Context: an optimization exercise on an open-source flow, tuned for small area. The choices shown serve that exercise and are no tape-out recipe. The RTL was checked by simulation tests, not by an equivalence proof against the original design. Not every run is shown, and edits may drop behaviour that the tests do not exercise.

==> design.v <==
module poker (	Switches, Ack,
					Check, Bet, Call, Fold,
					Clk, Reset,  SCEN,
					Card1, Card2, Card3, Card4, Card5,
					Player1card1, Player1card2, Player2card1, Player2card2,
					Player1balance, Player2balance,
					PlayerTurn, DispCards, Winner, Gameover,
					Player1state, Player2state, Betting);
input Ack, Clk, Reset, Check, Bet, Call, Fold;
input [7:0] Switches;
input SCEN;
output [3:0] Card1, Card2, Card3, Card4, Card5, Player1card1, Player1card2, Player2card1, Player2card2;
output [7:0] Player1balance, Player2balance;
output PlayerTurn;
output DispCards;
output Winner;
output Gameover;
output [5:0] Player1state;
output [5:0] Player2state;
output Betting;
reg [5:0] state;
reg [3:0] card1, card2, card3, card4, card5, player1card1, player1card2, player2card1, player2card2;
reg playerTurn;
reg dispCards;
reg gameover;
reg winner;
reg betting;
reg [7:0] player1balance, player2balance, betLimit, bet, pot;
reg [5:0] player1state;
reg [5:0] player2state;
reg flag;
reg [3:0] player1_data [0:6];
reg [3:0] player2_data [0:6];
reg [3:0] player1highcard;
reg [3:0] player2highcard;
reg [2:0] player1hand;
reg [2:0] player2hand;
reg player1sorted;
reg player2sorted;
reg player1High;
reg player2High;
reg [9:0] randomNum;
reg [9:0] rnd;
reg [3:0] srt [0:6];
reg [3:0] tmp;
reg [2:0] numpairs;
reg [2:0] hand_t;
reg [3:0] high_t;
integer i, j;
localparam
START   = 6'b000001,
HAND	= 6'b000010,
THREE	= 6'b000100,
FOUR    = 6'b001000,
FIVE    = 6'b010000,
WINNER  = 6'b100000,
NOMOVE  =   6'b000001,
CHECK   =   6'b000010,
BET	    =   6'b000100,
CALL    =   6'b001000,
FOLD    =   6'b010000,
IN 		=	6'b100000,
HIGHCARD    =   3'b000,
PAIR        =   3'b001,
TWOPAIR     =   3'b010,
TRIPLE      =   3'b011,
STRAIGHT    =   3'b100,
FULLHOUSE   =   3'b101,
QUAD        =   3'b110;
function [9:0] shift;
	input [9:0] v;
	shift = {v[8:0], v[9] ^ v[6]};
endfunction
function [3:0] draw;
	input [9:0] v;
	draw = v % 13 + 2;
endfunction
task rank;
	input [3:0] d0, d1, d2, d3, d4, d5, d6;
	output [2:0] hnd;
	output [3:0] hc;
	integer k;
	reg [3:0] d [0:6];
	begin
		d[0] = d0; d[1] = d1; d[2] = d2; d[3] = d3; d[4] = d4; d[5] = d5; d[6] = d6;
		if(d[0] == d[3] || d[1] == d[4] || d[2] == d[5] || d[3] == d[6])
		begin
			hnd = QUAD;
			hc = d[6];
		end
		else if((d[6] == d[4] && (d[3] == d[2] || d[2] == d[1] || d[1] == d[0]))
		|| (d[5] == d[3] && (d[2] == d[1] || d[1] == d[0])))
		begin
			hnd = FULLHOUSE;
			hc = d[6];
		end
		else if((d[4] == d[2] && (d[6] == d[5] || d[1] == d[0]))
		|| (d[3] == d[1] && (d[6] == d[5] || d[5] == d[4]))
		|| (d[2] == d[0] && (d[6] == d[5] || d[5] == d[4] || d[4] == d[3])))
		begin
			hnd = FULLHOUSE;
			if(d[6] == d[5])
				hc = d[6];
			else if(d[5] == d[4])
				hc = d[5];
			else
				hc = d[4];
		end
		else if(d[5] + 4'd1 == d[6] && d[4] + 4'd1 == d[5] && d[2] + 4'd1 == d[3] && d[3] + 4'd1 == d[4])
		begin
			hnd = STRAIGHT;
			hc = d[6];
		end
		else if(d[4] + 4'd1 == d[5] && d[1] + 4'd1 == d[2] && d[2] + 4'd1 == d[3] && d[3] + 4'd1 == d[4])
		begin
			hnd = STRAIGHT;
			hc = d[5];
		end
		else if(d[0] + 4'd1 == d[1] && d[1] + 4'd1 == d[2] && d[2] + 4'd1 == d[3] && d[3] + 4'd1 == d[4])
		begin
			hnd = STRAIGHT;
			hc = d[4];
		end
		else if(d[0] == d[2] || d[1] == d[3] || d[2] == d[4] || d[3] == d[5] || d[4] == d[6])
		begin
			hnd = TRIPLE;
			hc = d[6];
		end
		else if(d[0] == d[1] || d[1] == d[2] || d[2] == d[3] || d[3] == d[4] || d[4] == d[5] || d[6] == d[5])
		begin
			numpairs = 0;
			for (k = 1; k < 7; k = k + 1)
				if(d[k] == d[k-1])
					numpairs = numpairs + 1;
			hnd = (numpairs > 1) ? TWOPAIR : PAIR;
			hc = d[6];
		end
		else
		begin
			hnd = HIGHCARD;
			hc = d[6];
		end
	end
endtask
wire NEXT_TURN = player1state == CALL || player2state == CALL || (player1state == CHECK && player2state == CHECK);
wire END_GAME = player1state == FOLD || player2state == FOLD;
task betting_round;
	begin
		if(playerTurn == 0)
		begin
			if(player1state == BET)
			begin
				bet <= Switches;
				if(Bet && SCEN)
				begin
					player1state <= NOMOVE;	 
					betting <= 0;
				end
				else if(bet <= player1balance && bet > betLimit && Ack  && SCEN)  
				begin
					playerTurn <= 1;
					player1balance <= player1balance - bet;
					pot <= pot + bet;
					player1state <= IN;
					betLimit <= bet;
					betting <= 0;
				end
			end
			else
			begin
				if(Ack && SCEN)  
					dispCards <= !dispCards;
				if(player2state != NOMOVE && player2state != CHECK && Call && SCEN)
				begin
					playerTurn <= 1;
					dispCards <= 0;
					pot 			<= 	(player1balance > betLimit)	? pot + betLimit : pot + player1balance;
					player1balance 	<= 	(player1balance > betLimit)	? player1balance - betLimit : 0;
					player1state <= CALL;  
				end
				if(player1state != IN && Bet && SCEN)
				begin
					dispCards <= 0;
					player1state <= BET;  
					betting <= 1;
				end
				if((player2state == NOMOVE || player2state == CHECK) && player1state == NOMOVE && Check && SCEN)
				begin
					playerTurn <= 1;
					dispCards <= 0;
					player1state <= CHECK;  
				end
				if(Fold && SCEN)
				begin
					playerTurn <= 1;
					dispCards <= 0;
					player1state <= FOLD;  
				end
			end
		end
		else
		begin
			if(player2state == BET)
			begin
				bet <= Switches;
				if(Bet && SCEN)
				begin
					player2state <= NOMOVE;	 
					betting <= 0;
				end
				else if(bet <= player2balance && bet > betLimit && Ack && SCEN)  
				begin
					playerTurn <= 0;
					player2balance <= player2balance - bet;
					pot <= pot + bet;
					player2state <= IN;
					betLimit <= bet;
					betting <= 0;
				end
			end
			else
			begin
				if(Ack && SCEN)  
					dispCards <= !dispCards;
				if(player1state != NOMOVE && player1state != CHECK && Call && SCEN)  
				begin
					playerTurn <= 0;
					dispCards <= 0;
					pot 			<= 	(player2balance > betLimit)	? pot + betLimit : pot + player2balance;
					player2balance 	<= 	(player2balance > betLimit)	? player2balance - betLimit : 0;
					player2state <= CALL;  
				end
				if(player2state != IN && Bet && SCEN)  
				begin
					dispCards <= 0;
					player2state <= BET;  
					betting <= 1;
				end
				if((player1state == NOMOVE || player1state == CHECK) && player2state == NOMOVE && Check && SCEN)  
				begin
					playerTurn <= 0;
					dispCards <= 0;
					player2state <= CHECK;  
				end
				if(Fold && SCEN)  
				begin
					playerTurn <= 0;
					dispCards <= 0;
					player2state <= FOLD;  
				end
			end
		end
	end
endtask
always @(posedge Clk, posedge Reset)
  begin  : CU_n_DU
    if (Reset)
       begin
           state <= START;
           playerTurn <= 0;
           card1 <= 0;
           card2 <= 0;
           card3 <= 0;
           card4 <= 0;
           card5 <= 0;
           player1card1 <= 0;
           player1card2 <= 0;
           player2card1 <= 0;
           player2card2 <= 0;
           player1state <= NOMOVE;
           player2state <= NOMOVE;
           flag <= 0;
           dispCards <= 0;
           player1sorted <= 0;
           player2sorted <= 0;
           player1High <= 0;
           player2High <= 0;
           gameover <= 0;
           winner <= 0;
           betting <= 0;
           for (i = 0; i < 7; i = i + 1)
           begin
               player1_data[i] <= 0;
               player2_data[i] <= 0;
           end
           player1hand <= 0;
           player2hand <= 0;
           player1highcard <= 0;
           player2highcard <= 0;
			player1balance 		<= 		255;  
			player2balance 		<= 		255;
			betLimit 			<= 		8'b00000000;
			bet 				<= 		8'b00000000;
			pot 				<= 		8'b00000000;
            randomNum           <=      10'b1010110101;
       end
    else
       begin
         rnd = shift(randomNum);
         case (state)
            START :
              begin
                  rnd = shift(shift(rnd));
                  if (SCEN && Ack)
                     state <= HAND;
                    playerTurn <= 0;
                    card1 <= 0;
                    card2 <= 0;
                    card3 <= 0;
                    card4 <= 0;
                    card5 <= 0;
                    player1card1 <= 0;
                    player1card2 <= 0;
                    player2card1 <= 0;
                    player2card2 <= 0;
                    player1state <= NOMOVE;
                    player2state <= NOMOVE;
                    flag <= 0;
                    dispCards <= 0;
                    player1sorted <= 0;
                    player2sorted <= 0;
                    player1High <= 0;
                    player2High <= 0;
                    gameover <= 0;
                    betting <= 0;
                    for (i = 0; i < 7; i = i + 1)
                    begin
                        player1_data[i] <= 0;
                        player2_data[i] <= 0;
                    end
					pot 		<= 8'b00000000;
					betLimit 	<= 8'b00000000;
            end
            HAND, THREE, FOUR, FIVE :
            begin
			if(flag == 0)
			begin
				flag <= 1;
				if (state == HAND)
				begin
					player1card1 <= draw(rnd);
					rnd = shift(rnd);
					player1card2 <= draw(rnd);
					rnd = shift(rnd);
					player2card1 <= draw(rnd);
					rnd = shift(rnd);
					player2card2 <= draw(rnd);
				end
				else if (state == THREE)
				begin
					card1 <= draw(rnd);
					rnd = shift(rnd);
					card2 <= draw(rnd);
					rnd = shift(rnd);
					card3 <= draw(rnd);
					rnd = shift(rnd);
				end
				else if (state == FOUR)
				begin
					card4 <= draw(rnd);
					rnd = shift(rnd);
				end
				else
				begin
					card5 <= draw(rnd);
					rnd = shift(rnd);
				end
			end
			else if (NEXT_TURN)
			begin
				state <= (state == HAND) ? THREE : (state == THREE) ? FOUR : (state == FOUR) ? FIVE : WINNER;
				flag <= 0;
				player1state <= NOMOVE;
				player2state <= NOMOVE;
				betLimit <= 0;
				playerTurn <= 0;
			end
			else if(END_GAME)
			begin
				state <= WINNER;
				flag <= 0;
				betLimit <= 0;
				if (state == HAND)
					betting <= 0;
			end
			else
				betting_round;
            end
            WINNER :
            begin
                if(SCEN && Ack && gameover == 1)
                begin
					if(player1balance != 0 && player2balance != 0)	 
					begin
                        player1state <= NOMOVE;
                        player2state <= NOMOVE;
						state <= START;
					end
                end
                if(flag == 0)
                begin
                    flag <= 1;
                    player1_data[0] <= card1;
                    player1_data[1] <= card2;
                    player1_data[2] <= card3;
                    player1_data[3] <= card4;
                    player1_data[4] <= card5;
                    player1_data[5] <= player1card1;
                    player1_data[6] <= player1card2;
                    player2_data[0] <= card1;
                    player2_data[1] <= card2;
                    player2_data[2] <= card3;
                    player2_data[3] <= card4;
                    player2_data[4] <= card5;
                    player2_data[5] <= player2card1;
                    player2_data[6] <= player2card2;
                end
                if(player1state == FOLD)
                begin
					player2balance <= player2balance + pot;
					pot <= 0;
					winner <= 1;
					gameover <= 1;
                end
                else if(player2state == FOLD)
                begin
					player1balance <= player1balance + pot;
					pot <= 0;
					winner <= 0;
					gameover <= 1;
				end
                else if (player1sorted == 0)
                begin
                    srt[0] = card1; srt[1] = card2; srt[2] = card3; srt[3] = card4;
                    srt[4] = card5; srt[5] = player1card1; srt[6] = player1card2;
                    for (i = 0; i < 6; i = i + 1)
                        for (j = 0; j < 6 - i; j = j + 1)
                            if (srt[j] > srt[j + 1])
                            begin
                                tmp = srt[j];
                                srt[j] = srt[j + 1];
                                srt[j + 1] = tmp;
                            end
                    for (i = 0; i < 7; i = i + 1)
                        player1_data[i] <= srt[i];
                    player1sorted <= 1;
                end
                else if (player2sorted == 0)
                begin
                    for (i = 0; i < 7; i = i + 1)
                        srt[i] = player2_data[i];
                    for (i = 0; i < 6; i = i + 1)
                        for (j = 0; j < 6 - i; j = j + 1)
                            if (srt[j] > srt[j + 1])
                            begin
                                tmp = srt[j];
                                srt[j] = srt[j + 1];
                                srt[j + 1] = tmp;
                            end
                    for (i = 0; i < 7; i = i + 1)
                        player2_data[i] <= srt[i];
                    player2sorted <= 1;
                end
                else if(player1High == 0)
                begin
                    rank(player1_data[0], player1_data[1], player1_data[2], player1_data[3],
                         player1_data[4], player1_data[5], player1_data[6], hand_t, high_t);
                    player1hand <= hand_t;
                    player1highcard <= high_t;
                    player1High <= 1;
                end
                else if(player2High == 0)
                begin
                    rank(player2_data[0], player2_data[1], player2_data[2], player2_data[3],
                         player2_data[4], player2_data[5], player2_data[6], hand_t, high_t);
                    player2hand <= hand_t;
                    player2highcard <= high_t;
                    player2High <= 1;
                end
              else
              begin
                  gameover <= 1;
                  if(player1hand > player2hand || (player1hand == player2hand && player1highcard >= player2highcard))
                  begin
                    winner <= 0;  
					player1balance <= player1balance + pot;
					pot <= 0;
                  end
                  else
                  begin
                    winner <= 1;  
					player2balance <= player2balance + pot;
					pot <= 0;
                  end
              end
            end
            default : ;
        endcase
        randomNum <= rnd;
    end
  end
assign Card1 = card1;
assign Card2 = card2;
assign Card3 = card3;
assign Card4 = card4;
assign Card5 = card5;
assign Player1card1 = player1card1;
assign Player1card2 = player1card2;
assign Player2card1 = player2card1;
assign Player2card2 = player2card2;
assign Player1balance = player1balance;
assign Player2balance = player2balance;
assign PlayerTurn = playerTurn;
assign DispCards = dispCards;
assign Winner = winner;
assign Gameover = gameover;
assign Player1state = player1state;
assign Player2state = player2state;
assign Betting = betting;
endmodule   
module poker_board (
	input        Clk,
	input        Reset,
	input  [7:0] Switches,
	input        SCEN,
	input        Ack,
	input        Check,
	input        Bet,
	input        Call,
	input        Fold,
	output [3:0] Card1, Card2, Card3, Card4, Card5,
	output [3:0] Player1card1, Player1card2, Player2card1, Player2card2,
	output [7:0] Player1balance, Player2balance,
	output       PlayerTurn,
	output       DispCards,
	output       Winner,
	output       Gameover,
	output [5:0] Player1state,
	output [5:0] Player2state,
	output       Betting,
	output [31:0] Digits
);
	poker poker (   .Switches(Switches),
						.Ack(Ack),
						.Check(Check), .Bet(Bet), .Call(Call), .Fold(Fold),
						.Clk(Clk), .Reset(Reset), .SCEN(SCEN),
						.Card1(Card1), .Card2(Card2), .Card3(Card3), .Card4(Card4), .Card5(Card5),
						.Player1card1(Player1card1), .Player1card2(Player1card2), .Player2card1(Player2card1),
						.Player2card2(Player2card2), .Player1balance(Player1balance), .Player2balance(Player2balance),
						.PlayerTurn(PlayerTurn), .DispCards(DispCards), .Winner(Winner), .Gameover(Gameover),
						.Player1state(Player1state), .Player2state(Player2state), .Betting(Betting));
	function [3:0] dig;
		input [7:0] v;
		dig = (v % 10 == 0) ? 4'b1010 : v % 10;
	endfunction
	reg [3:0] SSD7, SSD6, SSD5, SSD4, SSD3, SSD2, SSD1, SSD0;
	reg [7:0] tempBal, tempSwitches;
	always @ *
	begin
		tempBal = 8'd0;
		tempSwitches = 8'd0;
		if(Betting == 0 && Gameover == 0 )
		begin
			SSD7 = (PlayerTurn == 0) ? 4'b0001 : 4'b0010;  
			SSD6 = Card5;
			SSD5 = Card4;
			SSD4 = Card3;
			SSD3 = Card2;
			SSD2 = Card1;
			SSD1 = (DispCards == 0) ? 4'b0000 : (PlayerTurn == 0) ? Player1card2 : Player2card2;  
			SSD0 = (DispCards == 0) ? 4'b0000 : (PlayerTurn == 0) ? Player1card1 : Player2card1;  
		end
		else if ( Betting == 1 )
		begin
			tempBal = (Player1state == 6'b000100)? Player1balance : Player2balance;
			tempSwitches = Switches;
			SSD4 = dig(tempBal);
			tempBal = tempBal / 10;
			SSD5 = dig(tempBal);
			tempBal = tempBal / 10;
			SSD6 = dig(tempBal);
			tempBal = tempBal / 10;
			SSD7 = dig(tempBal);
			SSD0 = dig(tempSwitches);
			tempSwitches = tempSwitches / 10;
			SSD1 = dig(tempSwitches);
			tempSwitches = tempSwitches / 10;
			SSD2 = dig(tempSwitches);
			tempSwitches = tempSwitches / 10;
			SSD3 = dig(tempSwitches);
		end
		else	 
		begin
			SSD7 = 4'b1111;
			SSD6 = (Winner == 0) ? 4'b0001 : 4'b0010;
			SSD5 = 4'b0000;
			SSD4 = 4'b0000;
			tempBal = (Winner == 0) ? Player1balance : Player2balance;
			SSD0 = dig(tempBal);
			tempBal = tempBal / 10;
			SSD1 = dig(tempBal);
			tempBal = tempBal / 10;
			SSD2 = dig(tempBal);
			tempBal = tempBal / 10;
			SSD3 = dig(tempBal);
		end
	end
	assign Digits = {SSD7, SSD6, SSD5, SSD4, SSD3, SSD2, SSD1, SSD0};
endmodule
==> run.sh <==
#!/bin/bash
# synth_recipe.tcl (not shown) runs the flow's synth.tcl, then flattens the netlist and writes it again
# the make line also repeats each setting of config.mk as NAME=value (left out here)
make -C /OpenROAD-flow-scripts/flow DESIGN_CONFIG=/design/flow/config.mk WORK_HOME=/design/flow/orfs CLKGATE_MAP_FILE= SYNTH_SCRIPT=/design/flow/synth_recipe.tcl finish
==> config.mk <==
export PLATFORM = sky130hd
export DESIGN_NAME = poker_board
export DESIGN_NICKNAME = poker_board
export VERILOG_FILES = /design/flow/design.v
export SDC_FILE = /design/flow/constraint.sdc
export NUM_CORES = 4
export LEC_CHECK = 0
export CAP_MARGIN = 20
export CORE_MARGIN = 2
export CORE_UTILIZATION = 40
export SLEW_MARGIN = 20
==> constraint.sdc <==
create_clock -name core_clock -period 20.0 [get_ports {Clk}]
set_input_delay 4.0000 -clock core_clock [delete_from_list [all_inputs] [get_ports {Clk}]]
set_output_delay 4.0000 -clock core_clock [all_outputs]
set_load 0.01 [all_outputs]
==> metrics.md, run 1 <==
| Metric | Value |
|---|---|
| Run status | `no timing/DRC/antenna violations` |
| Worst setup SP type | `flip-flop` |
| Sink Count | `184` |
| Worst path arrival time | `18750 ps` |
| Post-Syn Nets | `4631` |
| Finished Cell Area | `34000 um2` |
| Fraction of area in multi-input gates | `0.728` |
| Yosys warnings | `7` |
| Worst R2R End | `poker.player2_data[1][3]` |
| Most frequent cells in the layout | `nand2_1 (452), a21oi_1 (366), o21ai_0 (350)` |
| Vias/cell | `5.97` |
| IO Port Bufs | `116` |
| Worst Path Buf+Inv | `7` |
| Setup ws final | `1590 ps` |
| Non-clock buffer count | `174` |
| Post-synth top area share | `0.127` |
| Complex-gate fraction of the synthesized area | `0.275` |
| Antenna violations before repair | `2` |
| Synth async-reset ratio | `1.00` |
| Distinct cells, synth | `115` |
| Dpl cell area | `33300 um2` |
| Fraction of area in registers | `0.136` |
| Dpl hpwl | `82200 um` |
| #MultiIn Comb | `3591` |
| Post-synthesis sequential area ratio | `0.148` |
| Buffer depth of the longest clock path | `2` |
| Critical Path Max Stage Delay | `580 ps` |
| Wire length on met2 | `46200 um` |
| Initial drt markers | `2803` |
| CTS Hold Buffers Added | `0` |
| Inverters | `290` |
| Nets | `4578` |
| RR Startpoint | `poker.player2_data[0][1]` |
| Yosys reg bits | `184` |
| First-pass GRT wire length | `165000 um` |
| Pre-CTS setup slack | `741 ps` |
| DRC viols | `0` |
| Met1 Routed Length | `49500 um` |
| Final-layout clock buffer total | `17` |
| Delay-heaviest family, CP | `compound AO/OA/AOI/OAI gates` |
| Clock Root Buffer | `clkbuf_16` |
| Final non-clock buffer share | `0.0470` |
| Crit path time final | `18410 ps` |
| Final setup fails | `0` |
| Synth area leaders | `dfrtp_1 (13%), ha_1 (12%), mux2i_1 (6.7%)` |
| Most common cell in the netlist | `nand2_1` |
| CTS H-tree lvls | `4` |
| Critical path data required time | `20340 ps` |
| Most common library cells after synthesis | `nand2_1 (452), a21oi_1 (367), o21ai_0 (352), nor2_1 (346), ha_1 (296)` |
| Clock transition at path regs | `80 ps` |
| Top flop regs | `poker.player1_data (28), poker.player2_data (28), poker.randomNum (10)` |
| GRT overflow | `0` |
| # rows | `102` |
| Die Span X | `284 um` |
| FF/Latch Area | `4640 um2` |
| MaxCap Viol Count | `0` |
| Share of layout cells above drive strength 1 | `0.0642` |
| Worst-path fanout max | `11` |
| Critical Path End Type | `flip-flop` |
| Pin count of the biggest net entering global routing | `66` |
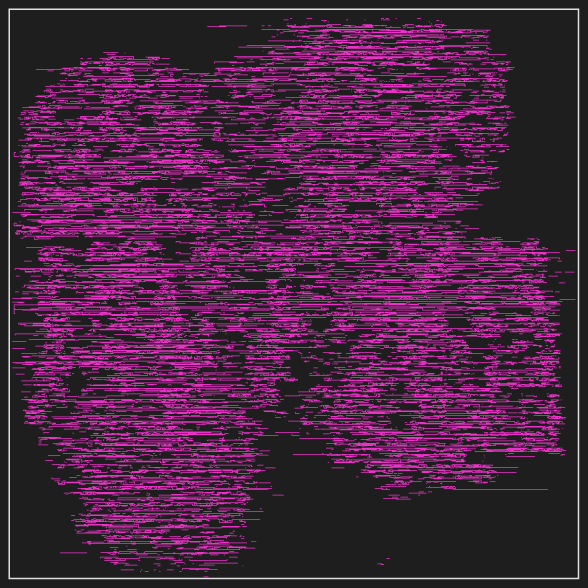
(run_1/m1.png)
(2 px per um)
- share of all routed wire: 47%
- main direction: horizontal
WL final: 106000 um
met1 Resource Use GR: 0.360
Vias: 31700

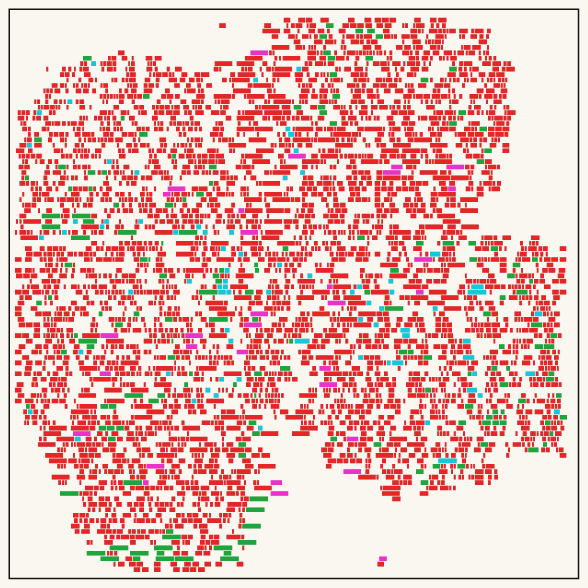
(run_1/sizing.png)
(2 px per um)
- cyan: x3 and x4 (cells 76; share 1.8%)
- green: x2 (cells 167; share 3.9%)
- red: x1 and smaller (cells 3997; share 94%)
- magenta: x6 and larger (cells 31; share 0.73%)

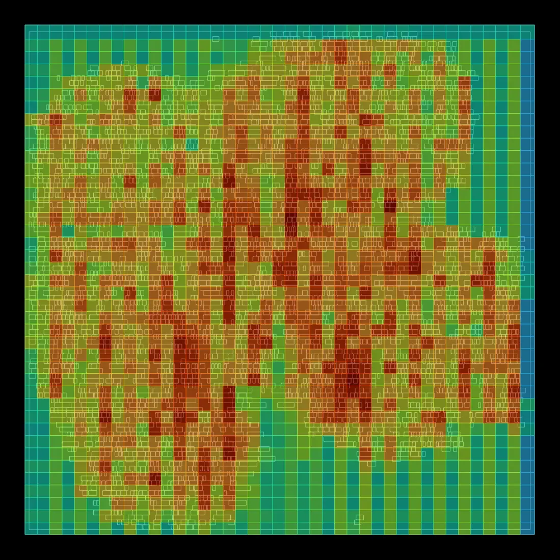
(run_1/congestion_map.png)
met3 Usage GRT: 0.0405
drt wl/cell: 20.0 um
Final Core Density: 0.439
met2 usage in global routing: 0.394

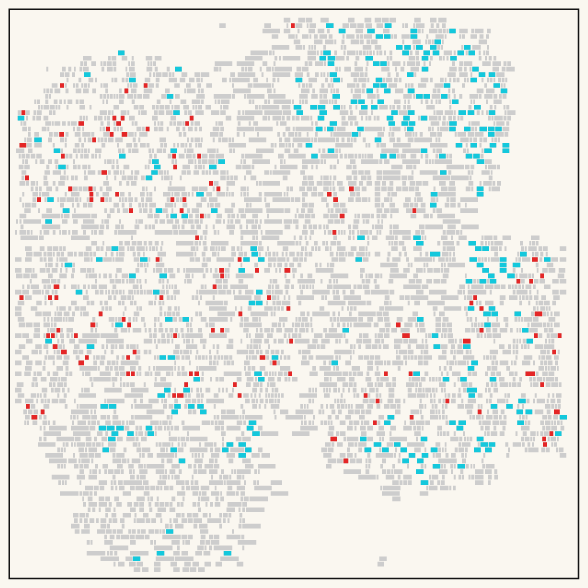
(run_1/gates.png)
(2 px per um)
- red: and/or cells (cells 124; most used and2_1)
- cyan: mux cells (cells 275; most used mux2i_1; where spread over the die)

==> run_1/placed.png <==
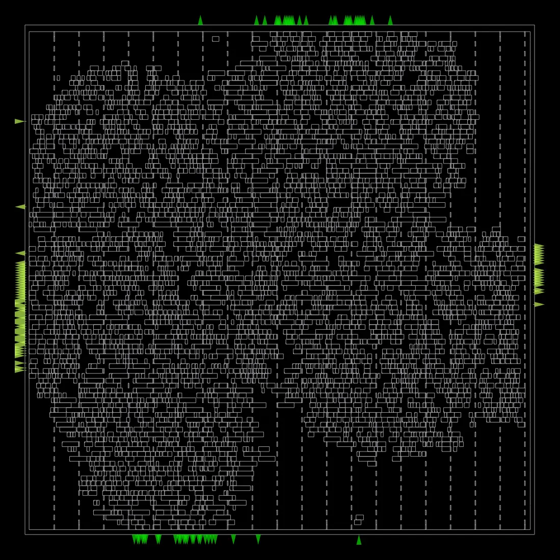

--- run 2 (changed files replaced; the others as in run 1) ---
==> design.v <==
module poker (
	input            Clk,
	input            Reset,
	input      [7:0] Switches,
	input            SCEN,
	input            Ack,
	input            Check,
	input            Bet,
	input            Call,
	input            Fold,
	output reg [3:0] Card1, Card2, Card3, Card4, Card5,
	output reg [3:0] Player1card1, Player1card2, Player2card1, Player2card2,
	output reg [7:0] Player1balance, Player2balance,
	output reg       PlayerTurn,
	output reg       DispCards,
	output reg       Winner,
	output reg       Gameover,
	output reg [5:0] Player1state,
	output reg [5:0] Player2state,
	output reg       Betting
);
localparam
NOMOVE  = 6'b000001,
CHECK   = 6'b000010,
BET     = 6'b000100,
CALL    = 6'b001000,
FOLD    = 6'b010000,
IN      = 6'b100000;
localparam
S_START  = 3'b000,
S_WINNER = 3'b001,
S_HAND   = 3'b100,
S_THREE  = 3'b101,
S_FOUR   = 3'b110,
S_FIVE   = 3'b111;
reg [2:0] st;
reg [2:0] cnt;
reg [7:0] betLimit, bet;
reg [9:0] rnd;      
reg [3:0] rmod;     
reg [6:0] p1rank;   
function [9:0] shift;
	input [9:0] v;
	shift = {v[8:0], v[9] ^ v[6]};
endfunction
function [3:0] mstep;
	input [3:0] u;
	input b, f;
	reg [4:0] t;
	begin
		t = {u, 1'b0} + {3'b000, b, b} + {4'b0000, f} - 5'd2;   
		mstep = (t >= 5'd28) ? t - 5'd26 : (t >= 5'd15) ? t - 5'd13 : t;
	end
endfunction
wire [9:0] r1 = shift(rnd);
wire [9:0] r2 = shift(r1);
wire [9:0] r3 = shift(r2);
wire [9:0] r4 = shift(r3);
wire [3:0] u1 = mstep(rmod, rnd[9], r1[0]);
wire [3:0] u2 = mstep(u1, r1[9], r2[0]);
wire [3:0] u3 = mstep(u2, r2[9], r3[0]);
wire [3:0] u4 = mstep(u3, r3[9], r4[0]);
wire [6:0] rk;
poker_rank rank (.c0(Card1), .c1(Card2), .c2(Card3), .c3(Card4), .c4(Card5),
	.c5(cnt[2] ? Player2card1 : Player1card1),
	.c6(cnt[2] ? Player2card2 : Player1card2), .rk(rk));
wire p1wins = p1rank >= rk;
wire [5:0] meS = PlayerTurn ? Player2state : Player1state;
wire [5:0] otS = PlayerTurn ? Player1state : Player2state;
wire [7:0] meB = PlayerTurn ? Player2balance : Player1balance;
wire       inBet = meS == BET;
wire [7:0] subB = inBet ? bet : betLimit;
wire [8:0] diff = {1'b0, meB} - {1'b0, subB};
wire [7:0] newB = diff[8] ? 8'd0 : diff[7:0];
wire sAck = SCEN & Ack, sBet = SCEN & Bet, sCall = SCEN & Call, sCheck = SCEN & Check, sFold = SCEN & Fold;
wire NEXT_TURN = Player1state == CALL || Player2state == CALL || (Player1state == CHECK && Player2state == CHECK);
wire END_GAME = Player1state == FOLD || Player2state == FOLD;
wire act     = st[2] & cnt[0] & ~NEXT_TURN & ~END_GAME;
wire bCancel = inBet & sBet;
wire bSubmit = inBet & ~sBet & ~diff[8] & (bet > betLimit) & sAck;
wire mCall   = ~inBet & otS != NOMOVE & otS != CHECK & sCall;
wire mBet    = ~inBet & meS != IN & sBet;
wire mCheck  = ~inBet & (otS == NOMOVE || otS == CHECK) & meS == NOMOVE & sCheck;
wire mFold   = ~inBet & sFold;
wire mSwap   = bSubmit | mCall | mCheck | mFold;
wire newBal  = act & (bSubmit | mCall);
wire [5:0] newS = mFold ? FOLD : mCheck ? CHECK : mBet ? BET : mCall ? CALL :
                  bSubmit ? IN : bCancel ? NOMOVE : meS;
always @(posedge Clk, posedge Reset)
begin
	if (Reset)
	begin
		st <= S_START;
		cnt <= 0;
		PlayerTurn <= 0;
		Card1 <= 0; Card2 <= 0; Card3 <= 0; Card4 <= 0; Card5 <= 0;
		Player1card1 <= 0; Player1card2 <= 0; Player2card1 <= 0; Player2card2 <= 0;
		Player1state <= NOMOVE;
		Player2state <= NOMOVE;
		DispCards <= 0;
		Gameover <= 0;
		Winner <= 0;
		Betting <= 0;
		Player1balance <= 255;
		Player2balance <= 255;
		betLimit <= 0;
		bet <= 0;
		rnd <= 10'b1010110101;
		rmod <= 4'd6;    
	end
	else
	begin
		rnd <= r1;
		rmod <= u1;
		case (st)
		S_START:
		begin
			rnd <= r3;
			rmod <= u3;
			if (sAck)
				st <= S_HAND;
			cnt <= 0;
			PlayerTurn <= 0;
			Card1 <= 0; Card2 <= 0; Card3 <= 0; Card4 <= 0; Card5 <= 0;
			Player1card1 <= 0; Player1card2 <= 0; Player2card1 <= 0; Player2card2 <= 0;
			Player1state <= NOMOVE;
			Player2state <= NOMOVE;
			DispCards <= 0;
			Gameover <= 0;
			Betting <= 0;
			betLimit <= 0;
		end
		S_WINNER:
		begin
			if (sAck && Gameover && Player1balance != 0 && Player2balance != 0)
			begin
				Player1state <= NOMOVE;
				Player2state <= NOMOVE;
				st <= S_START;
			end
			if (!cnt[2])
				cnt <= cnt + 3'd1;
			if (Player1state == FOLD)
			begin
				Player2balance <= ~Player1balance - 8'd1;
				Winner <= 1;
				Gameover <= 1;
			end
			else if (Player2state == FOLD)
			begin
				Player1balance <= ~Player2balance - 8'd1;
				Winner <= 0;
				Gameover <= 1;
			end
			else if (cnt[2])
			begin
				Gameover <= 1;
				Winner <= !p1wins;
				if (p1wins)
					Player1balance <= ~Player2balance - 8'd1;
				else
					Player2balance <= ~Player1balance - 8'd1;
			end
		end
		default:	 
		begin
			if (!cnt[0])
			begin
				cnt <= 1;
				case (st[1:0])
				2'b00: begin
					Player1card1 <= u1; Player1card2 <= u2; Player2card1 <= u3; Player2card2 <= u4;
					rnd <= r4; rmod <= u4;
				end
				2'b01: begin
					Card1 <= u1; Card2 <= u2; Card3 <= u3;
					rnd <= r4; rmod <= u4;
				end
				2'b10: begin
					Card4 <= u1;
					rnd <= r2; rmod <= u2;
				end
				default: begin
					Card5 <= u1;
					rnd <= r2; rmod <= u2;
				end
				endcase
			end
			else if (NEXT_TURN)
			begin
				st <= (st == S_FIVE) ? S_WINNER : st + 3'd1;
				cnt <= 0;
				Player1state <= NOMOVE;
				Player2state <= NOMOVE;
				betLimit <= 0;
				PlayerTurn <= 0;
			end
			else if (END_GAME)
			begin
				st <= S_WINNER;
				cnt <= 0;
				betLimit <= 0;
				if (st == S_HAND)
					Betting <= 0;
			end
			else
			begin
				if (inBet)
				begin
					bet <= Switches;
					if (bCancel)
						Betting <= 0;
					else if (bSubmit)
					begin
						betLimit <= bet;
						Betting <= 0;
					end
				end
				else
				begin
					if (mBet)
						Betting <= 1;
					if (mCall | mBet | mCheck | mFold)
						DispCards <= 0;
					else if (sAck)
						DispCards <= !DispCards;
				end
				if (mSwap)
					PlayerTurn <= !PlayerTurn;
				if (PlayerTurn)
				begin
					Player2state <= newS;
					if (newBal)
						Player2balance <= newB;
				end
				else
				begin
					Player1state <= newS;
					if (newBal)
						Player1balance <= newB;
				end
			end
		end
		endcase
	end
end
always @(posedge Clk)
	if (!cnt[2])
		p1rank <= rk;
endmodule
module poker_rank (
	input  [3:0] c0, c1, c2, c3, c4, c5, c6,
	output reg [6:0] rk
);
function [7:0] cx;
	input [3:0] a, b;
	cx = (a > b) ? {b, a} : {a, b};
endfunction
reg [3:0] d0, d1, d2, d3, d4, d5, d6;
reg [2:0] hnd;
reg [3:0] hc;
always @*
begin
	d0 = c0; d1 = c1; d2 = c2; d3 = c3; d4 = c4; d5 = c5; d6 = c6;
	{d0, d6} = cx(d0, d6);
	{d2, d3} = cx(d2, d3);
	{d4, d5} = cx(d4, d5);
	{d0, d2} = cx(d0, d2);
	{d1, d4} = cx(d1, d4);
	{d3, d6} = cx(d3, d6);
	{d0, d1} = cx(d0, d1);
	{d2, d5} = cx(d2, d5);
	{d3, d4} = cx(d3, d4);
	{d1, d2} = cx(d1, d2);
	{d4, d6} = cx(d4, d6);
	{d2, d3} = cx(d2, d3);
	{d4, d5} = cx(d4, d5);
	{d1, d2} = cx(d1, d2);
	{d3, d4} = cx(d3, d4);
	{d5, d6} = cx(d5, d6);
	hc = d6;
	if (d0 == d3 || d1 == d4 || d2 == d5 || d3 == d6)
		hnd = 3'd6;
	else if ((d6 == d4 && (d3 == d2 || d2 == d1 || d1 == d0))
	      || (d5 == d3 && (d2 == d1 || d1 == d0)))
		hnd = 3'd5;
	else if ((d4 == d2 && (d6 == d5 || d1 == d0))
	      || (d3 == d1 && (d6 == d5 || d5 == d4))
	      || (d2 == d0 && (d6 == d5 || d5 == d4 || d4 == d3)))
	begin
		hnd = 3'd5;
		if (d6 == d5)
			hc = d6;
		else if (d5 == d4)
			hc = d5;
		else
			hc = d4;
	end
	else if (d5 + 4'd1 == d6 && d4 + 4'd1 == d5 && d2 + 4'd1 == d3 && d3 + 4'd1 == d4)
		hnd = 3'd4;
	else if (d4 + 4'd1 == d5 && d1 + 4'd1 == d2 && d2 + 4'd1 == d3 && d3 + 4'd1 == d4)
	begin
		hnd = 3'd4;
		hc = d5;
	end
	else if (d0 + 4'd1 == d1 && d1 + 4'd1 == d2 && d2 + 4'd1 == d3 && d3 + 4'd1 == d4)
	begin
		hnd = 3'd4;
		hc = d4;
	end
	else if (d0 == d2 || d1 == d3 || d2 == d4 || d3 == d5 || d4 == d6)
		hnd = 3'd3;
	else if ((d0 == d1) + (d1 == d2) + (d2 == d3) + (d3 == d4) + (d4 == d5) + (d5 == d6) > 1)
		hnd = 3'd2;
	else if (d0 == d1 || d1 == d2 || d2 == d3 || d3 == d4 || d4 == d5 || d5 == d6)
		hnd = 3'd1;
	else
		hnd = 3'd0;
	rk = {hnd, hc};
end
endmodule
module poker_board (
	input        Clk,
	input        Reset,
	input  [7:0] Switches,
	input        SCEN,
	input        Ack,
	input        Check,
	input        Bet,
	input        Call,
	input        Fold,
	output [3:0] Card1, Card2, Card3, Card4, Card5,
	output [3:0] Player1card1, Player1card2, Player2card1, Player2card2,
	output [7:0] Player1balance, Player2balance,
	output       PlayerTurn,
	output       DispCards,
	output       Winner,
	output       Gameover,
	output [5:0] Player1state,
	output [5:0] Player2state,
	output       Betting,
	output [31:0] Digits
);
	poker poker (.Switches(Switches), .Ack(Ack),
		.Check(Check), .Bet(Bet), .Call(Call), .Fold(Fold),
		.Clk(Clk), .Reset(Reset), .SCEN(SCEN),
		.Card1(Card1), .Card2(Card2), .Card3(Card3), .Card4(Card4), .Card5(Card5),
		.Player1card1(Player1card1), .Player1card2(Player1card2), .Player2card1(Player2card1),
		.Player2card2(Player2card2), .Player1balance(Player1balance), .Player2balance(Player2balance),
		.PlayerTurn(PlayerTurn), .DispCards(DispCards), .Winner(Winner), .Gameover(Gameover),
		.Player1state(Player1state), .Player2state(Player2state), .Betting(Betting));
	function [11:0] dec3;
		input [7:0] v;
		reg [7:0] h, t, o;
		begin
			h = v / 100;
			t = (v / 10) % 10;
			o = v % 10;
			dec3[11:8] = (h == 0) ? 4'd10 : h[3:0];
			dec3[7:4]  = (t == 0) ? 4'd10 : t[3:0];
			dec3[3:0]  = (o == 0) ? 4'd10 : o[3:0];
		end
	endfunction
	wire [7:0] balA = Betting ? ((Player1state == 6'b000100) ? Player1balance : Player2balance)
	                          : (Winner ? Player2balance : Player1balance);
	wire [11:0] decA = dec3(balA);
	wire [11:0] decS = dec3(Switches);
	reg [3:0] SSD7, SSD6, SSD5, SSD4, SSD3, SSD2, SSD1, SSD0;
	always @ *
	begin
		if (Betting)
		begin
			SSD7 = 4'd10;
			{SSD6, SSD5, SSD4} = decA;
			SSD3 = 4'd10;
			{SSD2, SSD1, SSD0} = decS;
		end
		else if (Gameover)
		begin
			SSD7 = 4'b1111;
			SSD6 = Winner ? 4'd2 : 4'd1;
			SSD5 = 4'd0;
			SSD4 = 4'd0;
			SSD3 = 4'd10;
			{SSD2, SSD1, SSD0} = decA;
		end
		else
		begin
			SSD7 = PlayerTurn ? 4'd2 : 4'd1;
			SSD6 = Card5;
			SSD5 = Card4;
			SSD4 = Card3;
			SSD3 = Card2;
			SSD2 = Card1;
			SSD1 = DispCards ? (PlayerTurn ? Player2card2 : Player1card2) : 4'd0;
			SSD0 = DispCards ? (PlayerTurn ? Player2card1 : Player1card1) : 4'd0;
		end
	end
	assign Digits = {SSD7, SSD6, SSD5, SSD4, SSD3, SSD2, SSD1, SSD0};
endmodule
==> config.mk <==
export PLATFORM = sky130hd
export DESIGN_NAME = poker_board
export DESIGN_NICKNAME = poker_board
export VERILOG_FILES = /design/flow/design.v
export SDC_FILE = /design/flow/constraint.sdc
export NUM_CORES = 4
export LEC_CHECK = 0
export ABC_AREA = 1
export CAP_MARGIN = 20
export CORE_MARGIN = 2
export CORE_UTILIZATION = 40
export SLEW_MARGIN = 20
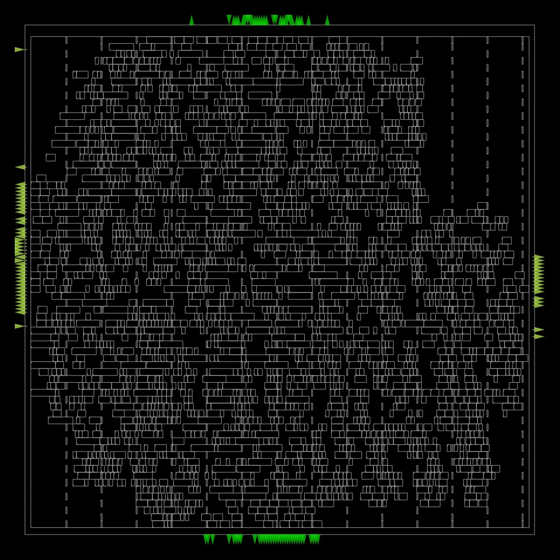
(run_2/placed.png)
Core Area: 37800 um2
post-route insts no fill: 2964

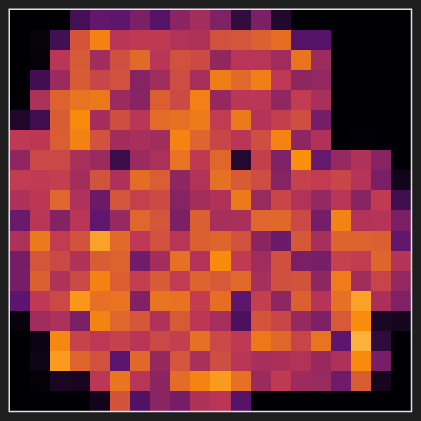
(run_2/util_map.png)
(2 px per um) 20 x 20 tiles, from black (low) to pale yellow (high), 0 to 100% covered.
- nearly empty tiles: 14%
- mean over tiles: 42%
- tiles over 75% full: 2.0%
- emptiest ninth of the die: upper right
Final Core Density: 0.459
Initial Util: 0.408

==> run 2 against run 1 <==
Compared with the run above: still clean; first-iteration DRC count is 54% lower; worst setup slack gained 2100 ps; utilization grew 2.0 points; die area is 50% lower; via count fell by 50%; synthesized cell count decreased by 45%; register-to-register slack improved by 2100 ps; flip-flop and latch count down 72; clock-buffer cell count is 8 lower.
==> metrics.md, run 2 <==
| Metric | Value |
|---|---|
| Most frequent cells in the layout | `nand2_1 (608), inv_1 (327), o21ai_0 (232) (was nand2_1 (452), a21oi_1 (366), o21ai_0 (350))` |
| Share of layout cells above drive strength 1 | `0.0889 (was 0.0642)` |
| Wire length on met2 | `22700 um (was 46200 um)` |
| Post-Place Cells | `2946 (was 5279)` |
| Crit path to | `poker.Player2balance[2] (was poker.player2_data[1][3])` |
| Die area | `40200 um2 (was 80600 um2)` |
| Worst Path Buf+Inv | `14 (was 7)` |
| Initial drt markers | `1276 (was 2803)` |
| Syn Area/Cell | `6.52 um2 (was 7.27 um2)` |
| Final hold slack | `512 ps (was 492 ps)` |
| Synth Area in XOR/XNOR | `0.0607 (was 0.0914)` |
| WL final | `49000 um (was 106000 um)` |
| DR WL met3 | `2410 um (was 7440 um)` |
| CTS Hold Buffers Added | `0 (unchanged)` |
| Sink Count | `112 (was 184)` |
| Setup ws final | `3660 ps (was 1590 ps)` |
| Buffer depth of the longest clock path | `2 (unchanged)` |
| Most common library cells after synthesis | `nand2_1 (608), inv_1 (328), o21ai_0 (232), ha_1 (161), nor2_1 (130) (was nand2_1 (452), a21oi_1 (367), o21ai_0 (352), nor2_1 (346), ha_1 (296))` |
| Worst-path fanout max | `16 (was 11)` |
| Met1 Resource Use GR | `0.329 (was 0.360)` |
| Fraction of area in registers | `0.165 (was 0.136)` |
| Final setup fails | `0 (unchanged)` |
| Largest register by flop count | `poker.rnd` |
| Met3 Usage GRT | `0.0226 (was 0.0405)` |
| Final ANT Viol Nets | `0 (unchanged)` |
| Final Cycle Share | `0.817 (was 0.921)` |
| Post-synth top area share | `0.148 (was 0.127)` |
| Pin count of the biggest net entering global routing | `59 (was 66)` |
| IO Port Bufs | `116 (unchanged)` |
| Final-layout clock buffer total | `9 (was 17)` |
| # rows | `71 (was 102)` |
| Worst R2R End | `poker.Player2balance[2] (was poker.player2_data[1][3])` |
| Critical Path Max Stage Delay | `880 ps (was 580 ps)` |
| Distinct cells, synth | `67 (was 115)` |
| RR Startpoint | `poker.cnt[2] (was poker.player2_data[0][1])` |
| Nets | `2633 (was 4578)` |
| Complex-gate fraction of the synthesized area | `0.208 (was 0.275)` |
| Antenna violations before repair | `0 (was 2)` |
| FF/Latch Area | `2870 um2 (was 4640 um2)` |
| Drt wl/cell | `16.5 um (was 20.0 um)` |
| Max FFs per register | `10` |
| #MultiIn Comb | `1836 (was 3591)` |
| Worst slew pin tran | `1030 ps (was 1020 ps)` |
| Post-synthesis sequential area ratio | `0.186 (was 0.148)` |
| Vias/cell | `5.35 (was 5.97)` |
| Crit path time final | `16340 ps (was 18410 ps)` |
| Met2 usage in global routing | `0.401 (was 0.394)` |
| Critical path data required time | `20300 ps (was 20340 ps)` |
| Dpl cell area | `17000 um2 (was 33300 um2)` |
| Final non-clock buffer share | `0.0711 (was 0.0470)` |
| Non-clock buffer count | `126 (was 174)` |
| Worst setup SP type | `flip-flop (unchanged)` |
| Inverters | `363 (was 290)` |
| Worst reg2reg path depth | `65 (was 83)` |
| Mapped cell area | `15400 um2 (was 31300 um2)` |
| Pre-CTS setup slack | `3670 ps (was 741 ps)` |
| Synth async-reset ratio | `0.938 (was 1.00)` |
| Met1 Routed Length | `22800 um (was 49500 um)` |
| Setup Total Neg Slack | `0 ps (unchanged)` |
| Most common cell in the netlist | `nand2_1 (unchanged)` |
| First-pass GRT wire length | `78500 um (was 165000 um)` |
| Clock transition at path regs | `90 ps (was 80 ps)` |
| RSZ-0062 raised after global routing | `no` |
| Synth area leaders | `nand2_1 (15%), ha_1 (13%), dfrtp_1 (13%) (was dfrtp_1 (13%), ha_1 (12%), mux2i_1 (6.7%))` |
| Count of flip-flops and latches | `112 (was 184)` |
| Delay-heaviest family, CP | `compound AO/OA/AOI/OAI gates (unchanged)` |
| MaxCap Viol Count | `0 (unchanged)` |
| CTS H-tree lvls | `3 (was 4)` |
| Fraction of area in multi-input gates | `0.631 (was 0.728)` |
| Dpl hpwl | `39600 um (was 82200 um)` |
| Die Span X | `200 um (was 284 um)` |
| Critical path depth | `65 (was 83)` |
| Clock Root Buffer | `clkbuf_16 (unchanged)` |
| Setup CP Type | `reg -> reg (unchanged)` |
| Total setup buffers inserted after CTS | `0 (unchanged)` |
| GRT overflow | `0 (unchanged)` |
| Post-Syn Nets | `2552 (was 4631)` |
| Die Height | `200 um (was 284 um)` |
| Total track usage | `0.239 (was 0.254)` |
| Hold Path Sink | `poker.cnt[1] (was poker.player2highcard[1])` |
| GPL Wtd Cong | `0.909 (was 0.939)` |
| Critical Path End Type | `flip-flop (unchanged)` |
| Worst path arrival time | `16640 ps (was 18750 ps)` |
| Vias | `15900 (was 31700)` |
| Yosys reg bits | `112 (was 184)` |
| Yosys warnings | `3 (was 7)` |
| DRC viols | `0 (unchanged)` |
| Run status | `no timing/DRC/antenna violations (unchanged)` |
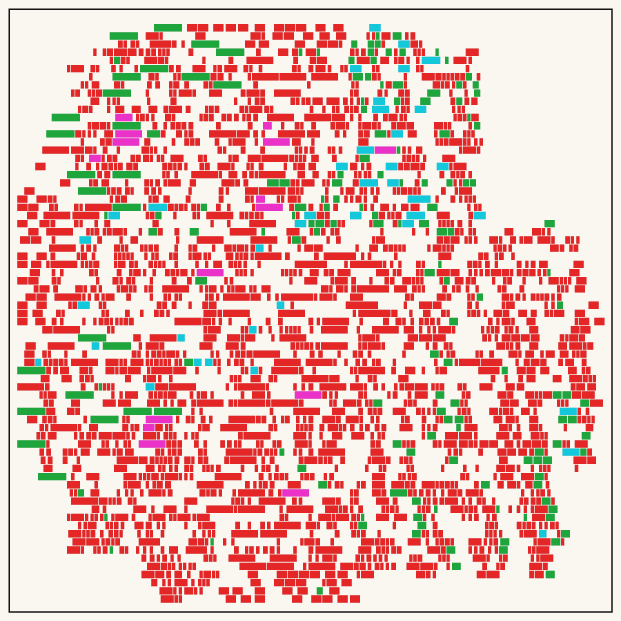
(run_2/sizing.png)
(3 px per um)
- red: x1 and smaller (cells 2235; share 91%)
- cyan: x3 and x4 (cells 39; share 1.6%)
- magenta: x6 and larger (cells 15; share 0.61%)
- green: x2 (cells 164; share 6.7%)
Area growth, synth to finish: 12.5%
Finished Cell Area: 17400 um2

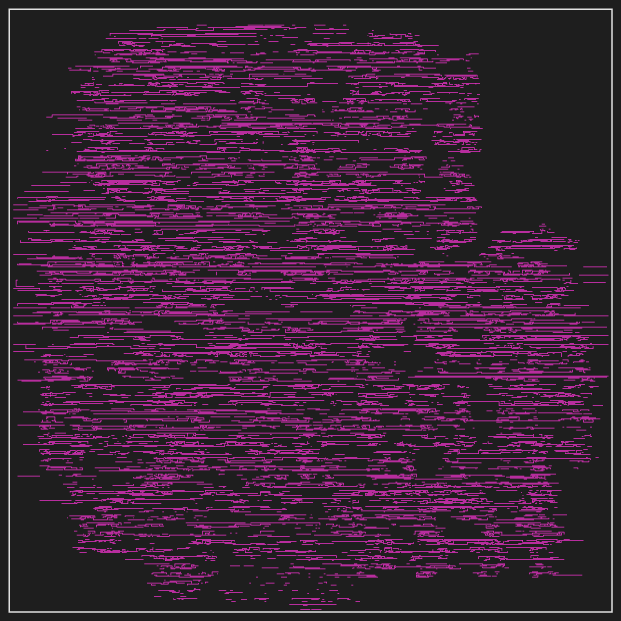
(run_2/m1.png)
(3 px per um)
- longest straight run: 66.2 um
- nets with wire on the layer: 2442
- wire length on this layer: 22.8 mm
- share of all routed wire: 46%
- main direction: horizontal

==> run_2/gates.png <==
(3 px per um)
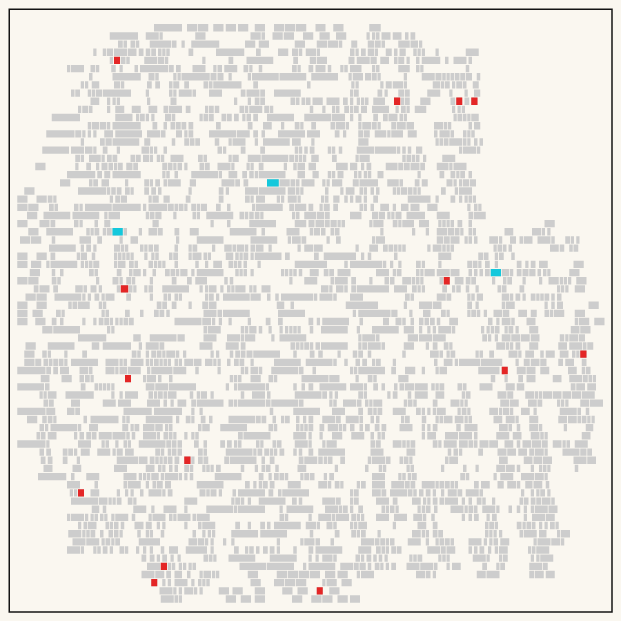

## Run 3: what changed since run 2
--- a/design.v
+++ b/design.v
@@ -252,3 +252,3 @@
 	input  [3:0] c0, c1, c2, c3, c4, c5, c6,
-	output reg [6:0] rk
+	output [6:0] rk
 );
@@ -256,7 +256,20 @@
 	input [3:0] a, b;
-	cx = (a > b) ? {b, a} : {a, b};
+	reg [3:0] gt, ge;
+	reg g;
+	begin
+		gt = a & ~b;
+		ge = a | ~b;
+		g = gt[3] | ge[3] & (gt[2] | ge[2] & (gt[1] | ge[1] & gt[0]));
+		cx = g ? {b, a} : {a, b};
+	end
+endfunction
+function succ;
+	input [3:0] a, b;
+	reg [3:0] a1;
+	begin
+		a1 = a + 4'd1;
+		succ = a1 == b;
+	end
 endfunction
 reg [3:0] d0, d1, d2, d3, d4, d5, d6;
-reg [2:0] hnd;
-reg [3:0] hc;
 always @*
@@ -280,37 +293,36 @@
 	{d5, d6} = cx(d5, d6);
-	hc = d6;
-	if (d0 == d3 || d1 == d4 || d2 == d5 || d3 == d6)
-		hnd = 3'd6;
-	else if ((d6 == d4 && (d3 == d2 || d2 == d1 || d1 == d0))
-	      || (d5 == d3 && (d2 == d1 || d1 == d0)))
-		hnd = 3'd5;
-	else if ((d4 == d2 && (d6 == d5 || d1 == d0))
-	      || (d3 == d1 && (d6 == d5 || d5 == d4))
-	      || (d2 == d0 && (d6 == d5 || d5 == d4 || d4 == d3)))
+end
+wire e0 = d0 == d1, e1 = d1 == d2, e2 = d2 == d3, e3 = d3 == d4, e4 = d4 == d5, e5 = d5 == d6;
+wire s0 = succ(d0, d1), s1 = succ(d1, d2), s2 = succ(d2, d3), s3 = succ(d3, d4), s4 = succ(d4, d5), s5 = succ(d5, d6);
+wire quad  = e0 & e1 & e2 | e1 & e2 & e3 | e2 & e3 & e4 | e3 & e4 & e5;
+wire full1 = e4 & e5 & (e2 | e1 | e0) | e3 & e4 & (e1 | e0);
+wire full2 = e2 & e3 & (e5 | e0) | e1 & e2 & (e5 | e4) | e0 & e1 & (e5 | e4 | e3);
+wire str1  = s2 & s3 & s4 & s5;
+wire str2  = s1 & s2 & s3 & s4;
+wire str3  = s0 & s1 & s2 & s3;
+wire trip  = e0 & e1 | e1 & e2 | e2 & e3 | e3 & e4 | e4 & e5;
+wire pair  = e0 | e1 | e2 | e3 | e4 | e5;
+wire pair2 = e0 & (e1 | e2 | e3 | e4 | e5) | e1 & (e2 | e3 | e4 | e5) | e2 & (e3 | e4 | e5) | e3 & (e4 | e5) | e4 & e5;
+reg [2:0] hnd;
+reg [1:0] hsel;   
+always @*
+begin
+	hsel = 2'd0;
+	if (quad | full1)
+		hnd = 3'd6 - {2'b00, ~quad};
+	else if (full2)
 	begin
 		hnd = 3'd5;
-		if (d6 == d5)
-			hc = d6;
-		else if (d5 == d4)
-			hc = d5;
-		else
-			hc = d4;
+		hsel = e5 ? 2'd0 : e4 ? 2'd1 : 2'd2;
 	end
-	else if (d5 + 4'd1 == d6 && d4 + 4'd1 == d5 && d2 + 4'd1 == d3 && d3 + 4'd1 == d4)
-		hnd = 3'd4;
-	else if (d4 + 4'd1 == d5 && d1 + 4'd1 == d2 && d2 + 4'd1 == d3 && d3 + 4'd1 == d4)
+	else if (str1 | str2 | str3)
 	begin
 		hnd = 3'd4;
-		hc = d5;
+		hsel = str1 ? 2'd0 : str2 ? 2'd1 : 2'd2;
 	end
-	else if (d0 + 4'd1 == d1 && d1 + 4'd1 == d2 && d2 + 4'd1 == d3 && d3 + 4'd1 == d4)
-	begin
-		hnd = 3'd4;
-		hc = d4;
-	end
-	else if (d0 == d2 || d1 == d3 || d2 == d4 || d3 == d5 || d4 == d6)
+	else if (trip)
 		hnd = 3'd3;
-	else if ((d0 == d1) + (d1 == d2) + (d2 == d3) + (d3 == d4) + (d4 == d5) + (d5 == d6) > 1)
+	else if (pair2)
 		hnd = 3'd2;
-	else if (d0 == d1 || d1 == d2 || d2 == d3 || d3 == d4 || d4 == d5 || d5 == d6)
+	else if (pair)
 		hnd = 3'd1;
@@ -318,4 +330,4 @@
 		hnd = 3'd0;
-	rk = {hnd, hc};
 end
+assign rk = {hnd, hsel[1] ? d4 : hsel[0] ? d5 : d6};
 endmodule
@@ -351,12 +363,29 @@
 		.Player1state(Player1state), .Player2state(Player2state), .Betting(Betting));
+	function [3:0] add3;
+		input [3:0] x;
+		begin
+			add3[3] = x[3] | x[2] & (x[1] | x[0]);
+			add3[2] = x[2] & ~x[1] & ~x[0] | x[3] & x[0];
+			add3[1] = ~x[2] & x[1] | x[1] & x[0] | x[3] & ~x[0];
+			add3[0] = ~x[3] & ~x[2] & x[0] | x[2] & x[1] & ~x[0] | x[3] & ~x[0];
+		end
+	endfunction
 	function [11:0] dec3;
 		input [7:0] v;
-		reg [7:0] h, t, o;
+		reg [3:0] c1, c2, c3, c4, c5, c6, c7;
+		reg [3:0] h, t, o;
 		begin
-			h = v / 100;
-			t = (v / 10) % 10;
-			o = v % 10;
-			dec3[11:8] = (h == 0) ? 4'd10 : h[3:0];
-			dec3[7:4]  = (t == 0) ? 4'd10 : t[3:0];
-			dec3[3:0]  = (o == 0) ? 4'd10 : o[3:0];
+			c1 = add3({1'b0, v[7:5]});
+			c2 = add3({c1[2:0], v[4]});
+			c3 = add3({c2[2:0], v[3]});
+			c4 = add3({1'b0, c1[3], c2[3], c3[3]});
+			c5 = add3({c3[2:0], v[2]});
+			c6 = add3({c4[2:0], c5[3]});
+			c7 = add3({c5[2:0], v[1]});
+			h = {2'b00, c4[3], c6[3]};
+			t = {c6[2:0], c7[3]};
+			o = {c7[2:0], v[0]};
+			dec3[11:8] = (h == 0) ? 4'd10 : h;
+			dec3[7:4]  = (t == 0) ? 4'd10 : t;
+			dec3[3:0]  = (o == 0) ? 4'd10 : o;
 		end
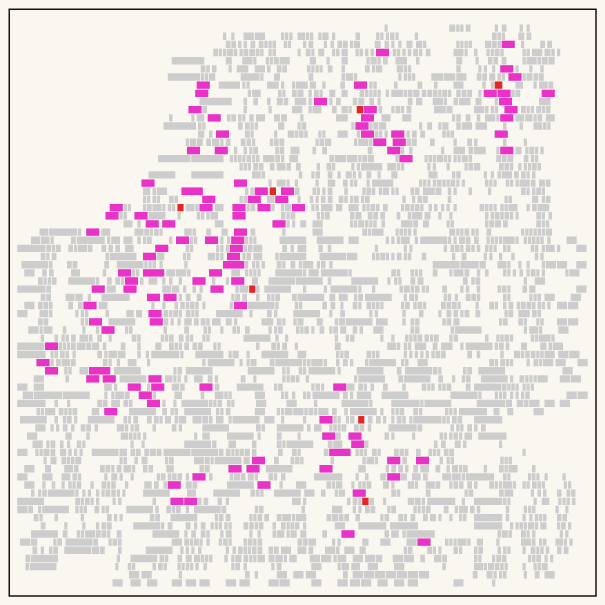
(run_3/gates.png)
(3 px per um)
fraction of area in multi-input gates: 0.598
post-route insts no fill: 2954
commonest non-fill, non-tap cell in the layout: nand2_1

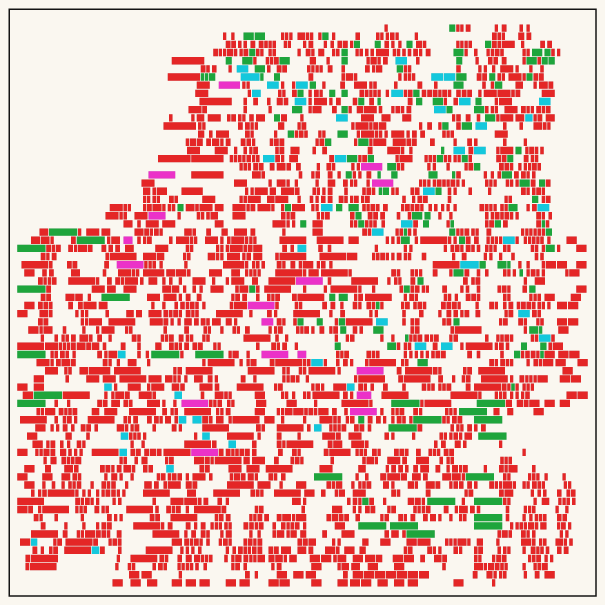
(run_3/sizing.png)
(3 px per um)
- cyan: x3 and x4 (cells 48; share 1.9%)
- green: x2 (cells 153; share 6.1%)
- magenta: x6 and larger (cells 17; share 0.68%)
- red: x1 and smaller (cells 2275; share 91%)

==> run 3 against run 2 <==
Compared with the run above: area after synthesis shrank 5.4%; wire length decreased by 1.8%; via count down 0.64%; still clean; maximum frequency up 39%; cell count decreased by 0.34%; largest cell class unchanged.
==> metrics.md, run 3 <==
| Metric | Value |
|---|---|
| Critical path depth | `20 (was 65)` |
| #MultiIn Comb | `1806 (was 1836)` |
| Pre-CTS setup slack | `8330 ps (was 3670 ps)` |
| Final ANT Viol Nets | `0 (unchanged)` |
| Dpl cell area | `16200 um2 (was 17000 um2)` |
| Met1 Resource Use GR | `0.363 (was 0.329)` |
| Clock transition at path regs | `100 ps (was 90 ps)` |
| RSZ-0062 raised after global routing | `no (unchanged)` |
| Nets | `2614 (was 2633)` |
| Final-layout clock buffer total | `10 (was 9)` |
| Final Cycle Share | `0.587 (was 0.817)` |
| Synth Area in XOR/XNOR | `0.0240 (was 0.0607)` |
| DRC viols | `0 (unchanged)` |
| Most common cell in the netlist | `nand2_1 (unchanged)` |
| Setup ws final | `8260 ps (was 3660 ps)` |
| Complex-gate fraction of the synthesized area | `0.158 (was 0.208)` |
| Worst-path fanout max | `5 (was 16)` |
| Vias | `15800 (was 15900)` |
| Distinct cells, synth | `61 (was 67)` |
| Worst Path Buf+Inv | `8 (was 14)` |
| Post-synth top area share | `0.163 (was 0.148)` |
| Run status | `no timing/DRC/antenna violations (unchanged)` |
| Count of flip-flops and latches | `112 (unchanged)` |
| Core Area | `35700 um2 (was 37800 um2)` |
| Yosys warnings | `3 (unchanged)` |
| Total track usage | `0.251 (was 0.239)` |
| Buffer depth of the longest clock path | `2 (unchanged)` |
| Worst slew pin tran | `947 ps (was 1030 ps)` |
| Inverters | `431 (was 363)` |
| FF/Latch Area | `2870 um2 (unchanged)` |
| Antenna violations before repair | `0 (unchanged)` |
| Synth async-reset ratio | `0.938 (unchanged)` |
| Drt wl/cell | `16.3 um (was 16.5 um)` |
| Area growth, synth to finish | `13.0% (was 12.5%)` |
| CTS H-tree lvls | `3 (unchanged)` |
| Met3 Usage GRT | `0.0259 (was 0.0226)` |
| WL final | `48100 um (was 49000 um)` |
| CTS Hold Buffers Added | `0 (unchanged)` |
| Yosys reg bits | `112 (unchanged)` |
| Hold Path Sink | `poker.Player1state[0] (was poker.cnt[1])` |
| Worst path arrival time | `7740 ps (was 16640 ps)` |
| Vias/cell | `5.33 (was 5.35)` |
| Initial drt markers | `1305 (was 1276)` |
| Pin count of the biggest net entering global routing | `66 (was 59)` |
| First-pass GRT wire length | `77300 um (was 78500 um)` |
| Worst R2R End | `poker.Player1balance[2] (was poker.Player2balance[2])` |
| Delay-heaviest family, CP | `buffers and inverters (was compound AO/OA/AOI/OAI gates)` |
| Finished Cell Area | `16500 um2 (was 17400 um2)` |
| Die area | `38000 um2 (was 40200 um2)` |
| Final hold slack | `517 ps (was 512 ps)` |
| Final setup fails | `0 (unchanged)` |
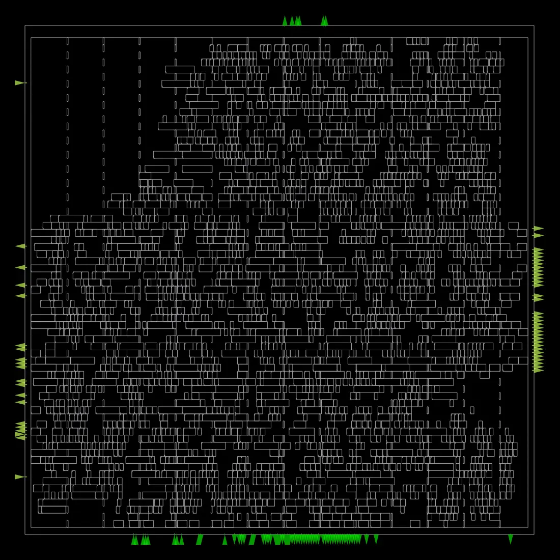
(run_3/placed.png)
fraction of area in registers: 0.174
# rows: 69

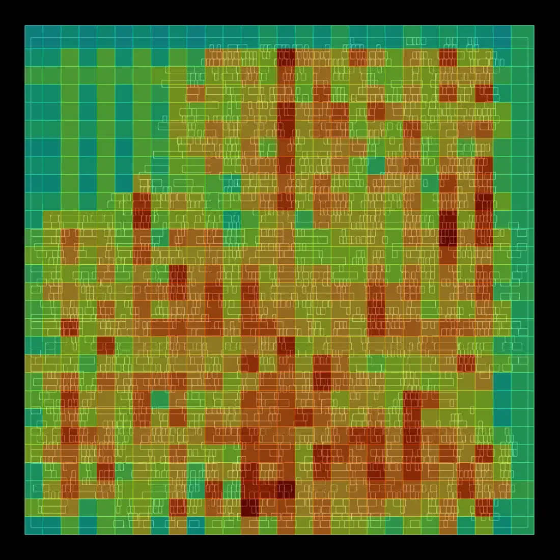
(run_3/congestion_map.png)
met2 usage in global routing: 0.396
Final Core Density: 0.461

==> run_3/util_map.png <==
(2 px per um) 20 x 20 tiles, from black (low) to pale yellow (high), 0 to 100% covered.
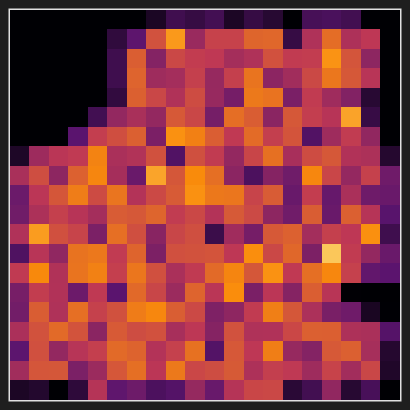

## Run 4: what changed since run 3
==> flow/run.sh (new file) <==
#!/bin/bash
# Own layout flow: the standard synthesis, then its combinational logic
# re-mapped by ABC for area (every register instance is kept as it is), then
# the standard layout from floorplan to finish.
set -euo pipefail
W=$(pwd)
R=$W/orfs/results/$FLOW_PLATFORM/poker_board/base
LIB=$FLOW_HOME/platforms/$FLOW_PLATFORM/lib/sky130_fd_sc_hd__tt_025C_1v80.lib

bash standard.sh synth > $W/log_1_synth.txt 2>&1
cp $R/1_2_yosys.v $W/std_1_2_yosys.v

DONT_USE=$(sed -n '/^export DONT_USE_CELLS += /,/^$/p' $FLOW_HOME/platforms/$FLOW_PLATFORM/config.mk \
	| grep -o 'sky130_fd_sc_hd__[a-z0-9_]*' | sed 's/^/-dont_use /' | tr '\n' ' ')

yosys -p "
read_liberty -ignore_miss_func $LIB
read_verilog $W/std_1_2_yosys.v
hierarchy -check -top $FLOW_TOP
setattr -mod -set keep_hierarchy 1 sky130_fd_sc_hd__df* sky130_fd_sc_hd__edf* sky130_fd_sc_hd__conb_1
flatten
rename -hide w:*.*
opt -purge
abc -liberty $LIB -script $W/flow/area.abc $DONT_USE $FLOW_TOP
opt_clean -purge
select $FLOW_TOP
write_verilog -noattr -nohex -nodec -selected $W/abc_1_2_yosys.v
" > $W/log_2_resyn.txt 2>&1

yosys -p "
read_liberty -lib $LIB
read_verilog $W/abc_1_2_yosys.v
hierarchy -check -top $FLOW_TOP
hilomap -singleton -hicell sky130_fd_sc_hd__conb_1 HI -locell sky130_fd_sc_hd__conb_1 LO
splitnets
opt_clean -purge
insbuf -buf sky130_fd_sc_hd__buf_4 A X
check -assert
tee -o $W/resyn_stat.txt stat -liberty $LIB
write_verilog -noattr -nohex -nodec $W/resyn_1_2_yosys.v
" > $W/log_3_resyn_check.txt 2>&1

cp $W/resyn_1_2_yosys.v $R/1_2_yosys.v
rm -f $R/1_synth.odb
bash standard.sh BUFFER_PORTS_ARGS="-buffer_cell sky130_fd_sc_hd__buf_1" finish > $W/log_4_layout.txt 2>&1
==> flow/area.abc (new file) <==
strash
&get -n
&dch -f
&nf -R 1000
&put
==> standard.sh (new file) <==
#!/bin/bash
# synth_recipe.tcl (not shown) runs the flow's synth.tcl, then flattens the netlist and writes it again
# the make line also repeats each setting of config.mk as NAME=value (left out here)
make -C /OpenROAD-flow-scripts/flow DESIGN_CONFIG=/design/flow/config.mk WORK_HOME=/design/flow/orfs CLKGATE_MAP_FILE= SYNTH_SCRIPT=/design/flow/synth_recipe.tcl "${@:-finish}"
removed: run.sh
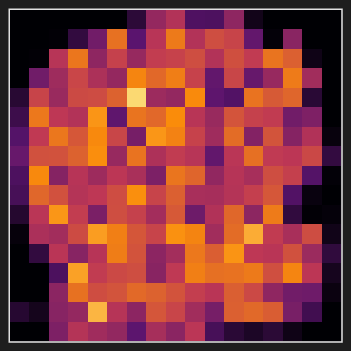
(run_4/util_map.png)
(2 px per um) 17 x 17 tiles, from black (low) to pale yellow (high), 0 to 100% covered.
Final Core Density: 0.452
Initial Util: 0.404
Core Area: 25800 um2

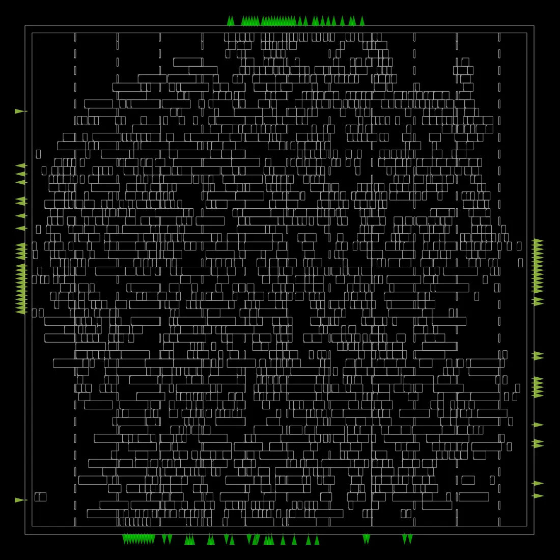
(run_4/placed.png)
post-route insts no fill: 1897
fillcell total: 2656
# rows: 59
# Taps: 335

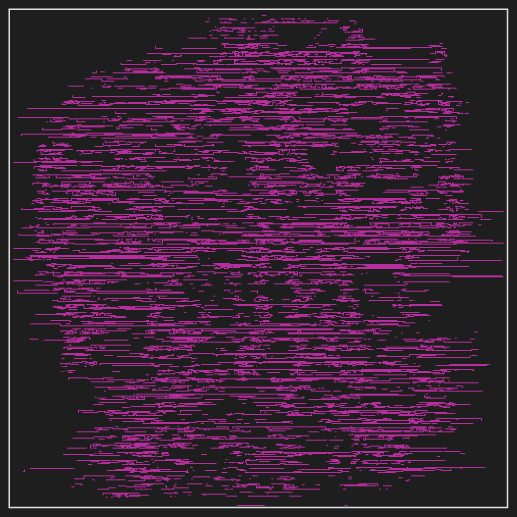
(run_4/m1.png)
(3 px per um)
- nets with wire on the layer: 1456
- share of all routed wire: 46%
- main direction: horizontal

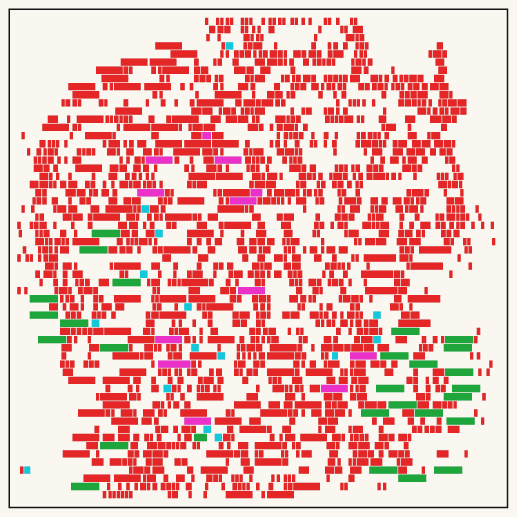
(run_4/sizing.png)
(3 px per um)
setup ws final: 6480 ps
Area growth, synth to finish: 11.8%
Finished Cell Area: 11700 um2
non-clock buffer count: 128

==> run 4 against run 3 <==
Compared with the run above: still clean; area after synthesis fell by 28%; register-to-register slack got worse by 3300 ps; sequential share of layout area rose by 7.2 points; cell count fell by 36%; synthesized cell count fell by 41%; wire length fell by 27%; non-clock buffer count did not move.
==> metrics.md, run 4 <==
| Metric | Value |
|---|---|
| Delay-heaviest family, CP | `compound AO/OA/AOI/OAI gates (was buffers and inverters)` |
| Most frequent cells in the layout | `nand2_1 (225), o21ai_0 (176), nor2_1 (173) (was nand2_1 (636), inv_1 (404), nand3_1 (239))` |
| Nets | `1573 (was 2614)` |
| Setup CP Type | `reg -> reg (was in -> out)` |
| Total track usage | `0.249 (was 0.251)` |
| Fraction of area in registers | `0.246 (was 0.174)` |
| WL final | `35100 um (was 48100 um)` |
| FF/Latch Area | `2870 um2 (unchanged)` |
| DRC viols | `0 (unchanged)` |
| Yosys warnings | `3 (unchanged)` |
| Worst slew pin tran | `1110 ps (was 947 ps)` |
| Sink Count | `112 (unchanged)` |
| IO Port Bufs | `116 (unchanged)` |
| Die Span X | `166 um (was 195 um)` |
| Die Height | `166 um (was 195 um)` |
| Die area | `27400 um2 (was 38000 um2)` |
| Crit path time final | `13520 ps (was 11740 ps)` |
| Mapped cell area | `10400 um2 (was 14600 um2)` |
| #MultiIn Comb | `1244 (was 1806)` |
| Count of flip-flops and latches | `112 (unchanged)` |
| Met3 Usage GRT | `0.0323 (was 0.0259)` |
| Hold Path Sink | `poker.cnt[1] (was poker.Player1state[0])` |
| Met2 usage in global routing | `0.398 (was 0.396)` |
| GPL Wtd Cong | `0.950 (was 0.940)` |
| Max FFs per register | `10 (unchanged)` |
| Met1 Resource Use GR | `0.354 (was 0.363)` |
| Dpl cell area | `11400 um2 (was 16200 um2)` |
| Vias/cell | `5.91 (was 5.33)` |
| Critical path data required time | `20290 ps (was 16000 ps)` |
| Largest register by flop count | `poker.rnd (unchanged)` |
| Dpl hpwl | `27200 um (was 38800 um)` |
| RSZ-0062 raised after global routing | `no (unchanged)` |
| Antenna violations before repair | `0 (unchanged)` |
| Initial drt markers | `918 (was 1305)` |
| Final ANT Viol Nets | `0 (unchanged)` |
| Clock Root Buffer | `clkbuf_16 (unchanged)` |
| Worst R2R End | `poker.Player1balance[1] (was poker.Player1balance[2])` |
| Drt wl/cell | `18.5 um (was 16.3 um)` |
| Final setup fails | `0 (unchanged)` |
| RR Startpoint | `poker.cnt[2] (unchanged)` |
| Final hold slack | `511 ps (was 517 ps)` |
| Worst setup SP type | `flip-flop (was primary input)` |
| Worst-path fanout max | `16 (was 5)` |
| Inverters | `62 (was 431)` |
| CTS Hold Buffers Added | `0 (unchanged)` |
| Final Cycle Share | `0.676 (was 0.587)` |
| Critical path depth | `55 (was 20)` |
| Final non-clock buffer share | `0.0450 (was 0.0759)` |
| Pin count of the biggest net entering global routing | `57 (was 66)` |
| Post-Syn Nets | `1436 (was 2521)` |
| Fraction of area in multi-input gates | `0.628 (was 0.598)` |
| GRT overflow | `0 (unchanged)` |
| Worst Path Buf+Inv | `2 (was 8)` |
| Vias | `11200 (was 15800)` |
| Syn Area/Cell | `7.36 um2 (was 6.10 um2)` |
| Worst reg2reg path depth | `55 (was 72)` |
| Buffer depth of the longest clock path | `2 (unchanged)` |
| Pre-CTS setup slack | `6710 ps (was 8330 ps)` |
| Crit path to | `poker.Player1balance[1] (was Digits[11])` |
| Critical Path End Type | `flip-flop (was output port)` |
| Met1 Routed Length | `16200 um (was 23600 um)` |
| CTS H-tree lvls | `3 (unchanged)` |
| MaxCap Viol Count | `0 (unchanged)` |
| Worst path arrival time | `13800 ps (was 7740 ps)` |
| Share of layout cells above drive strength 1 | `0.0346 (was 0.0874)` |
| Total setup buffers inserted after CTS | `0 (unchanged)` |
| Wire length on met2 | `15900 um (was 20800 um)` |
| Run status | `no timing/DRC/antenna violations (unchanged)` |
| Commonest non-fill, non-tap cell in the layout | `nand2_1 (unchanged)` |
==> run_4/gates.png <==
(3 px per um)
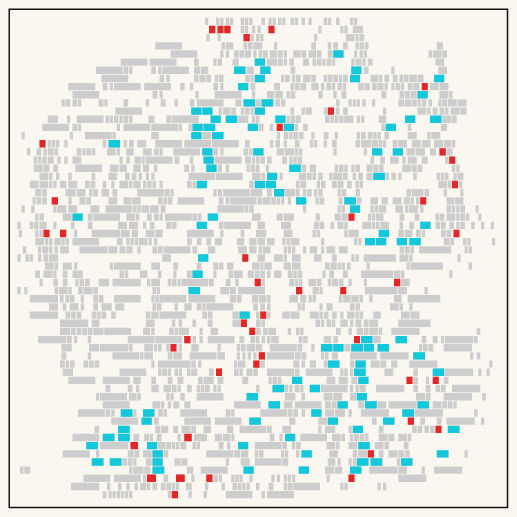

## Run 5: what changed since run 4
--- a/design.v
+++ b/design.v
@@ -41,2 +41,54 @@
 reg [6:0] p1rank;   
+function gt8;
+	input [7:0] a, b;
+	integer i;
+	reg g;
+	begin
+		g = 1'b0;
+		for (i = 0; i < 8; i = i + 1)
+			g = a[i] & ~b[i] | (a[i] | ~b[i]) & g;
+		gt8 = g;
+	end
+endfunction
+function [8:0] sub8;
+	input [7:0] a, b;
+	integer i;
+	reg br;
+	reg [7:0] d;
+	begin
+		br = 1'b0;
+		for (i = 0; i < 8; i = i + 1)
+		begin
+			d[i] = a[i] ^ b[i] ^ br;
+			br = ~a[i] & b[i] | ~(a[i] ^ b[i]) & br;
+		end
+		sub8 = {br, d};
+	end
+endfunction
+function [7:0] pay;
+	input [7:0] v;
+	integer i;
+	reg br;
+	reg [7:0] d;
+	begin
+		br = 1'b1;
+		for (i = 0; i < 8; i = i + 1)
+		begin
+			d[i] = ~v[i] ^ br;
+			br = v[i] & br;
+		end
+		pay = d;
+	end
+endfunction
+function ge7;
+	input [6:0] a, b;
+	integer i;
+	reg g;
+	begin
+		g = 1'b1;
+		for (i = 0; i < 7; i = i + 1)
+			g = a[i] & ~b[i] | (a[i] | ~b[i]) & g;
+		ge7 = g;
+	end
+endfunction
 function [9:0] shift;
@@ -66,3 +118,3 @@
 	.c6(cnt[2] ? Player2card2 : Player1card2), .rk(rk));
-wire p1wins = p1rank >= rk;
+wire p1wins = ge7(p1rank, rk);
 wire [5:0] meS = PlayerTurn ? Player2state : Player1state;
@@ -72,3 +124,3 @@
 wire [7:0] subB = inBet ? bet : betLimit;
-wire [8:0] diff = {1'b0, meB} - {1'b0, subB};
+wire [8:0] diff = sub8(meB, subB);
 wire [7:0] newB = diff[8] ? 8'd0 : diff[7:0];
@@ -79,3 +131,3 @@
 wire bCancel = inBet & sBet;
-wire bSubmit = inBet & ~sBet & ~diff[8] & (bet > betLimit) & sAck;
+wire bSubmit = inBet & ~sBet & ~diff[8] & gt8(bet, betLimit) & sAck;
 wire mCall   = ~inBet & otS != NOMOVE & otS != CHECK & sCall;
@@ -144,3 +196,3 @@
 			begin
-				Player2balance <= ~Player1balance - 8'd1;
+				Player2balance <= pay(Player1balance);
 				Winner <= 1;
@@ -150,3 +202,3 @@
 			begin
-				Player1balance <= ~Player2balance - 8'd1;
+				Player1balance <= pay(Player2balance);
 				Winner <= 0;
@@ -159,5 +211,5 @@
 				if (p1wins)
-					Player1balance <= ~Player2balance - 8'd1;
+					Player1balance <= pay(Player2balance);
 				else
-					Player2balance <= ~Player1balance - 8'd1;
+					Player2balance <= pay(Player1balance);
 			end
@@ -265,9 +317,5 @@
 endfunction
-function succ;
+function plus4;
 	input [3:0] a, b;
-	reg [3:0] a1;
-	begin
-		a1 = a + 4'd1;
-		succ = a1 == b;
-	end
+	plus4 = b[1:0] == a[1:0] && b[3:2] == a[3:2] + 2'd1;
 endfunction
@@ -295,3 +343,2 @@
 wire e0 = d0 == d1, e1 = d1 == d2, e2 = d2 == d3, e3 = d3 == d4, e4 = d4 == d5, e5 = d5 == d6;
-wire s0 = succ(d0, d1), s1 = succ(d1, d2), s2 = succ(d2, d3), s3 = succ(d3, d4), s4 = succ(d4, d5), s5 = succ(d5, d6);
 wire quad  = e0 & e1 & e2 | e1 & e2 & e3 | e2 & e3 & e4 | e3 & e4 & e5;
@@ -299,5 +346,5 @@
 wire full2 = e2 & e3 & (e5 | e0) | e1 & e2 & (e5 | e4) | e0 & e1 & (e5 | e4 | e3);
-wire str1  = s2 & s3 & s4 & s5;
-wire str2  = s1 & s2 & s3 & s4;
-wire str3  = s0 & s1 & s2 & s3;
+wire str1  = ~(e2 | e3 | e4 | e5) & plus4(d2, d6);
+wire str2  = ~(e1 | e2 | e3 | e4) & plus4(d1, d5);
+wire str3  = ~(e0 | e1 | e2 | e3) & plus4(d0, d4);
 wire trip  = e0 & e1 | e1 & e2 | e2 & e3 | e3 & e4 | e4 & e5;
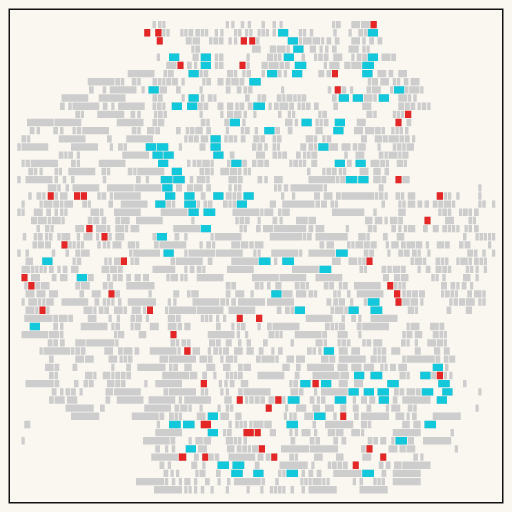
(run_5/gates.png)
(3 px per um)
post-route insts no fill: 1884
fraction of area in multi-input gates: 0.622

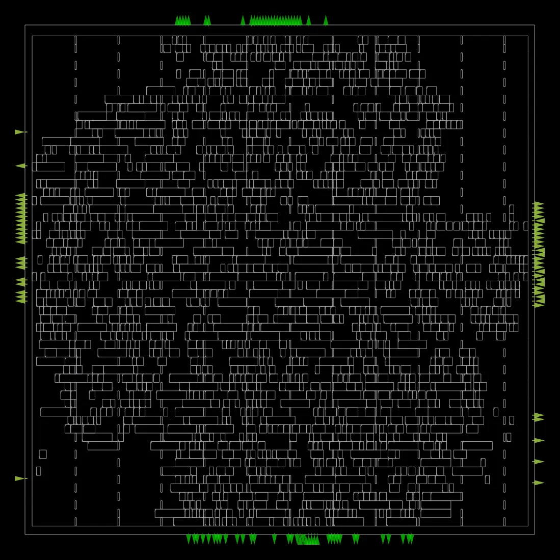
(run_5/placed.png)
fillcell total: 2596
# rows: 58
count of flip-flops and latches: 112

==> run 5 against run 4 <==
Compared with the run above: still clean on timing, DRC and antenna; register-to-register slack better by 320 ps; hold slack worse by 7.3 ps; first-iteration DRC count rose by 4.9%; via count fell by 0.20%; non-clock buffer count grew 1; clock-buffer cell count decreased by 2; utilization grew 0.42 points; area after synthesis decreased by 2.0%; critical path type unchanged; critical endpoint is now poker.Player2balance[0].
==> metrics.md, run 5 <==
| Metric | Value |
|---|---|
| Run status | `no timing/DRC/antenna violations (unchanged)` |
| Met3 Usage GRT | `0.0452 (was 0.0323)` |
| First-pass GRT wire length | `54400 um (was 55900 um)` |
| Antenna violations before repair | `0 (unchanged)` |
| CTS Hold Buffers Added | `0 (unchanged)` |
| RR Startpoint | `poker.cnt[2] (unchanged)` |
| Post-Place Cells | `1868 (was 1881)` |
| Critical path depth | `52 (was 55)` |
| Delay-heaviest family, CP | `compound AO/OA/AOI/OAI gates (unchanged)` |
| Total track usage | `0.256 (was 0.249)` |
| Clock transition at path regs | `80 ps (about the same)` |
| Dpl hpwl | `26600 um (was 27200 um)` |
| GRT overflow | `0 (unchanged)` |
| Worst reg2reg path depth | `52 (was 55)` |
| Buffer depth of the longest clock path | `2 (unchanged)` |
| FF/Latch Area | `2870 um2 (unchanged)` |
| Wire length on met2 | `15300 um (was 15900 um)` |
| Worst Setup SP | `poker.cnt[2] (unchanged)` |
| Inverters | `66 (was 62)` |
| Die Span X | `164 um (was 166 um)` |
| Total setup buffers inserted after CTS | `0 (unchanged)` |
| Critical path data required time | `20300 ps (was 20290 ps)` |
| Max FFs per register | `10 (unchanged)` |
| Final ANT Viol Nets | `0 (unchanged)` |
| Final Core Density | `0.456 (was 0.452)` |
| Worst-path fanout max | `16 (unchanged)` |
| RSZ-0062 raised after global routing | `no (unchanged)` |
| Nets | `1565 (was 1573)` |
| Hold Path Sink | `poker.betLimit[4] (was poker.cnt[1])` |
| Commonest non-fill, non-tap cell in the layout | `nand2_1 (unchanged)` |
| Syn Area/Cell | `7.27 um2 (was 7.36 um2)` |
| Final-layout clock buffer total | `9 (was 11)` |
| Yosys warnings | `3 (unchanged)` |
| Critical Path End Type | `flip-flop (unchanged)` |
| Drt wl/cell | `18.5 um (about the same)` |
| Vias/cell | `5.94 (was 5.91)` |
| Pin count of the biggest net entering global routing | `61 (was 57)` |
| Post-Syn Nets | `1425 (was 1436)` |
| Critical Path Max Stage Delay | `800 ps (was 830 ps)` |
| Final non-clock buffer share | `0.0464 (was 0.0450)` |
| Final hold slack | `504 ps (was 511 ps)` |
| Fraction of area in registers | `0.250 (was 0.246)` |
| Setup Total Neg Slack | `0 ps (unchanged)` |
| Worst Path Buf+Inv | `2 (unchanged)` |
| Area growth, synth to finish | `12.3% (was 11.8%)` |
| Dpl cell area | `11200 um2 (was 11400 um2)` |
| Final Cycle Share | `0.660 (was 0.676)` |
| Crit path to | `poker.Player2balance[0] (was poker.Player1balance[1])` |
| Met1 Routed Length | `16200 um (about the same)` |
| Die area | `26900 um2 (was 27400 um2)` |
| Cell count after synthesis | `1409 (was 1420)` |
| Sink Count | `112 (unchanged)` |
| Setup ws final | `6800 ps (was 6480 ps)` |
| Pre-CTS setup slack | `7000 ps (was 6710 ps)` |
| DRC viols | `0 (unchanged)` |
| Final setup fails | `0 (unchanged)` |
| Worst R2R End | `poker.Player2balance[0] (was poker.Player1balance[1])` |
| DR WL met3 | `2390 um (was 2210 um)` |
| Most frequent cells in the layout | `nand2_1 (225), nor2_1 (183), o21ai_0 (169) (was nand2_1 (225), o21ai_0 (176), nor2_1 (173))` |
| Worst setup SP type | `flip-flop (unchanged)` |
| # Taps | `330 (was 335)` |
| Initial drt markers | `963 (was 918)` |
| Mapped cell area | `10200 um2 (was 10400 um2)` |
| Worst path arrival time | `13500 ps (was 13800 ps)` |
| Share of layout cells above drive strength 1 | `0.0380 (was 0.0346)` |
| Core Area | `25200 um2 (was 25800 um2)` |
| Non-clock buffer count | `129 (was 128)` |
| Worst slew pin tran | `1050 ps (was 1110 ps)` |
| Initial Util | `0.407 (was 0.404)` |
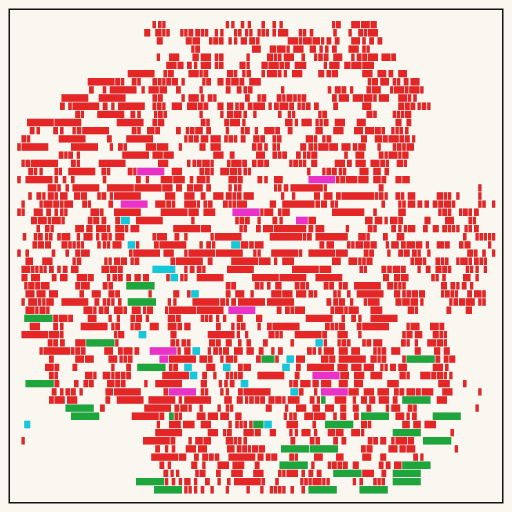
(run_5/sizing.png)
(3 px per um)
- cyan: x3 and x4 (cells 18; share 1.2%)
- red: x1 and smaller (cells 1495; share 96%)
- green: x2 (cells 30; share 1.9%)
- magenta: x6 and larger (cells 11; share 0.71%)

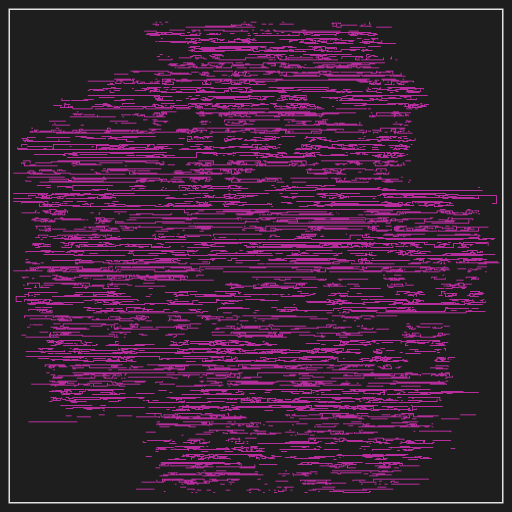
(run_5/m1.png)
(3 px per um)
met1 Resource Use GR: 0.366
WL final: 34800 um
Vias: 11200

==> run_5/congestion_map.png <==
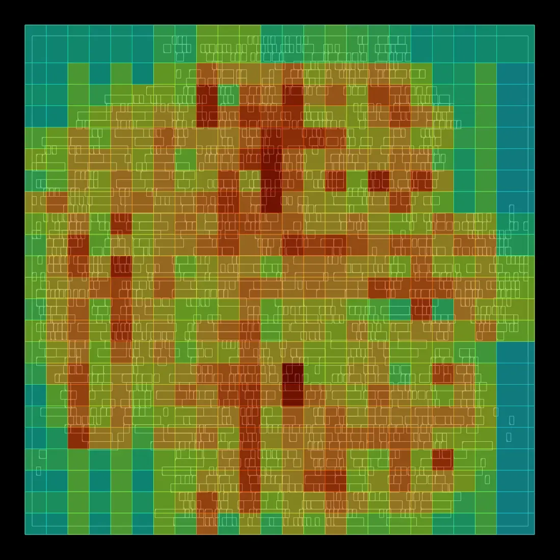

## Run 6: what changed since run 5
--- a/flow/run.sh
+++ b/flow/run.sh
@@ -3,3 +3,4 @@
 # re-mapped by ABC for area (every register instance is kept as it is), then
-# the standard layout from floorplan to finish.
+# the standard layout from floorplan to finish, with the smallest buffer
+# on the ports and no dummy loads in the clock tree.
 set -euo pipefail
@@ -44,2 +45,3 @@
 rm -f $R/1_synth.odb
-bash standard.sh BUFFER_PORTS_ARGS="-buffer_cell sky130_fd_sc_hd__buf_1" finish > $W/log_4_layout.txt 2>&1
+bash standard.sh BUFFER_PORTS_ARGS="-buffer_cell sky130_fd_sc_hd__buf_1" \
+	CTS_ARGS="-sink_clustering_enable -repair_clock_nets -dont_use_dummy_load -buf_list sky130_fd_sc_hd__clkbuf_8 -sink_clustering_size 10" finish > $W/log_4_layout.txt 2>&1
==> flow/area.abc (replaced) <==
strash
&get -n
&dch -f
&nf -R 1000
&put
mfs2 -a
strash
&get -n
&dch -f
&nf -R 1000
&put
mfs2 -a
strash
&get -n
&dch -f
&nf -R 1000
&put
mfs2 -a
strash
&get -n
&dch -f
&nf -R 1000
&put
mfs2 -a
strash
&get -n
&dch -f
&nf -R 1000
&put
mfs2 -a
strash
&get -n
&dch -f
&nf -R 1000
&put
mfs2 -a
strash
&get -n
&dch -f
&nf -R 1000
&put
mfs2 -a
strash
&get -n
&dch -f
&nf -R 1000
&put
mfs2 -a
strash
&get -n
&dch -f
&nf -R 1000
&put
mfs2 -a
strash
&get -n
&dch -f
&nf -R 1000
&put
mfs2 -a
strash
&get -n
&dch -f
&nf -R 1000
&put
mfs2 -a
strash
&get -n
&dch -f
&nf -R 1000
&put
mfs2 -a
strash
&get -n
&dch -f
&nf -R 1000
&put
mfs2 -a
strash
&get -n
&dch -f
&nf -R 1000
&put
mfs2 -a
strash
&get -n
&dch -f
&nf -R 1000
&put
mfs2 -a
strash
&get -n
&dch -f
&nf -R 1000
&put
mfs2 -a
strash
&get -n
&dch -f
&nf -R 1000
&put
mfs2 -a
strash
&get -n
&dch -f
&nf -R 1000
&put
mfs2 -a
strash
&get -n
&dch -f
&nf -R 1000
&put
mfs2 -a
strash
&get -n
&dch -f
&nf -R 1000
&put
mfs2 -a
strash
&get -n
&dch -f
&nf -R 1000
&put
mfs2 -a
strash
&get -n
&dch -f
&nf -R 1000
&put
mfs2 -a
strash
&get -n
&dch -f
&nf -R 1000
&put
mfs2 -a
strash
&get -n
&dch -f
&nf -R 1000
&put
mfs2 -a
strash
&get -n
&dch -f
&nf -R 1000
&put
mfs2 -a
strash
&get -n
&dch -f
&nf -R 1000
&put
mfs2 -a
strash
&get -n
&dch -f
&nf -R 1000
&put
mfs2 -a
strash
&get -n
&dch -f
&nf -R 1000
&put
mfs2 -a
strash
&get -n
&dch -f
&nf -R 1000
&put
mfs2 -a
strash
&get -n
&dch -f
&nf -R 1000
&put
mfs2 -a
strash
&get -n
&dch -f
&nf -R 1000
&put
mfs2 -a
strash
&get -n
&dch -f
&nf -R 1000
&put
mfs2 -a
strash
&get -n
&dch -f
&nf -R 1000
&put
mfs2 -a
strash
&get -n
&dch -f
&nf -R 1000
&put
mfs2 -a
strash
&get -n
&dch -f
&nf -R 1000
&put
mfs2 -a
strash
&get -n
&dch -f
&nf -R 1000
&put
mfs2 -a
strash
&get -n
&dch -f
&nf -R 1000
&put
mfs2 -a
strash
&get -n
&dch -f
&nf -R 1000
&put
mfs2 -a
strash
&get -n
&dch -f
&nf -R 1000
&put
mfs2 -a
strash
&get -n
&dch -f
&nf -R 1000
&put
mfs2 -a
strash
&get -n
&dch -f
&nf -R 1000
&put
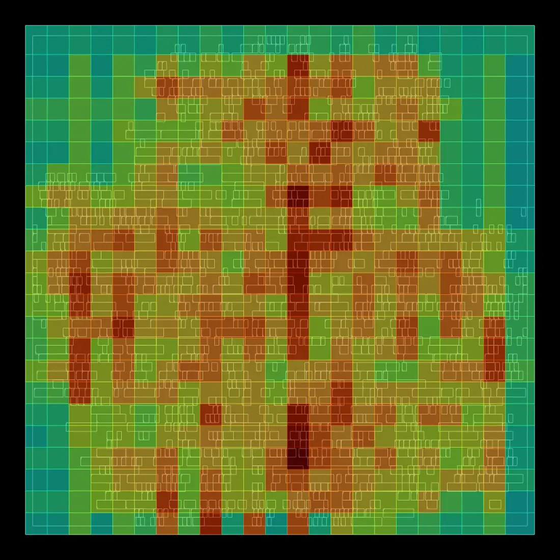
(run_6/congestion_map.png)
met2 usage in global routing: 0.377
met1 Resource Use GR: 0.399
drt wl/cell: 19.1 um
total track usage: 0.261
Final Core Density: 0.451

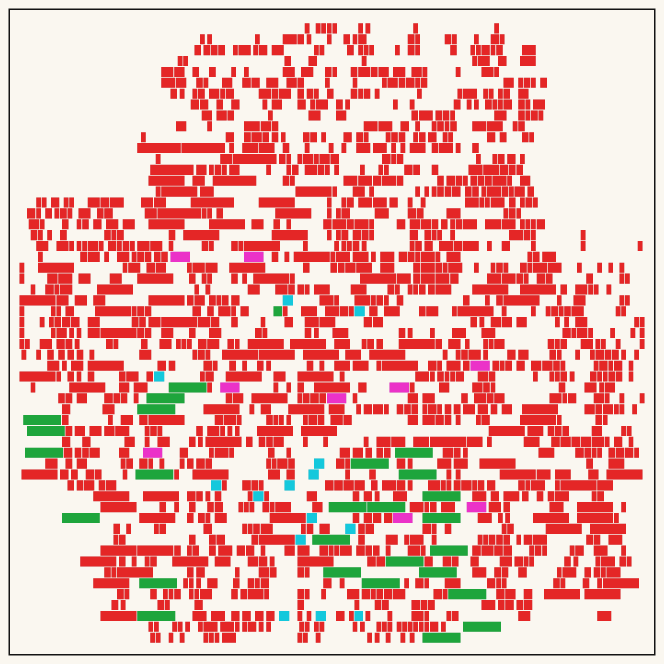
(run_6/sizing.png)
(4 px per um)
- red: x1 and smaller (cells 1408; share 97%)
- magenta: x6 and larger (cells 9; share 0.62%)
- green: x2 (cells 27; share 1.9%)
- cyan: x3 and x4 (cells 14; share 0.96%)
setup ws final: 6430 ps
non-clock buffer count: 129
Area growth, synth to finish: 10.8%
Finished Cell Area: 10900 um2

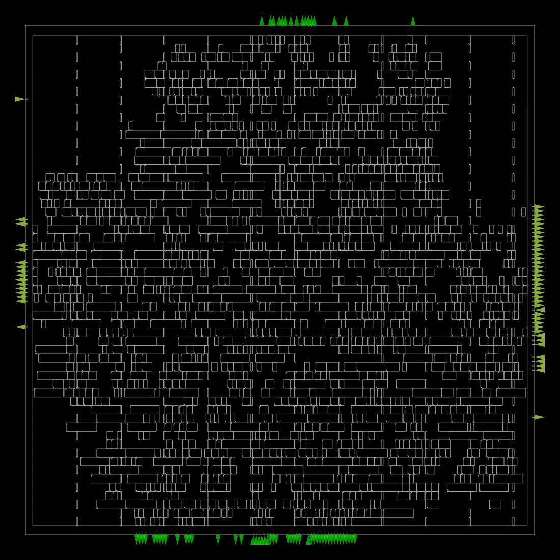
(run_6/placed.png)
post-route insts no fill: 1782
# Taps: 324
Core Area: 24200 um2
fillcell total: 2496
fraction of area in registers: 0.263

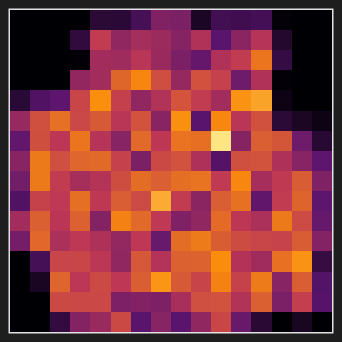
(run_6/util_map.png)
(2 px per um) 16 x 16 tiles, from black (low) to pale yellow (high), 0 to 100% covered.
- nearly empty tiles: 13%
- emptiest ninth of the die: upper left
- tiles over 75% full: 3.5%

==> run 6 against run 5 <==
Compared with the run above: utilization is 0.58 points lower; cell area is 4.9% lower; first-iteration DRC count is 12% higher; highest routed layer unchanged; area after synthesis is 3.7% lower; flip-flop and latch count stayed put; hold slack better by 14 ps; non-clock buffer count stayed put; register-to-register slack worse by 370 ps; synthesized cell count is 6.3% lower.
==> metrics.md, run 6 <==
| Metric | Value |
|---|---|
| Multi-input gate area | `6790 um2 (was 7150 um2)` |
| Worst path arrival time | `13880 ps (was 13500 ps)` |
| MaxCap Viol Count | `0 (unchanged)` |
| Initial Util | `0.407 (about the same)` |
| Post-Place Cells | `1773 (was 1868)` |
| #MultiIn Comb | `1155 (was 1231)` |
| Met1 Routed Length | `16300 um (was 16200 um)` |
| Final setup fails | `0 (unchanged)` |
| Worst setup SP type | `flip-flop (unchanged)` |
| Crit path time final | `13570 ps (was 13200 ps)` |
| Dpl cell area | `10800 um2 (was 11200 um2)` |
| FF/Latch Area | `2870 um2 (unchanged)` |
| DR WL met3 | `2430 um (was 2390 um)` |
| Largest register by flop count | `poker.rnd (unchanged)` |
| Wire length on met2 | `14300 um (was 15300 um)` |
| Initial drt markers | `1080 (was 963)` |
| Syn Area/Cell | `7.47 um2 (was 7.27 um2)` |
| Biggest Area Class | `multi-input gates (unchanged)` |
| Critical Path Max Stage Delay | `670 ps (was 800 ps)` |
| Pin count of the biggest net entering global routing | `63 (was 61)` |
| Max FFs per register | `10 (unchanged)` |
| IO Port Bufs | `116 (unchanged)` |
| CTS Hold Buffers Added | `0 (unchanged)` |
| CTS H-tree lvls | `3 (unchanged)` |
| Die Span X | `161 um (was 164 um)` |
| Mapped cell area | `9860 um2 (was 10200 um2)` |
| Count of flip-flops and latches | `112 (unchanged)` |
| Total setup buffers inserted after CTS | `0 (unchanged)` |
| Vias in the first global route | `9586 (was 10000)` |
| Crit path to | `poker.Player2balance[4] (was poker.Player2balance[0])` |
| Clock transition at path regs | `100 ps (was 80 ps)` |
| Dpl hpwl | `26300 um (was 26600 um)` |
| Worst-path fanout max | `16 (unchanged)` |
| Nets | `1476 (was 1565)` |
| Met3 Usage GRT | `0.0452 (about the same)` |
| Inverters | `53 (was 66)` |
| GPL Wtd Cong | `0.932 (was 0.946)` |
| Worst slew pin tran | `1000 ps (was 1050 ps)` |
| Vias/cell | `5.97 (was 5.94)` |
| Cell count after synthesis | `1320 (was 1409)` |
| Worst reg2reg path depth | `53 (was 52)` |
| Yosys warnings | `3 (unchanged)` |
| Post-Syn Nets | `1336 (was 1425)` |
| Worst Setup SP | `poker.cnt[2] (unchanged)` |
| Die area | `25900 um2 (was 26900 um2)` |
| Antenna violations before repair | `0 (unchanged)` |
| Share of layout cells above drive strength 1 | `0.0343 (was 0.0380)` |
| WL final | `34000 um (was 34800 um)` |
| DRC viols | `0 (unchanged)` |
| GRT overflow | `0 (unchanged)` |
| Clock Root Buffer | `clkbuf_8 (was clkbuf_16)` |
| Final-layout clock buffer total | `9 (unchanged)` |
| Commonest non-fill, non-tap cell in the layout | `nand2_1 (unchanged)` |
| Final non-clock buffer share | `0.0488 (was 0.0464)` |
| First-pass GRT wire length | `54100 um (was 54400 um)` |
| # rows | `57 (was 58)` |
| Fraction of area in multi-input gates | `0.622 (about the same)` |
| RR Startpoint | `poker.cnt[2] (unchanged)` |
| Final hold slack | `518 ps (was 504 ps)` |
| Critical path depth | `53 (was 52)` |
| Final Cycle Share | `0.678 (was 0.660)` |
| Pre-Repair DR Iteration Count | `6 (unchanged)` |
| Worst Path Buf+Inv | `3 (was 2)` |
| Worst R2R End | `poker.Player2balance[4] (was poker.Player2balance[0])` |
| Pre-CTS setup slack | `6370 ps (was 7000 ps)` |
| Critical Path End Type | `flip-flop (unchanged)` |
| Hold Path Sink | `poker.betLimit[4] (unchanged)` |
| Setup CP Type | `reg -> reg (unchanged)` |
| Final ANT Viol Nets | `0 (unchanged)` |
| Delay-heaviest family, CP | `compound AO/OA/AOI/OAI gates (unchanged)` |
| Die Height | `161 um (was 164 um)` |
| Setup Total Neg Slack | `0 ps (unchanged)` |
| Sink Count | `112 (unchanged)` |
| Vias | `10600 (was 11200)` |
| RSZ-0062 raised after global routing | `no (unchanged)` |
| Buffer depth of the longest clock path | `2 (unchanged)` |
| Run status | `no timing/DRC/antenna violations (unchanged)` |
| Most frequent cells in the layout | `nand2_1 (184), nor2_1 (168), o21ai_0 (158) (was nand2_1 (225), nor2_1 (183), o21ai_0 (169))` |
| Critical path data required time | `20310 ps (was 20300 ps)` |
| GR peak layer | `met1 (was met2)` |
## Run 7: what changed since run 6
--- a/flow/run.sh
+++ b/flow/run.sh
@@ -46,2 +46,2 @@
 bash standard.sh BUFFER_PORTS_ARGS="-buffer_cell sky130_fd_sc_hd__buf_1" \
-	CTS_ARGS="-sink_clustering_enable -repair_clock_nets -dont_use_dummy_load -buf_list sky130_fd_sc_hd__clkbuf_8 -sink_clustering_size 10" finish > $W/log_4_layout.txt 2>&1
+	CTS_ARGS="-sink_clustering_enable -repair_clock_nets -dont_use_dummy_load -buf_list sky130_fd_sc_hd__clkbuf_8 -sink_clustering_size 8" finish > $W/log_4_layout.txt 2>&1
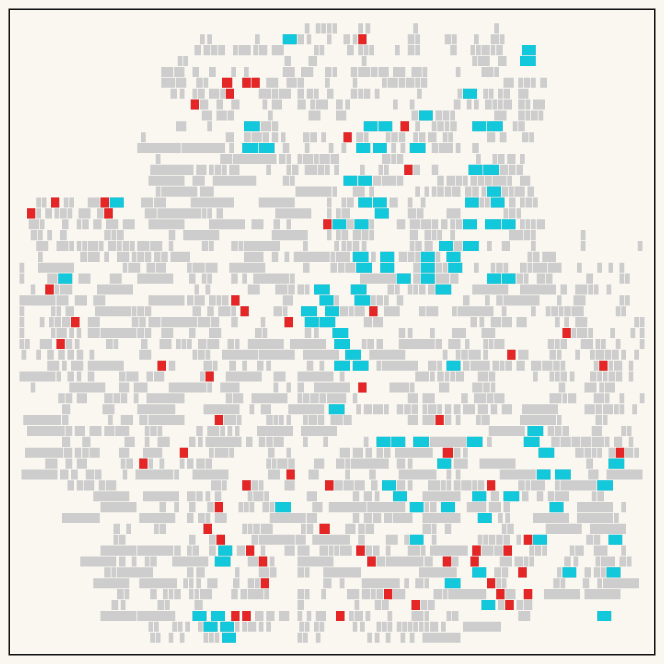
(run_7/gates.png)
(4 px per um)
- cyan: mux cells (cells 99; most used mux2i_1)
- red: and/or cells (cells 61; where spread over the die)

==> run 7 against run 6 <==
Compared with the run above: die area did not move; synthesized cell count unchanged; cell area stayed put; wire length unchanged; flip-flop and latch count is the same; worst setup slack did not move; maximum frequency stayed put.
==> metrics.md, run 7 <==
| Metric | Value |
|---|---|
| Run status | `no timing/DRC/antenna violations (unchanged)` |
| RSZ-0062 raised after global routing | `no (unchanged)` |
| Initial drt markers | `1080 (unchanged)` |
| Multi-input gate area | `6790 um2 (unchanged)` |
| CTS Hold Buffers Added | `0 (unchanged)` |
| Clock transition at path regs | `100 ps (about the same)` |
| Die Span X | `161 um (unchanged)` |
| Syn Area/Cell | `7.47 um2 (unchanged)` |
| Dpl cell area | `10800 um2 (unchanged)` |
| Post-route insts no fill | `1782 (unchanged)` |
| Non-clock buffer count | `129 (unchanged)` |
| Worst slew pin tran | `1000 ps (unchanged)` |
| Worst Path Buf+Inv | `3 (unchanged)` |
| IO Port Bufs | `116 (unchanged)` |
| Mapped cell area | `9860 um2 (unchanged)` |
| #MultiIn Comb | `1155 (unchanged)` |
| Met3 Usage GRT | `0.0452 (unchanged)` |
| Fillcell total | `2496 (unchanged)` |
| Count of flip-flops and latches | `112 (unchanged)` |
| Delay-heaviest family, CP | `compound AO/OA/AOI/OAI gates (unchanged)` |
| Yosys warnings | `3 (unchanged)` |
| Final hold slack | `518 ps (unchanged)` |
| Commonest non-fill, non-tap cell in the layout | `nand2_1 (unchanged)` |
| Worst Setup SP | `poker.cnt[2] (unchanged)` |
| GR peak layer | `met1 (unchanged)` |
| RR Startpoint | `poker.cnt[2] (unchanged)` |
| Most frequent cells in the layout | `nand2_1 (184), nor2_1 (168), o21ai_0 (158) (unchanged)` |
| Antenna violations before repair | `0 (unchanged)` |
| # Taps | `324 (unchanged)` |
| Dpl hpwl | `26300 um (unchanged)` |
| First-pass GRT wire length | `54100 um (unchanged)` |
| Initial Util | `0.407 (unchanged)` |
| Vias/cell | `5.97 (unchanged)` |
| Worst-path fanout max | `16 (unchanged)` |
| Vias in the first global route | `9586 (unchanged)` |
| Final-layout clock buffer total | `9 (unchanged)` |
| Worst reg2reg path depth | `53 (unchanged)` |
| Worst R2R End | `poker.Player2balance[4] (unchanged)` |
| Critical path data required time | `20310 ps (about the same)` |
| Pre-Repair DR Iteration Count | `6 (unchanged)` |
| Critical path depth | `53 (unchanged)` |
| Die Height | `161 um (unchanged)` |
| GPL Wtd Cong | `0.932 (unchanged)` |
| Setup ws final | `6430 ps (unchanged)` |
| Clk_skew | `51.7 ps (unchanged)` |
| FF/Latch Area | `2870 um2 (unchanged)` |
| Met1 Routed Length | `16300 um (unchanged)` |
| Fraction of area in multi-input gates | `0.622 (unchanged)` |
| Buffer depth of the longest clock path | `2 (unchanged)` |
| Critical Path Max Stage Delay | `670 ps (about the same)` |
| Clock Root Buffer | `clkbuf_8 (unchanged)` |
| Critical Path Slowest Stage Cell | `dfrtp_1 (unchanged)` |
| Setup CP Type | `reg -> reg (unchanged)` |
| Post-Syn Nets | `1336 (unchanged)` |
| Crit path time final | `13570 ps (unchanged)` |
| Final Core Density | `0.451 (unchanged)` |
| Finished Cell Area | `10900 um2 (unchanged)` |
| Total setup buffers inserted after CTS | `0 (unchanged)` |
| Final ANT Viol Nets | `0 (unchanged)` |
| Critical Path End Type | `flip-flop (unchanged)` |
| Fraction of area in registers | `0.263 (unchanged)` |
| MaxCap Viol Count | `0 (unchanged)` |
| Met2 usage in global routing | `0.377 (unchanged)` |
| Worst setup SP type | `flip-flop (unchanged)` |
| Most used cell, CP | `o21ai_0 (unchanged)` |
| Final non-clock buffer share | `0.0488 (unchanged)` |
| Clk Latency, worst-skew pair | `400 ps (about the same)` |
| # rows | `57 (unchanged)` |
| Share of layout cells above drive strength 1 | `0.0343 (unchanged)` |
| Crit path to | `poker.Player2balance[4] (unchanged)` |
| Inverters | `53 (unchanged)` |
| Largest register by flop count | `poker.rnd (unchanged)` |
| Worst path arrival time | `13880 ps (about the same)` |
| Met1 Resource Use GR | `0.399 (unchanged)` |
| DRC viols | `0 (unchanged)` |
| Nets | `1476 (unchanged)` |
| Total track usage | `0.261 (unchanged)` |
| Biggest Area Class | `multi-input gates (unchanged)` |
| Post-Place Cells | `1773 (unchanged)` |
| Setup Total Neg Slack | `0 ps (unchanged)` |
| Hold Path Sink | `poker.betLimit[4] (unchanged)` |
| GRT overflow | `0 (unchanged)` |
| Wire length on met2 | `14300 um (unchanged)` |
| Max FFs per register | `10 (unchanged)` |
| Final Cycle Share | `0.678 (unchanged)` |
| CTS H-tree lvls | `3 (unchanged)` |
| Cell count after synthesis | `1320 (unchanged)` |
| DR WL met3 | `2430 um (unchanged)` |
| Final setup fails | `0 (unchanged)` |
| Drt wl/cell | `19.1 um (unchanged)` |
| TritonCTS clock tree | `yes (unchanged)` |
| Pre-CTS setup slack | `6370 ps (unchanged)` |
| Sink Count | `112 (unchanged)` |
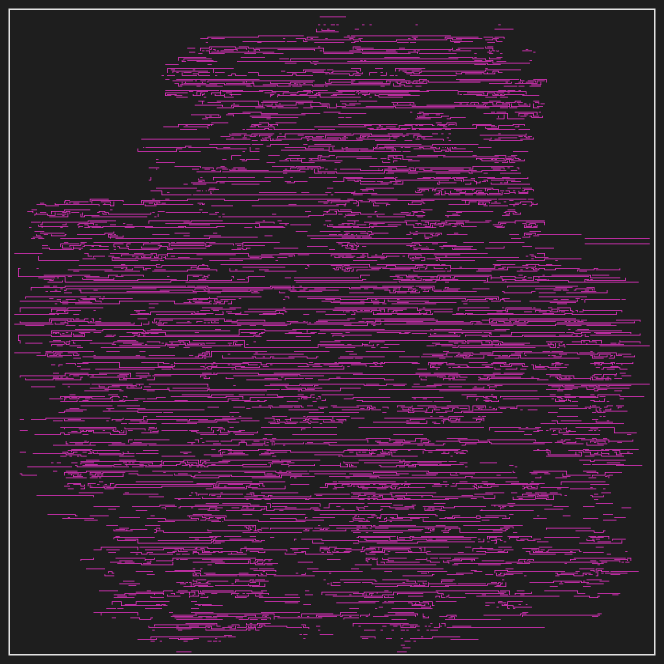
(run_7/m1.png)
(4 px per um)
- nets with wire on the layer: 1349
- longest straight run: 53.8 um
- wire length on this layer: 16300 um
WL final: 34000 um
Vias: 10600

## Run 8: what changed since run 7
--- a/flow/run.sh
+++ b/flow/run.sh
@@ -46,2 +46,2 @@
 bash standard.sh BUFFER_PORTS_ARGS="-buffer_cell sky130_fd_sc_hd__buf_1" \
-	CTS_ARGS="-sink_clustering_enable -repair_clock_nets -dont_use_dummy_load -buf_list sky130_fd_sc_hd__clkbuf_8 -sink_clustering_size 8" finish > $W/log_4_layout.txt 2>&1
+	CTS_ARGS="-sink_clustering_enable -repair_clock_nets -dont_use_dummy_load" finish > $W/log_4_layout.txt 2>&1
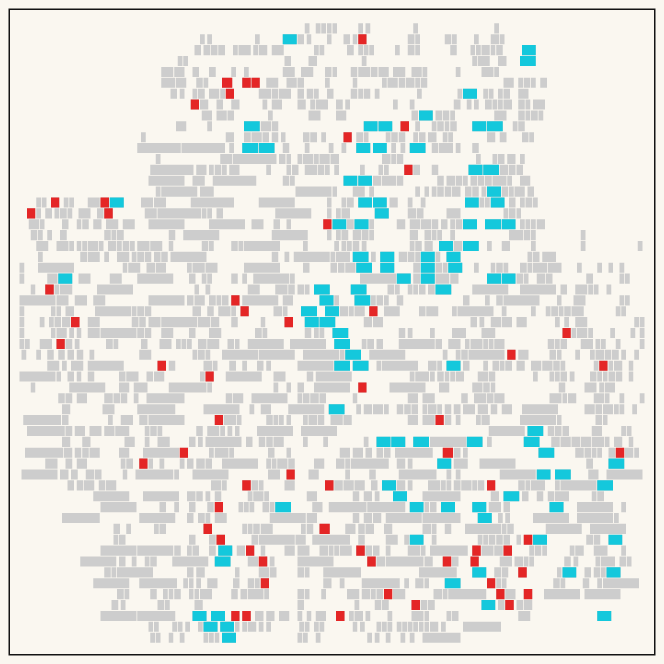
(run_8/gates.png)
(4 px per um)
- red: and/or cells (cells 61; where spread over the die)
- cyan: mux cells (cells 99; most used mux2i_1)
fraction of area in multi-input gates: 0.616

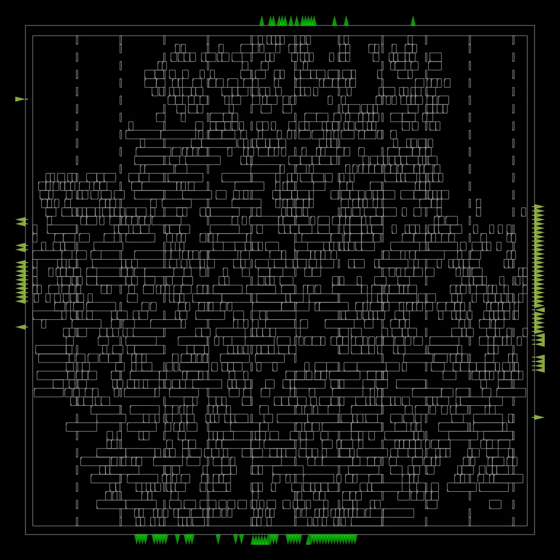
(run_8/placed.png)
fraction of area in registers: 0.260
# rows: 57
fillcell total: 2480

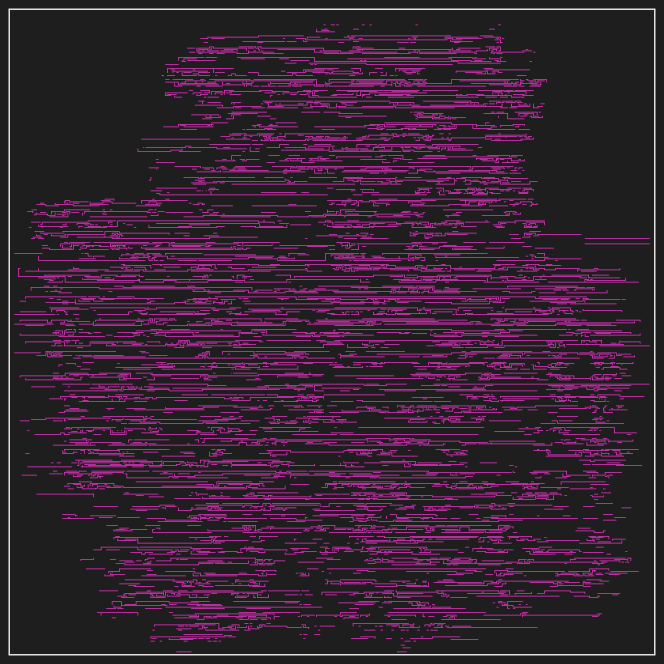
(run_8/m1.png)
(4 px per um)
- main direction: horizontal
- nets with wire on the layer: 1353

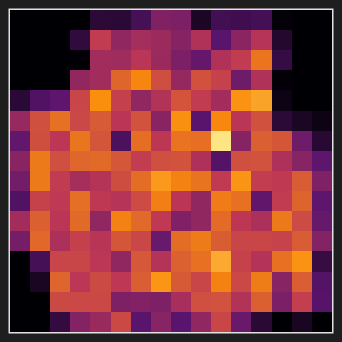
(run_8/util_map.png)
(2 px per um) 16 x 16 tiles, from black (low) to pale yellow (high), 0 to 100% covered.
- mean over tiles: 41%
- emptiest ninth of the die: upper left
- fullest tile: 94%
- nearly empty tiles: 13%
- tiles over 75% full: 3.9%
Final Core Density: 0.455
Initial Util: 0.407

==> run 8 against run 7 <==
Compared with the run above: register-to-register slack improved by 40 ps; area after synthesis unchanged; synthesized cell count unchanged; clock-buffer cell count unchanged; non-clock buffer count unchanged; global-route usage increased by 0.073 points; flip-flop and latch count unchanged; worst setup slack improved by 35 ps; critical path type unchanged; highest routed layer unchanged.
==> metrics.md, run 8 <==
| Metric | Value |
|---|---|
| Run status | `no timing/DRC/antenna violations (unchanged)` |
| Post-Syn Nets | `1336 (unchanged)` |
| Met1 Routed Length | `16500 um (was 16300 um)` |
| Yosys warnings | `3 (unchanged)` |
| Worst-path fanout max | `16 (unchanged)` |
| Drt wl/cell | `19.1 um (about the same)` |
| Total setup buffers inserted after CTS | `0 (unchanged)` |
| Met1 Resource Use GR | `0.399 (about the same)` |
| Final-layout clock buffer total | `9 (unchanged)` |
| Core Area | `24200 um2 (unchanged)` |
| Area growth, synth to finish | `11.9% (was 10.8%)` |
| Finished Cell Area | `11000 um2 (was 10900 um2)` |
| GPL Wtd Cong | `0.932 (unchanged)` |
| Crit path time final | `13530 ps (was 13570 ps)` |
| DR WL met3 | `2290 um (was 2430 um)` |
| Vias | `10500 (was 10600)` |
| Dpl hpwl | `26300 um (unchanged)` |
| #MultiIn Comb | `1155 (unchanged)` |
| Worst setup SP type | `flip-flop (unchanged)` |
| Met3 Usage GRT | `0.0460 (was 0.0452)` |
| Clk Latency, worst-skew pair | `360 ps (was 400 ps)` |
| # Taps | `324 (unchanged)` |
| Inverters | `53 (unchanged)` |
| Buffer depth of the longest clock path | `2 (unchanged)` |
| Post-route insts no fill | `1782 (unchanged)` |
| Worst reg2reg path depth | `53 (unchanged)` |
| Wire length on met2 | `14300 um (about the same)` |
| Pre-CTS setup slack | `6370 ps (unchanged)` |
| Die Height | `161 um (unchanged)` |
| Antenna violations before repair | `0 (unchanged)` |
| Clock transition at path regs | `70 ps (was 100 ps)` |
| Pin count of the biggest net entering global routing | `63 (unchanged)` |
| Initial drt markers | `1096 (was 1080)` |
| Critical path depth | `53 (unchanged)` |
| Setup CP Type | `reg -> reg (unchanged)` |
| Count of flip-flops and latches | `112 (unchanged)` |
| Dpl cell area | `10800 um2 (unchanged)` |
| Crit path to | `poker.Player2balance[4] (unchanged)` |
| Final non-clock buffer share | `0.0483 (was 0.0488)` |
| Vias/cell | `5.88 (was 5.97)` |
| Cell count after synthesis | `1320 (unchanged)` |
| Max FFs per register | `10 (unchanged)` |
| Worst R2R End | `poker.Player2balance[4] (unchanged)` |
| Most frequent cells in the layout | `nand2_1 (184), nor2_1 (168), o21ai_0 (158) (unchanged)` |
| Worst slew pin tran | `1040 ps (was 1000 ps)` |
| Commonest non-fill, non-tap cell in the layout | `nand2_1 (unchanged)` |
| Critical Path End Type | `flip-flop (unchanged)` |
| Final hold slack | `512 ps (was 518 ps)` |
| Critical path data required time | `20280 ps (was 20310 ps)` |
| Vias in the first global route | `9608 (was 9586)` |
| First-pass GRT wire length | `54200 um (was 54100 um)` |
| Nets | `1476 (unchanged)` |
| Worst Setup SP | `poker.cnt[2] (unchanged)` |
| CTS H-tree lvls | `3 (unchanged)` |
| Worst Path Buf+Inv | `3 (unchanged)` |
| CTS Hold Buffers Added | `0 (unchanged)` |
| Critical Path Max Stage Delay | `670 ps (about the same)` |
| Final Cycle Share | `0.677 (was 0.678)` |
| GRT overflow | `0 (unchanged)` |
| Critical Path Slowest Stage Cell | `dfrtp_1 (unchanged)` |
| Worst path arrival time | `13810 ps (was 13880 ps)` |
| Mapped cell area | `9860 um2 (unchanged)` |
| Post-Place Cells | `1773 (unchanged)` |
| Sink Count | `112 (unchanged)` |
| Largest register by flop count | `poker.rnd (unchanged)` |
| MaxCap Viol Count | `0 (unchanged)` |
| Clk_skew | `33.3 ps (was 51.7 ps)` |
| Multi-input gate area | `6790 um2 (unchanged)` |
| Setup ws final | `6470 ps (was 6430 ps)` |
| DRC viols | `0 (unchanged)` |
| Share of layout cells above drive strength 1 | `0.0343 (unchanged)` |
==> run_8/congestion_map.png <==
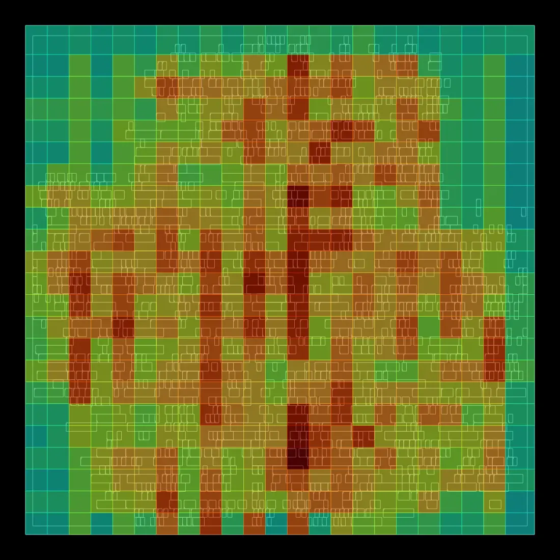

## Run 9: what changed since run 8
--- a/design.v
+++ b/design.v
@@ -17,4 +17,4 @@
 	output reg       Gameover,
-	output reg [5:0] Player1state,
-	output reg [5:0] Player2state,
+	output     [5:0] Player1state,
+	output     [5:0] Player2state,
 	output reg       Betting
@@ -22,8 +22,12 @@
 localparam
-NOMOVE  = 6'b000001,
-CHECK   = 6'b000010,
-BET     = 6'b000100,
-CALL    = 6'b001000,
-FOLD    = 6'b010000,
-IN      = 6'b100000;
+NOMOVE  = 3'b000,
+CHECK   = 3'b001,
+BET     = 3'b010,
+IN      = 3'b110,
+CALL    = 3'b100,
+FOLD    = 3'b101;
+function [5:0] onehot;
+	input [2:0] e;
+	onehot = {e == IN, e == FOLD, e == CALL, e == BET, e == CHECK, e == NOMOVE};
+endfunction
 localparam
@@ -41,2 +45,5 @@
 reg [6:0] p1rank;   
+reg [2:0] p1e, p2e;   
+assign Player1state = onehot(p1e);
+assign Player2state = onehot(p2e);
 function gt8;
@@ -119,4 +126,4 @@
 wire p1wins = ge7(p1rank, rk);
-wire [5:0] meS = PlayerTurn ? Player2state : Player1state;
-wire [5:0] otS = PlayerTurn ? Player1state : Player2state;
+wire [2:0] meS = PlayerTurn ? p2e : p1e;
+wire [2:0] otS = PlayerTurn ? p1e : p2e;
 wire [7:0] meB = PlayerTurn ? Player2balance : Player1balance;
@@ -127,4 +134,4 @@
 wire sAck = SCEN & Ack, sBet = SCEN & Bet, sCall = SCEN & Call, sCheck = SCEN & Check, sFold = SCEN & Fold;
-wire NEXT_TURN = Player1state == CALL || Player2state == CALL || (Player1state == CHECK && Player2state == CHECK);
-wire END_GAME = Player1state == FOLD || Player2state == FOLD;
+wire NEXT_TURN = p1e == CALL || p2e == CALL || (p1e == CHECK && p2e == CHECK);
+wire END_GAME = p1e == FOLD || p2e == FOLD;
 wire act     = st[2] & cnt[0] & ~NEXT_TURN & ~END_GAME;
@@ -138,3 +145,3 @@
 wire newBal  = act & (bSubmit | mCall);
-wire [5:0] newS = mFold ? FOLD : mCheck ? CHECK : mBet ? BET : mCall ? CALL :
+wire [2:0] newS = mFold ? FOLD : mCheck ? CHECK : mBet ? BET : mCall ? CALL :
                   bSubmit ? IN : bCancel ? NOMOVE : meS;
@@ -149,4 +156,4 @@
 		Player1card1 <= 0; Player1card2 <= 0; Player2card1 <= 0; Player2card2 <= 0;
-		Player1state <= NOMOVE;
-		Player2state <= NOMOVE;
+		p1e <= NOMOVE;
+		p2e <= NOMOVE;
 		DispCards <= 0;
@@ -177,4 +184,4 @@
 			Player1card1 <= 0; Player1card2 <= 0; Player2card1 <= 0; Player2card2 <= 0;
-			Player1state <= NOMOVE;
-			Player2state <= NOMOVE;
+			p1e <= NOMOVE;
+			p2e <= NOMOVE;
 			DispCards <= 0;
@@ -188,9 +195,9 @@
 			begin
-				Player1state <= NOMOVE;
-				Player2state <= NOMOVE;
+				p1e <= NOMOVE;
+				p2e <= NOMOVE;
 				st <= S_START;
 			end
-			if (!cnt[2])
+			if (!(cnt[2] & cnt[0]))
 				cnt <= cnt + 3'd1;
-			if (Player1state == FOLD)
+			if (p1e == FOLD)
 			begin
@@ -200,3 +207,3 @@
 			end
-			else if (Player2state == FOLD)
+			else if (p2e == FOLD)
 			begin
@@ -206,3 +213,3 @@
 			end
-			else if (cnt[2])
+			else if (cnt[2] & ~cnt[0])
 			begin
@@ -244,4 +251,4 @@
 				cnt <= 0;
-				Player1state <= NOMOVE;
-				Player2state <= NOMOVE;
+				p1e <= NOMOVE;
+				p2e <= NOMOVE;
 				betLimit <= 0;
@@ -283,3 +290,3 @@
 				begin
-					Player2state <= newS;
+					p2e <= newS;
 					if (newBal)
@@ -289,3 +296,3 @@
 				begin
-					Player1state <= newS;
+					p1e <= newS;
 					if (newBal)
@@ -299,4 +306,3 @@
 always @(posedge Clk)
-	if (!cnt[2])
-		p1rank <= rk;
+	p1rank <= rk;
 endmodule
@@ -439,6 +445,6 @@
 	endfunction
-	wire [7:0] balA = Betting ? ((Player1state == 6'b000100) ? Player1balance : Player2balance)
-	                          : (Winner ? Player2balance : Player1balance);
-	wire [11:0] decA = dec3(balA);
-	wire [11:0] decS = dec3(Switches);
+	wire [7:0] balB = (Player1state == 6'b000100) ? Player1balance : Player2balance;
+	wire [7:0] balL = Betting ? Switches : Winner ? Player2balance : Player1balance;
+	wire [11:0] decA = dec3(balB);
+	wire [11:0] decL = dec3(balL);
 	reg [3:0] SSD7, SSD6, SSD5, SSD4, SSD3, SSD2, SSD1, SSD0;
@@ -446,17 +452,18 @@
 	begin
-		if (Betting)
+		if (Betting | Gameover)
 		begin
-			SSD7 = 4'd10;
-			{SSD6, SSD5, SSD4} = decA;
 			SSD3 = 4'd10;
-			{SSD2, SSD1, SSD0} = decS;
-		end
-		else if (Gameover)
-		begin
-			SSD7 = 4'b1111;
-			SSD6 = Winner ? 4'd2 : 4'd1;
-			SSD5 = 4'd0;
-			SSD4 = 4'd0;
-			SSD3 = 4'd10;
-			{SSD2, SSD1, SSD0} = decA;
+			{SSD2, SSD1, SSD0} = decL;
+			if (Betting)
+			begin
+				SSD7 = 4'd10;
+				{SSD6, SSD5, SSD4} = decA;
+			end
+			else
+			begin
+				SSD7 = 4'b1111;
+				SSD6 = Winner ? 4'd2 : 4'd1;
+				SSD5 = 4'd0;
+				SSD4 = 4'd0;
+			end
 		end
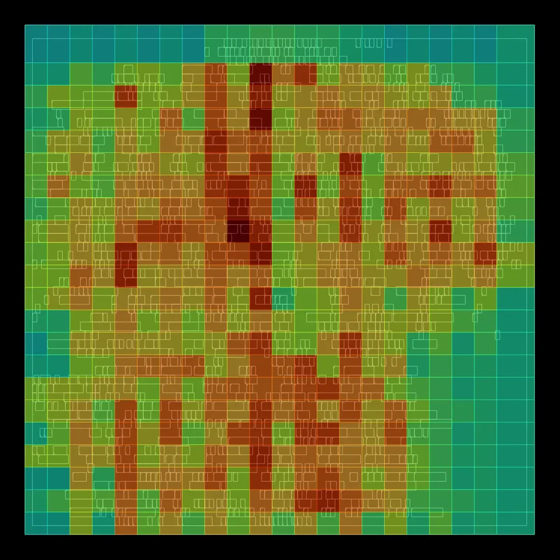
(run_9/congestion_map.png)
met1 Resource Use GR: 0.359
GR peak layer: met2
met3 Usage GRT: 0.0305
Final Core Density: 0.460

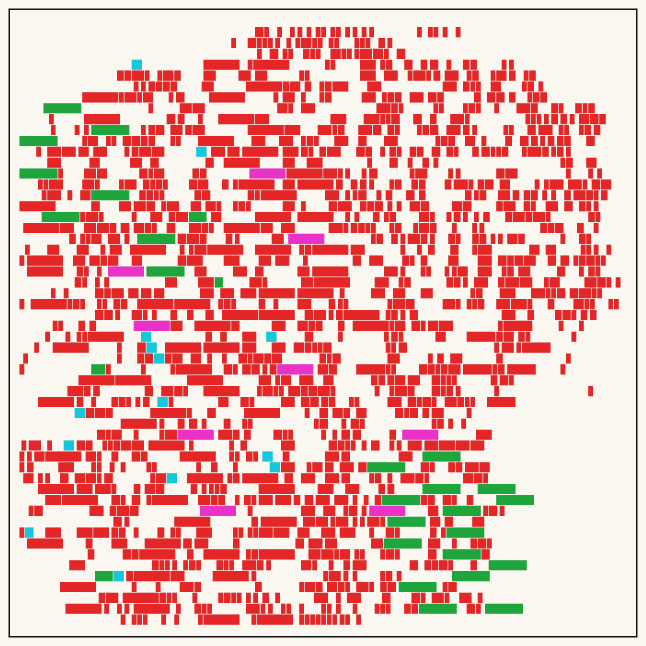
(run_9/sizing.png)
(4 px per um)
- green: x2 (cells 28; share 2.0%)
- cyan: x3 and x4 (cells 14; share 1.0%)
- red: x1 and smaller (cells 1338; share 96%)
- magenta: x6 and larger (cells 9; share 0.65%)
Finished Cell Area: 10400 um2
Area growth, synth to finish: 12.2%

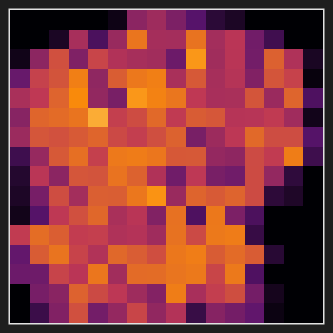
(run_9/util_map.png)
(2 px per um) 16 x 16 tiles, from black (low) to pale yellow (high), 0 to 100% covered.
- fullest tile: 82%
- mean over tiles: 41%
- tiles over 75% full: 1.6%
- emptiest ninth of the die: lower right
- nearly empty tiles: 13%
Core Area: 22700 um2
Initial Util: 0.410

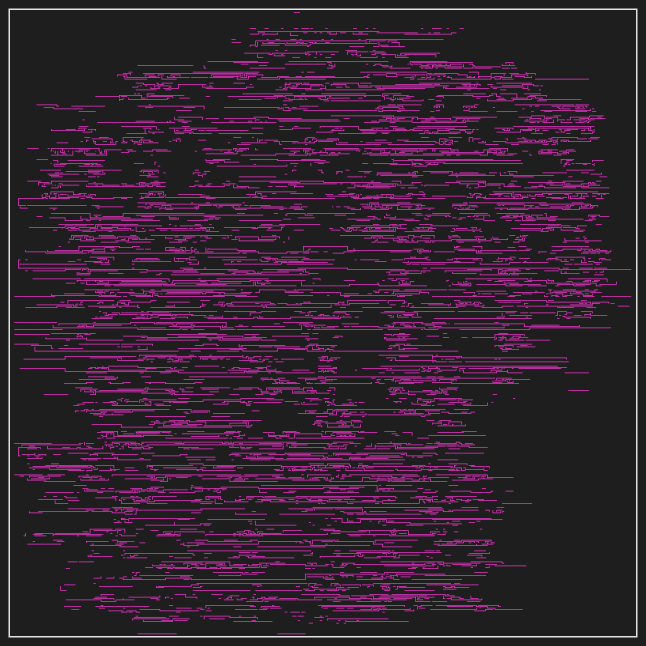
(run_9/m1.png)
(4 px per um)
Vias: 9959
WL final: 31200 um

==> run 9 against run 8 <==
Compared with the run above: register-to-register slack improved by 550 ps; highest routed layer unchanged; maximum frequency rose by 4.2%; area after synthesis fell by 5.7%; critical path depth rose by 2; flip-flop and latch count fell by 6; utilization rose by 0.48 points; via count fell by 5.0%; still clean on timing, DRC and antenna; sequential share of layout area fell by 0.66 points; cell count fell by 6.1%.
==> metrics.md, run 9 <==
| Metric | Value |
|---|---|
| Final-layout clock buffer total | `9 (unchanged)` |
| First-pass GRT wire length | `49300 um (was 54200 um)` |
| Multi-input gate area | `6500 um2 (was 6790 um2)` |
| Clk Latency, worst-skew pair | `360 ps (about the same)` |
| Total track usage | `0.255 (was 0.262)` |
| #MultiIn Comb | `1098 (was 1155)` |
| Met1 Routed Length | `14400 um (was 16500 um)` |
| Final hold slack | `489 ps (was 512 ps)` |
| Critical Path End Type | `flip-flop (unchanged)` |
| Pin count of the biggest net entering global routing | `63 (unchanged)` |
| Run status | `no timing/DRC/antenna violations (unchanged)` |
| TritonCTS clock tree | `yes (unchanged)` |
| CTS H-tree lvls | `3 (unchanged)` |
| Post-route insts no fill | `1674 (was 1782)` |
| Yosys warnings | `3 (unchanged)` |
| Worst R2R End | `poker.Player2balance[5] (was poker.Player2balance[4])` |
| # Taps | `285 (was 324)` |
| Buffer depth of the longest clock path | `2 (unchanged)` |
| Non-clock buffer count | `129 (unchanged)` |
| Worst Setup SP | `poker.cnt[2] (unchanged)` |
| Vias in the first global route | `8999 (was 9608)` |

## what the ideal ports hide
How much do the figures lean on ideal ports? The routed layouts below were timed once more, with nothing changed but the port constraints. Step 1 assumes that a clkbuf_16 drives the clock port and a buf_2 every other input. Step 2 adds t to the input delays and takes it off the output delays; t is the mean of the earliest and latest rising clock arrival at the registers after step 1. Input paths then give back, and output paths get back, about the clock's delay inside the block. Slacks: no drivers / after step 1 / after step 2; pairs: no drivers / after step 1.
| run | shift t [ns] | slack for setup (ns) | clock arrival spread, ns |
|---|---|---|---|
| run 1 | 0.556 | 1.587 / 1.587 / 1.587 | 0.027 / 0.027 |
| run 2 | 0.417 | 3.656 / 3.656 / 3.656 | 0.009 / 0.009 |
| run 3 | 0.413 | 8.261 / 8.238 / 8.238 | 0.027 / 0.027 |
| run 4 | 0.407 | 6.483 / 6.483 / 6.483 | 0.015 / 0.015 |
| run 5 | 0.406 | 6.798 / 6.798 / 6.798 | 0.015 / 0.015 |
| run 6 | 0.419 | 6.430 / 6.430 / 6.430 | 0.051 / 0.052 |
| run 7 | 0.419 | 6.430 / 6.430 / 6.430 | 0.051 / 0.052 |
| run 8 | 0.395 | 6.466 / 6.466 / 6.466 | 0.033 / 0.034 |
| run 9 | 0.401 | 7.011 / 7.011 / 7.011 | 0.018 / 0.019 |
After both steps setup and hold are still met in every run listed. For run 3, which loses most, drivers alone change the setup slack by -0.023 ns; drivers and shift together by -0.023 ns.
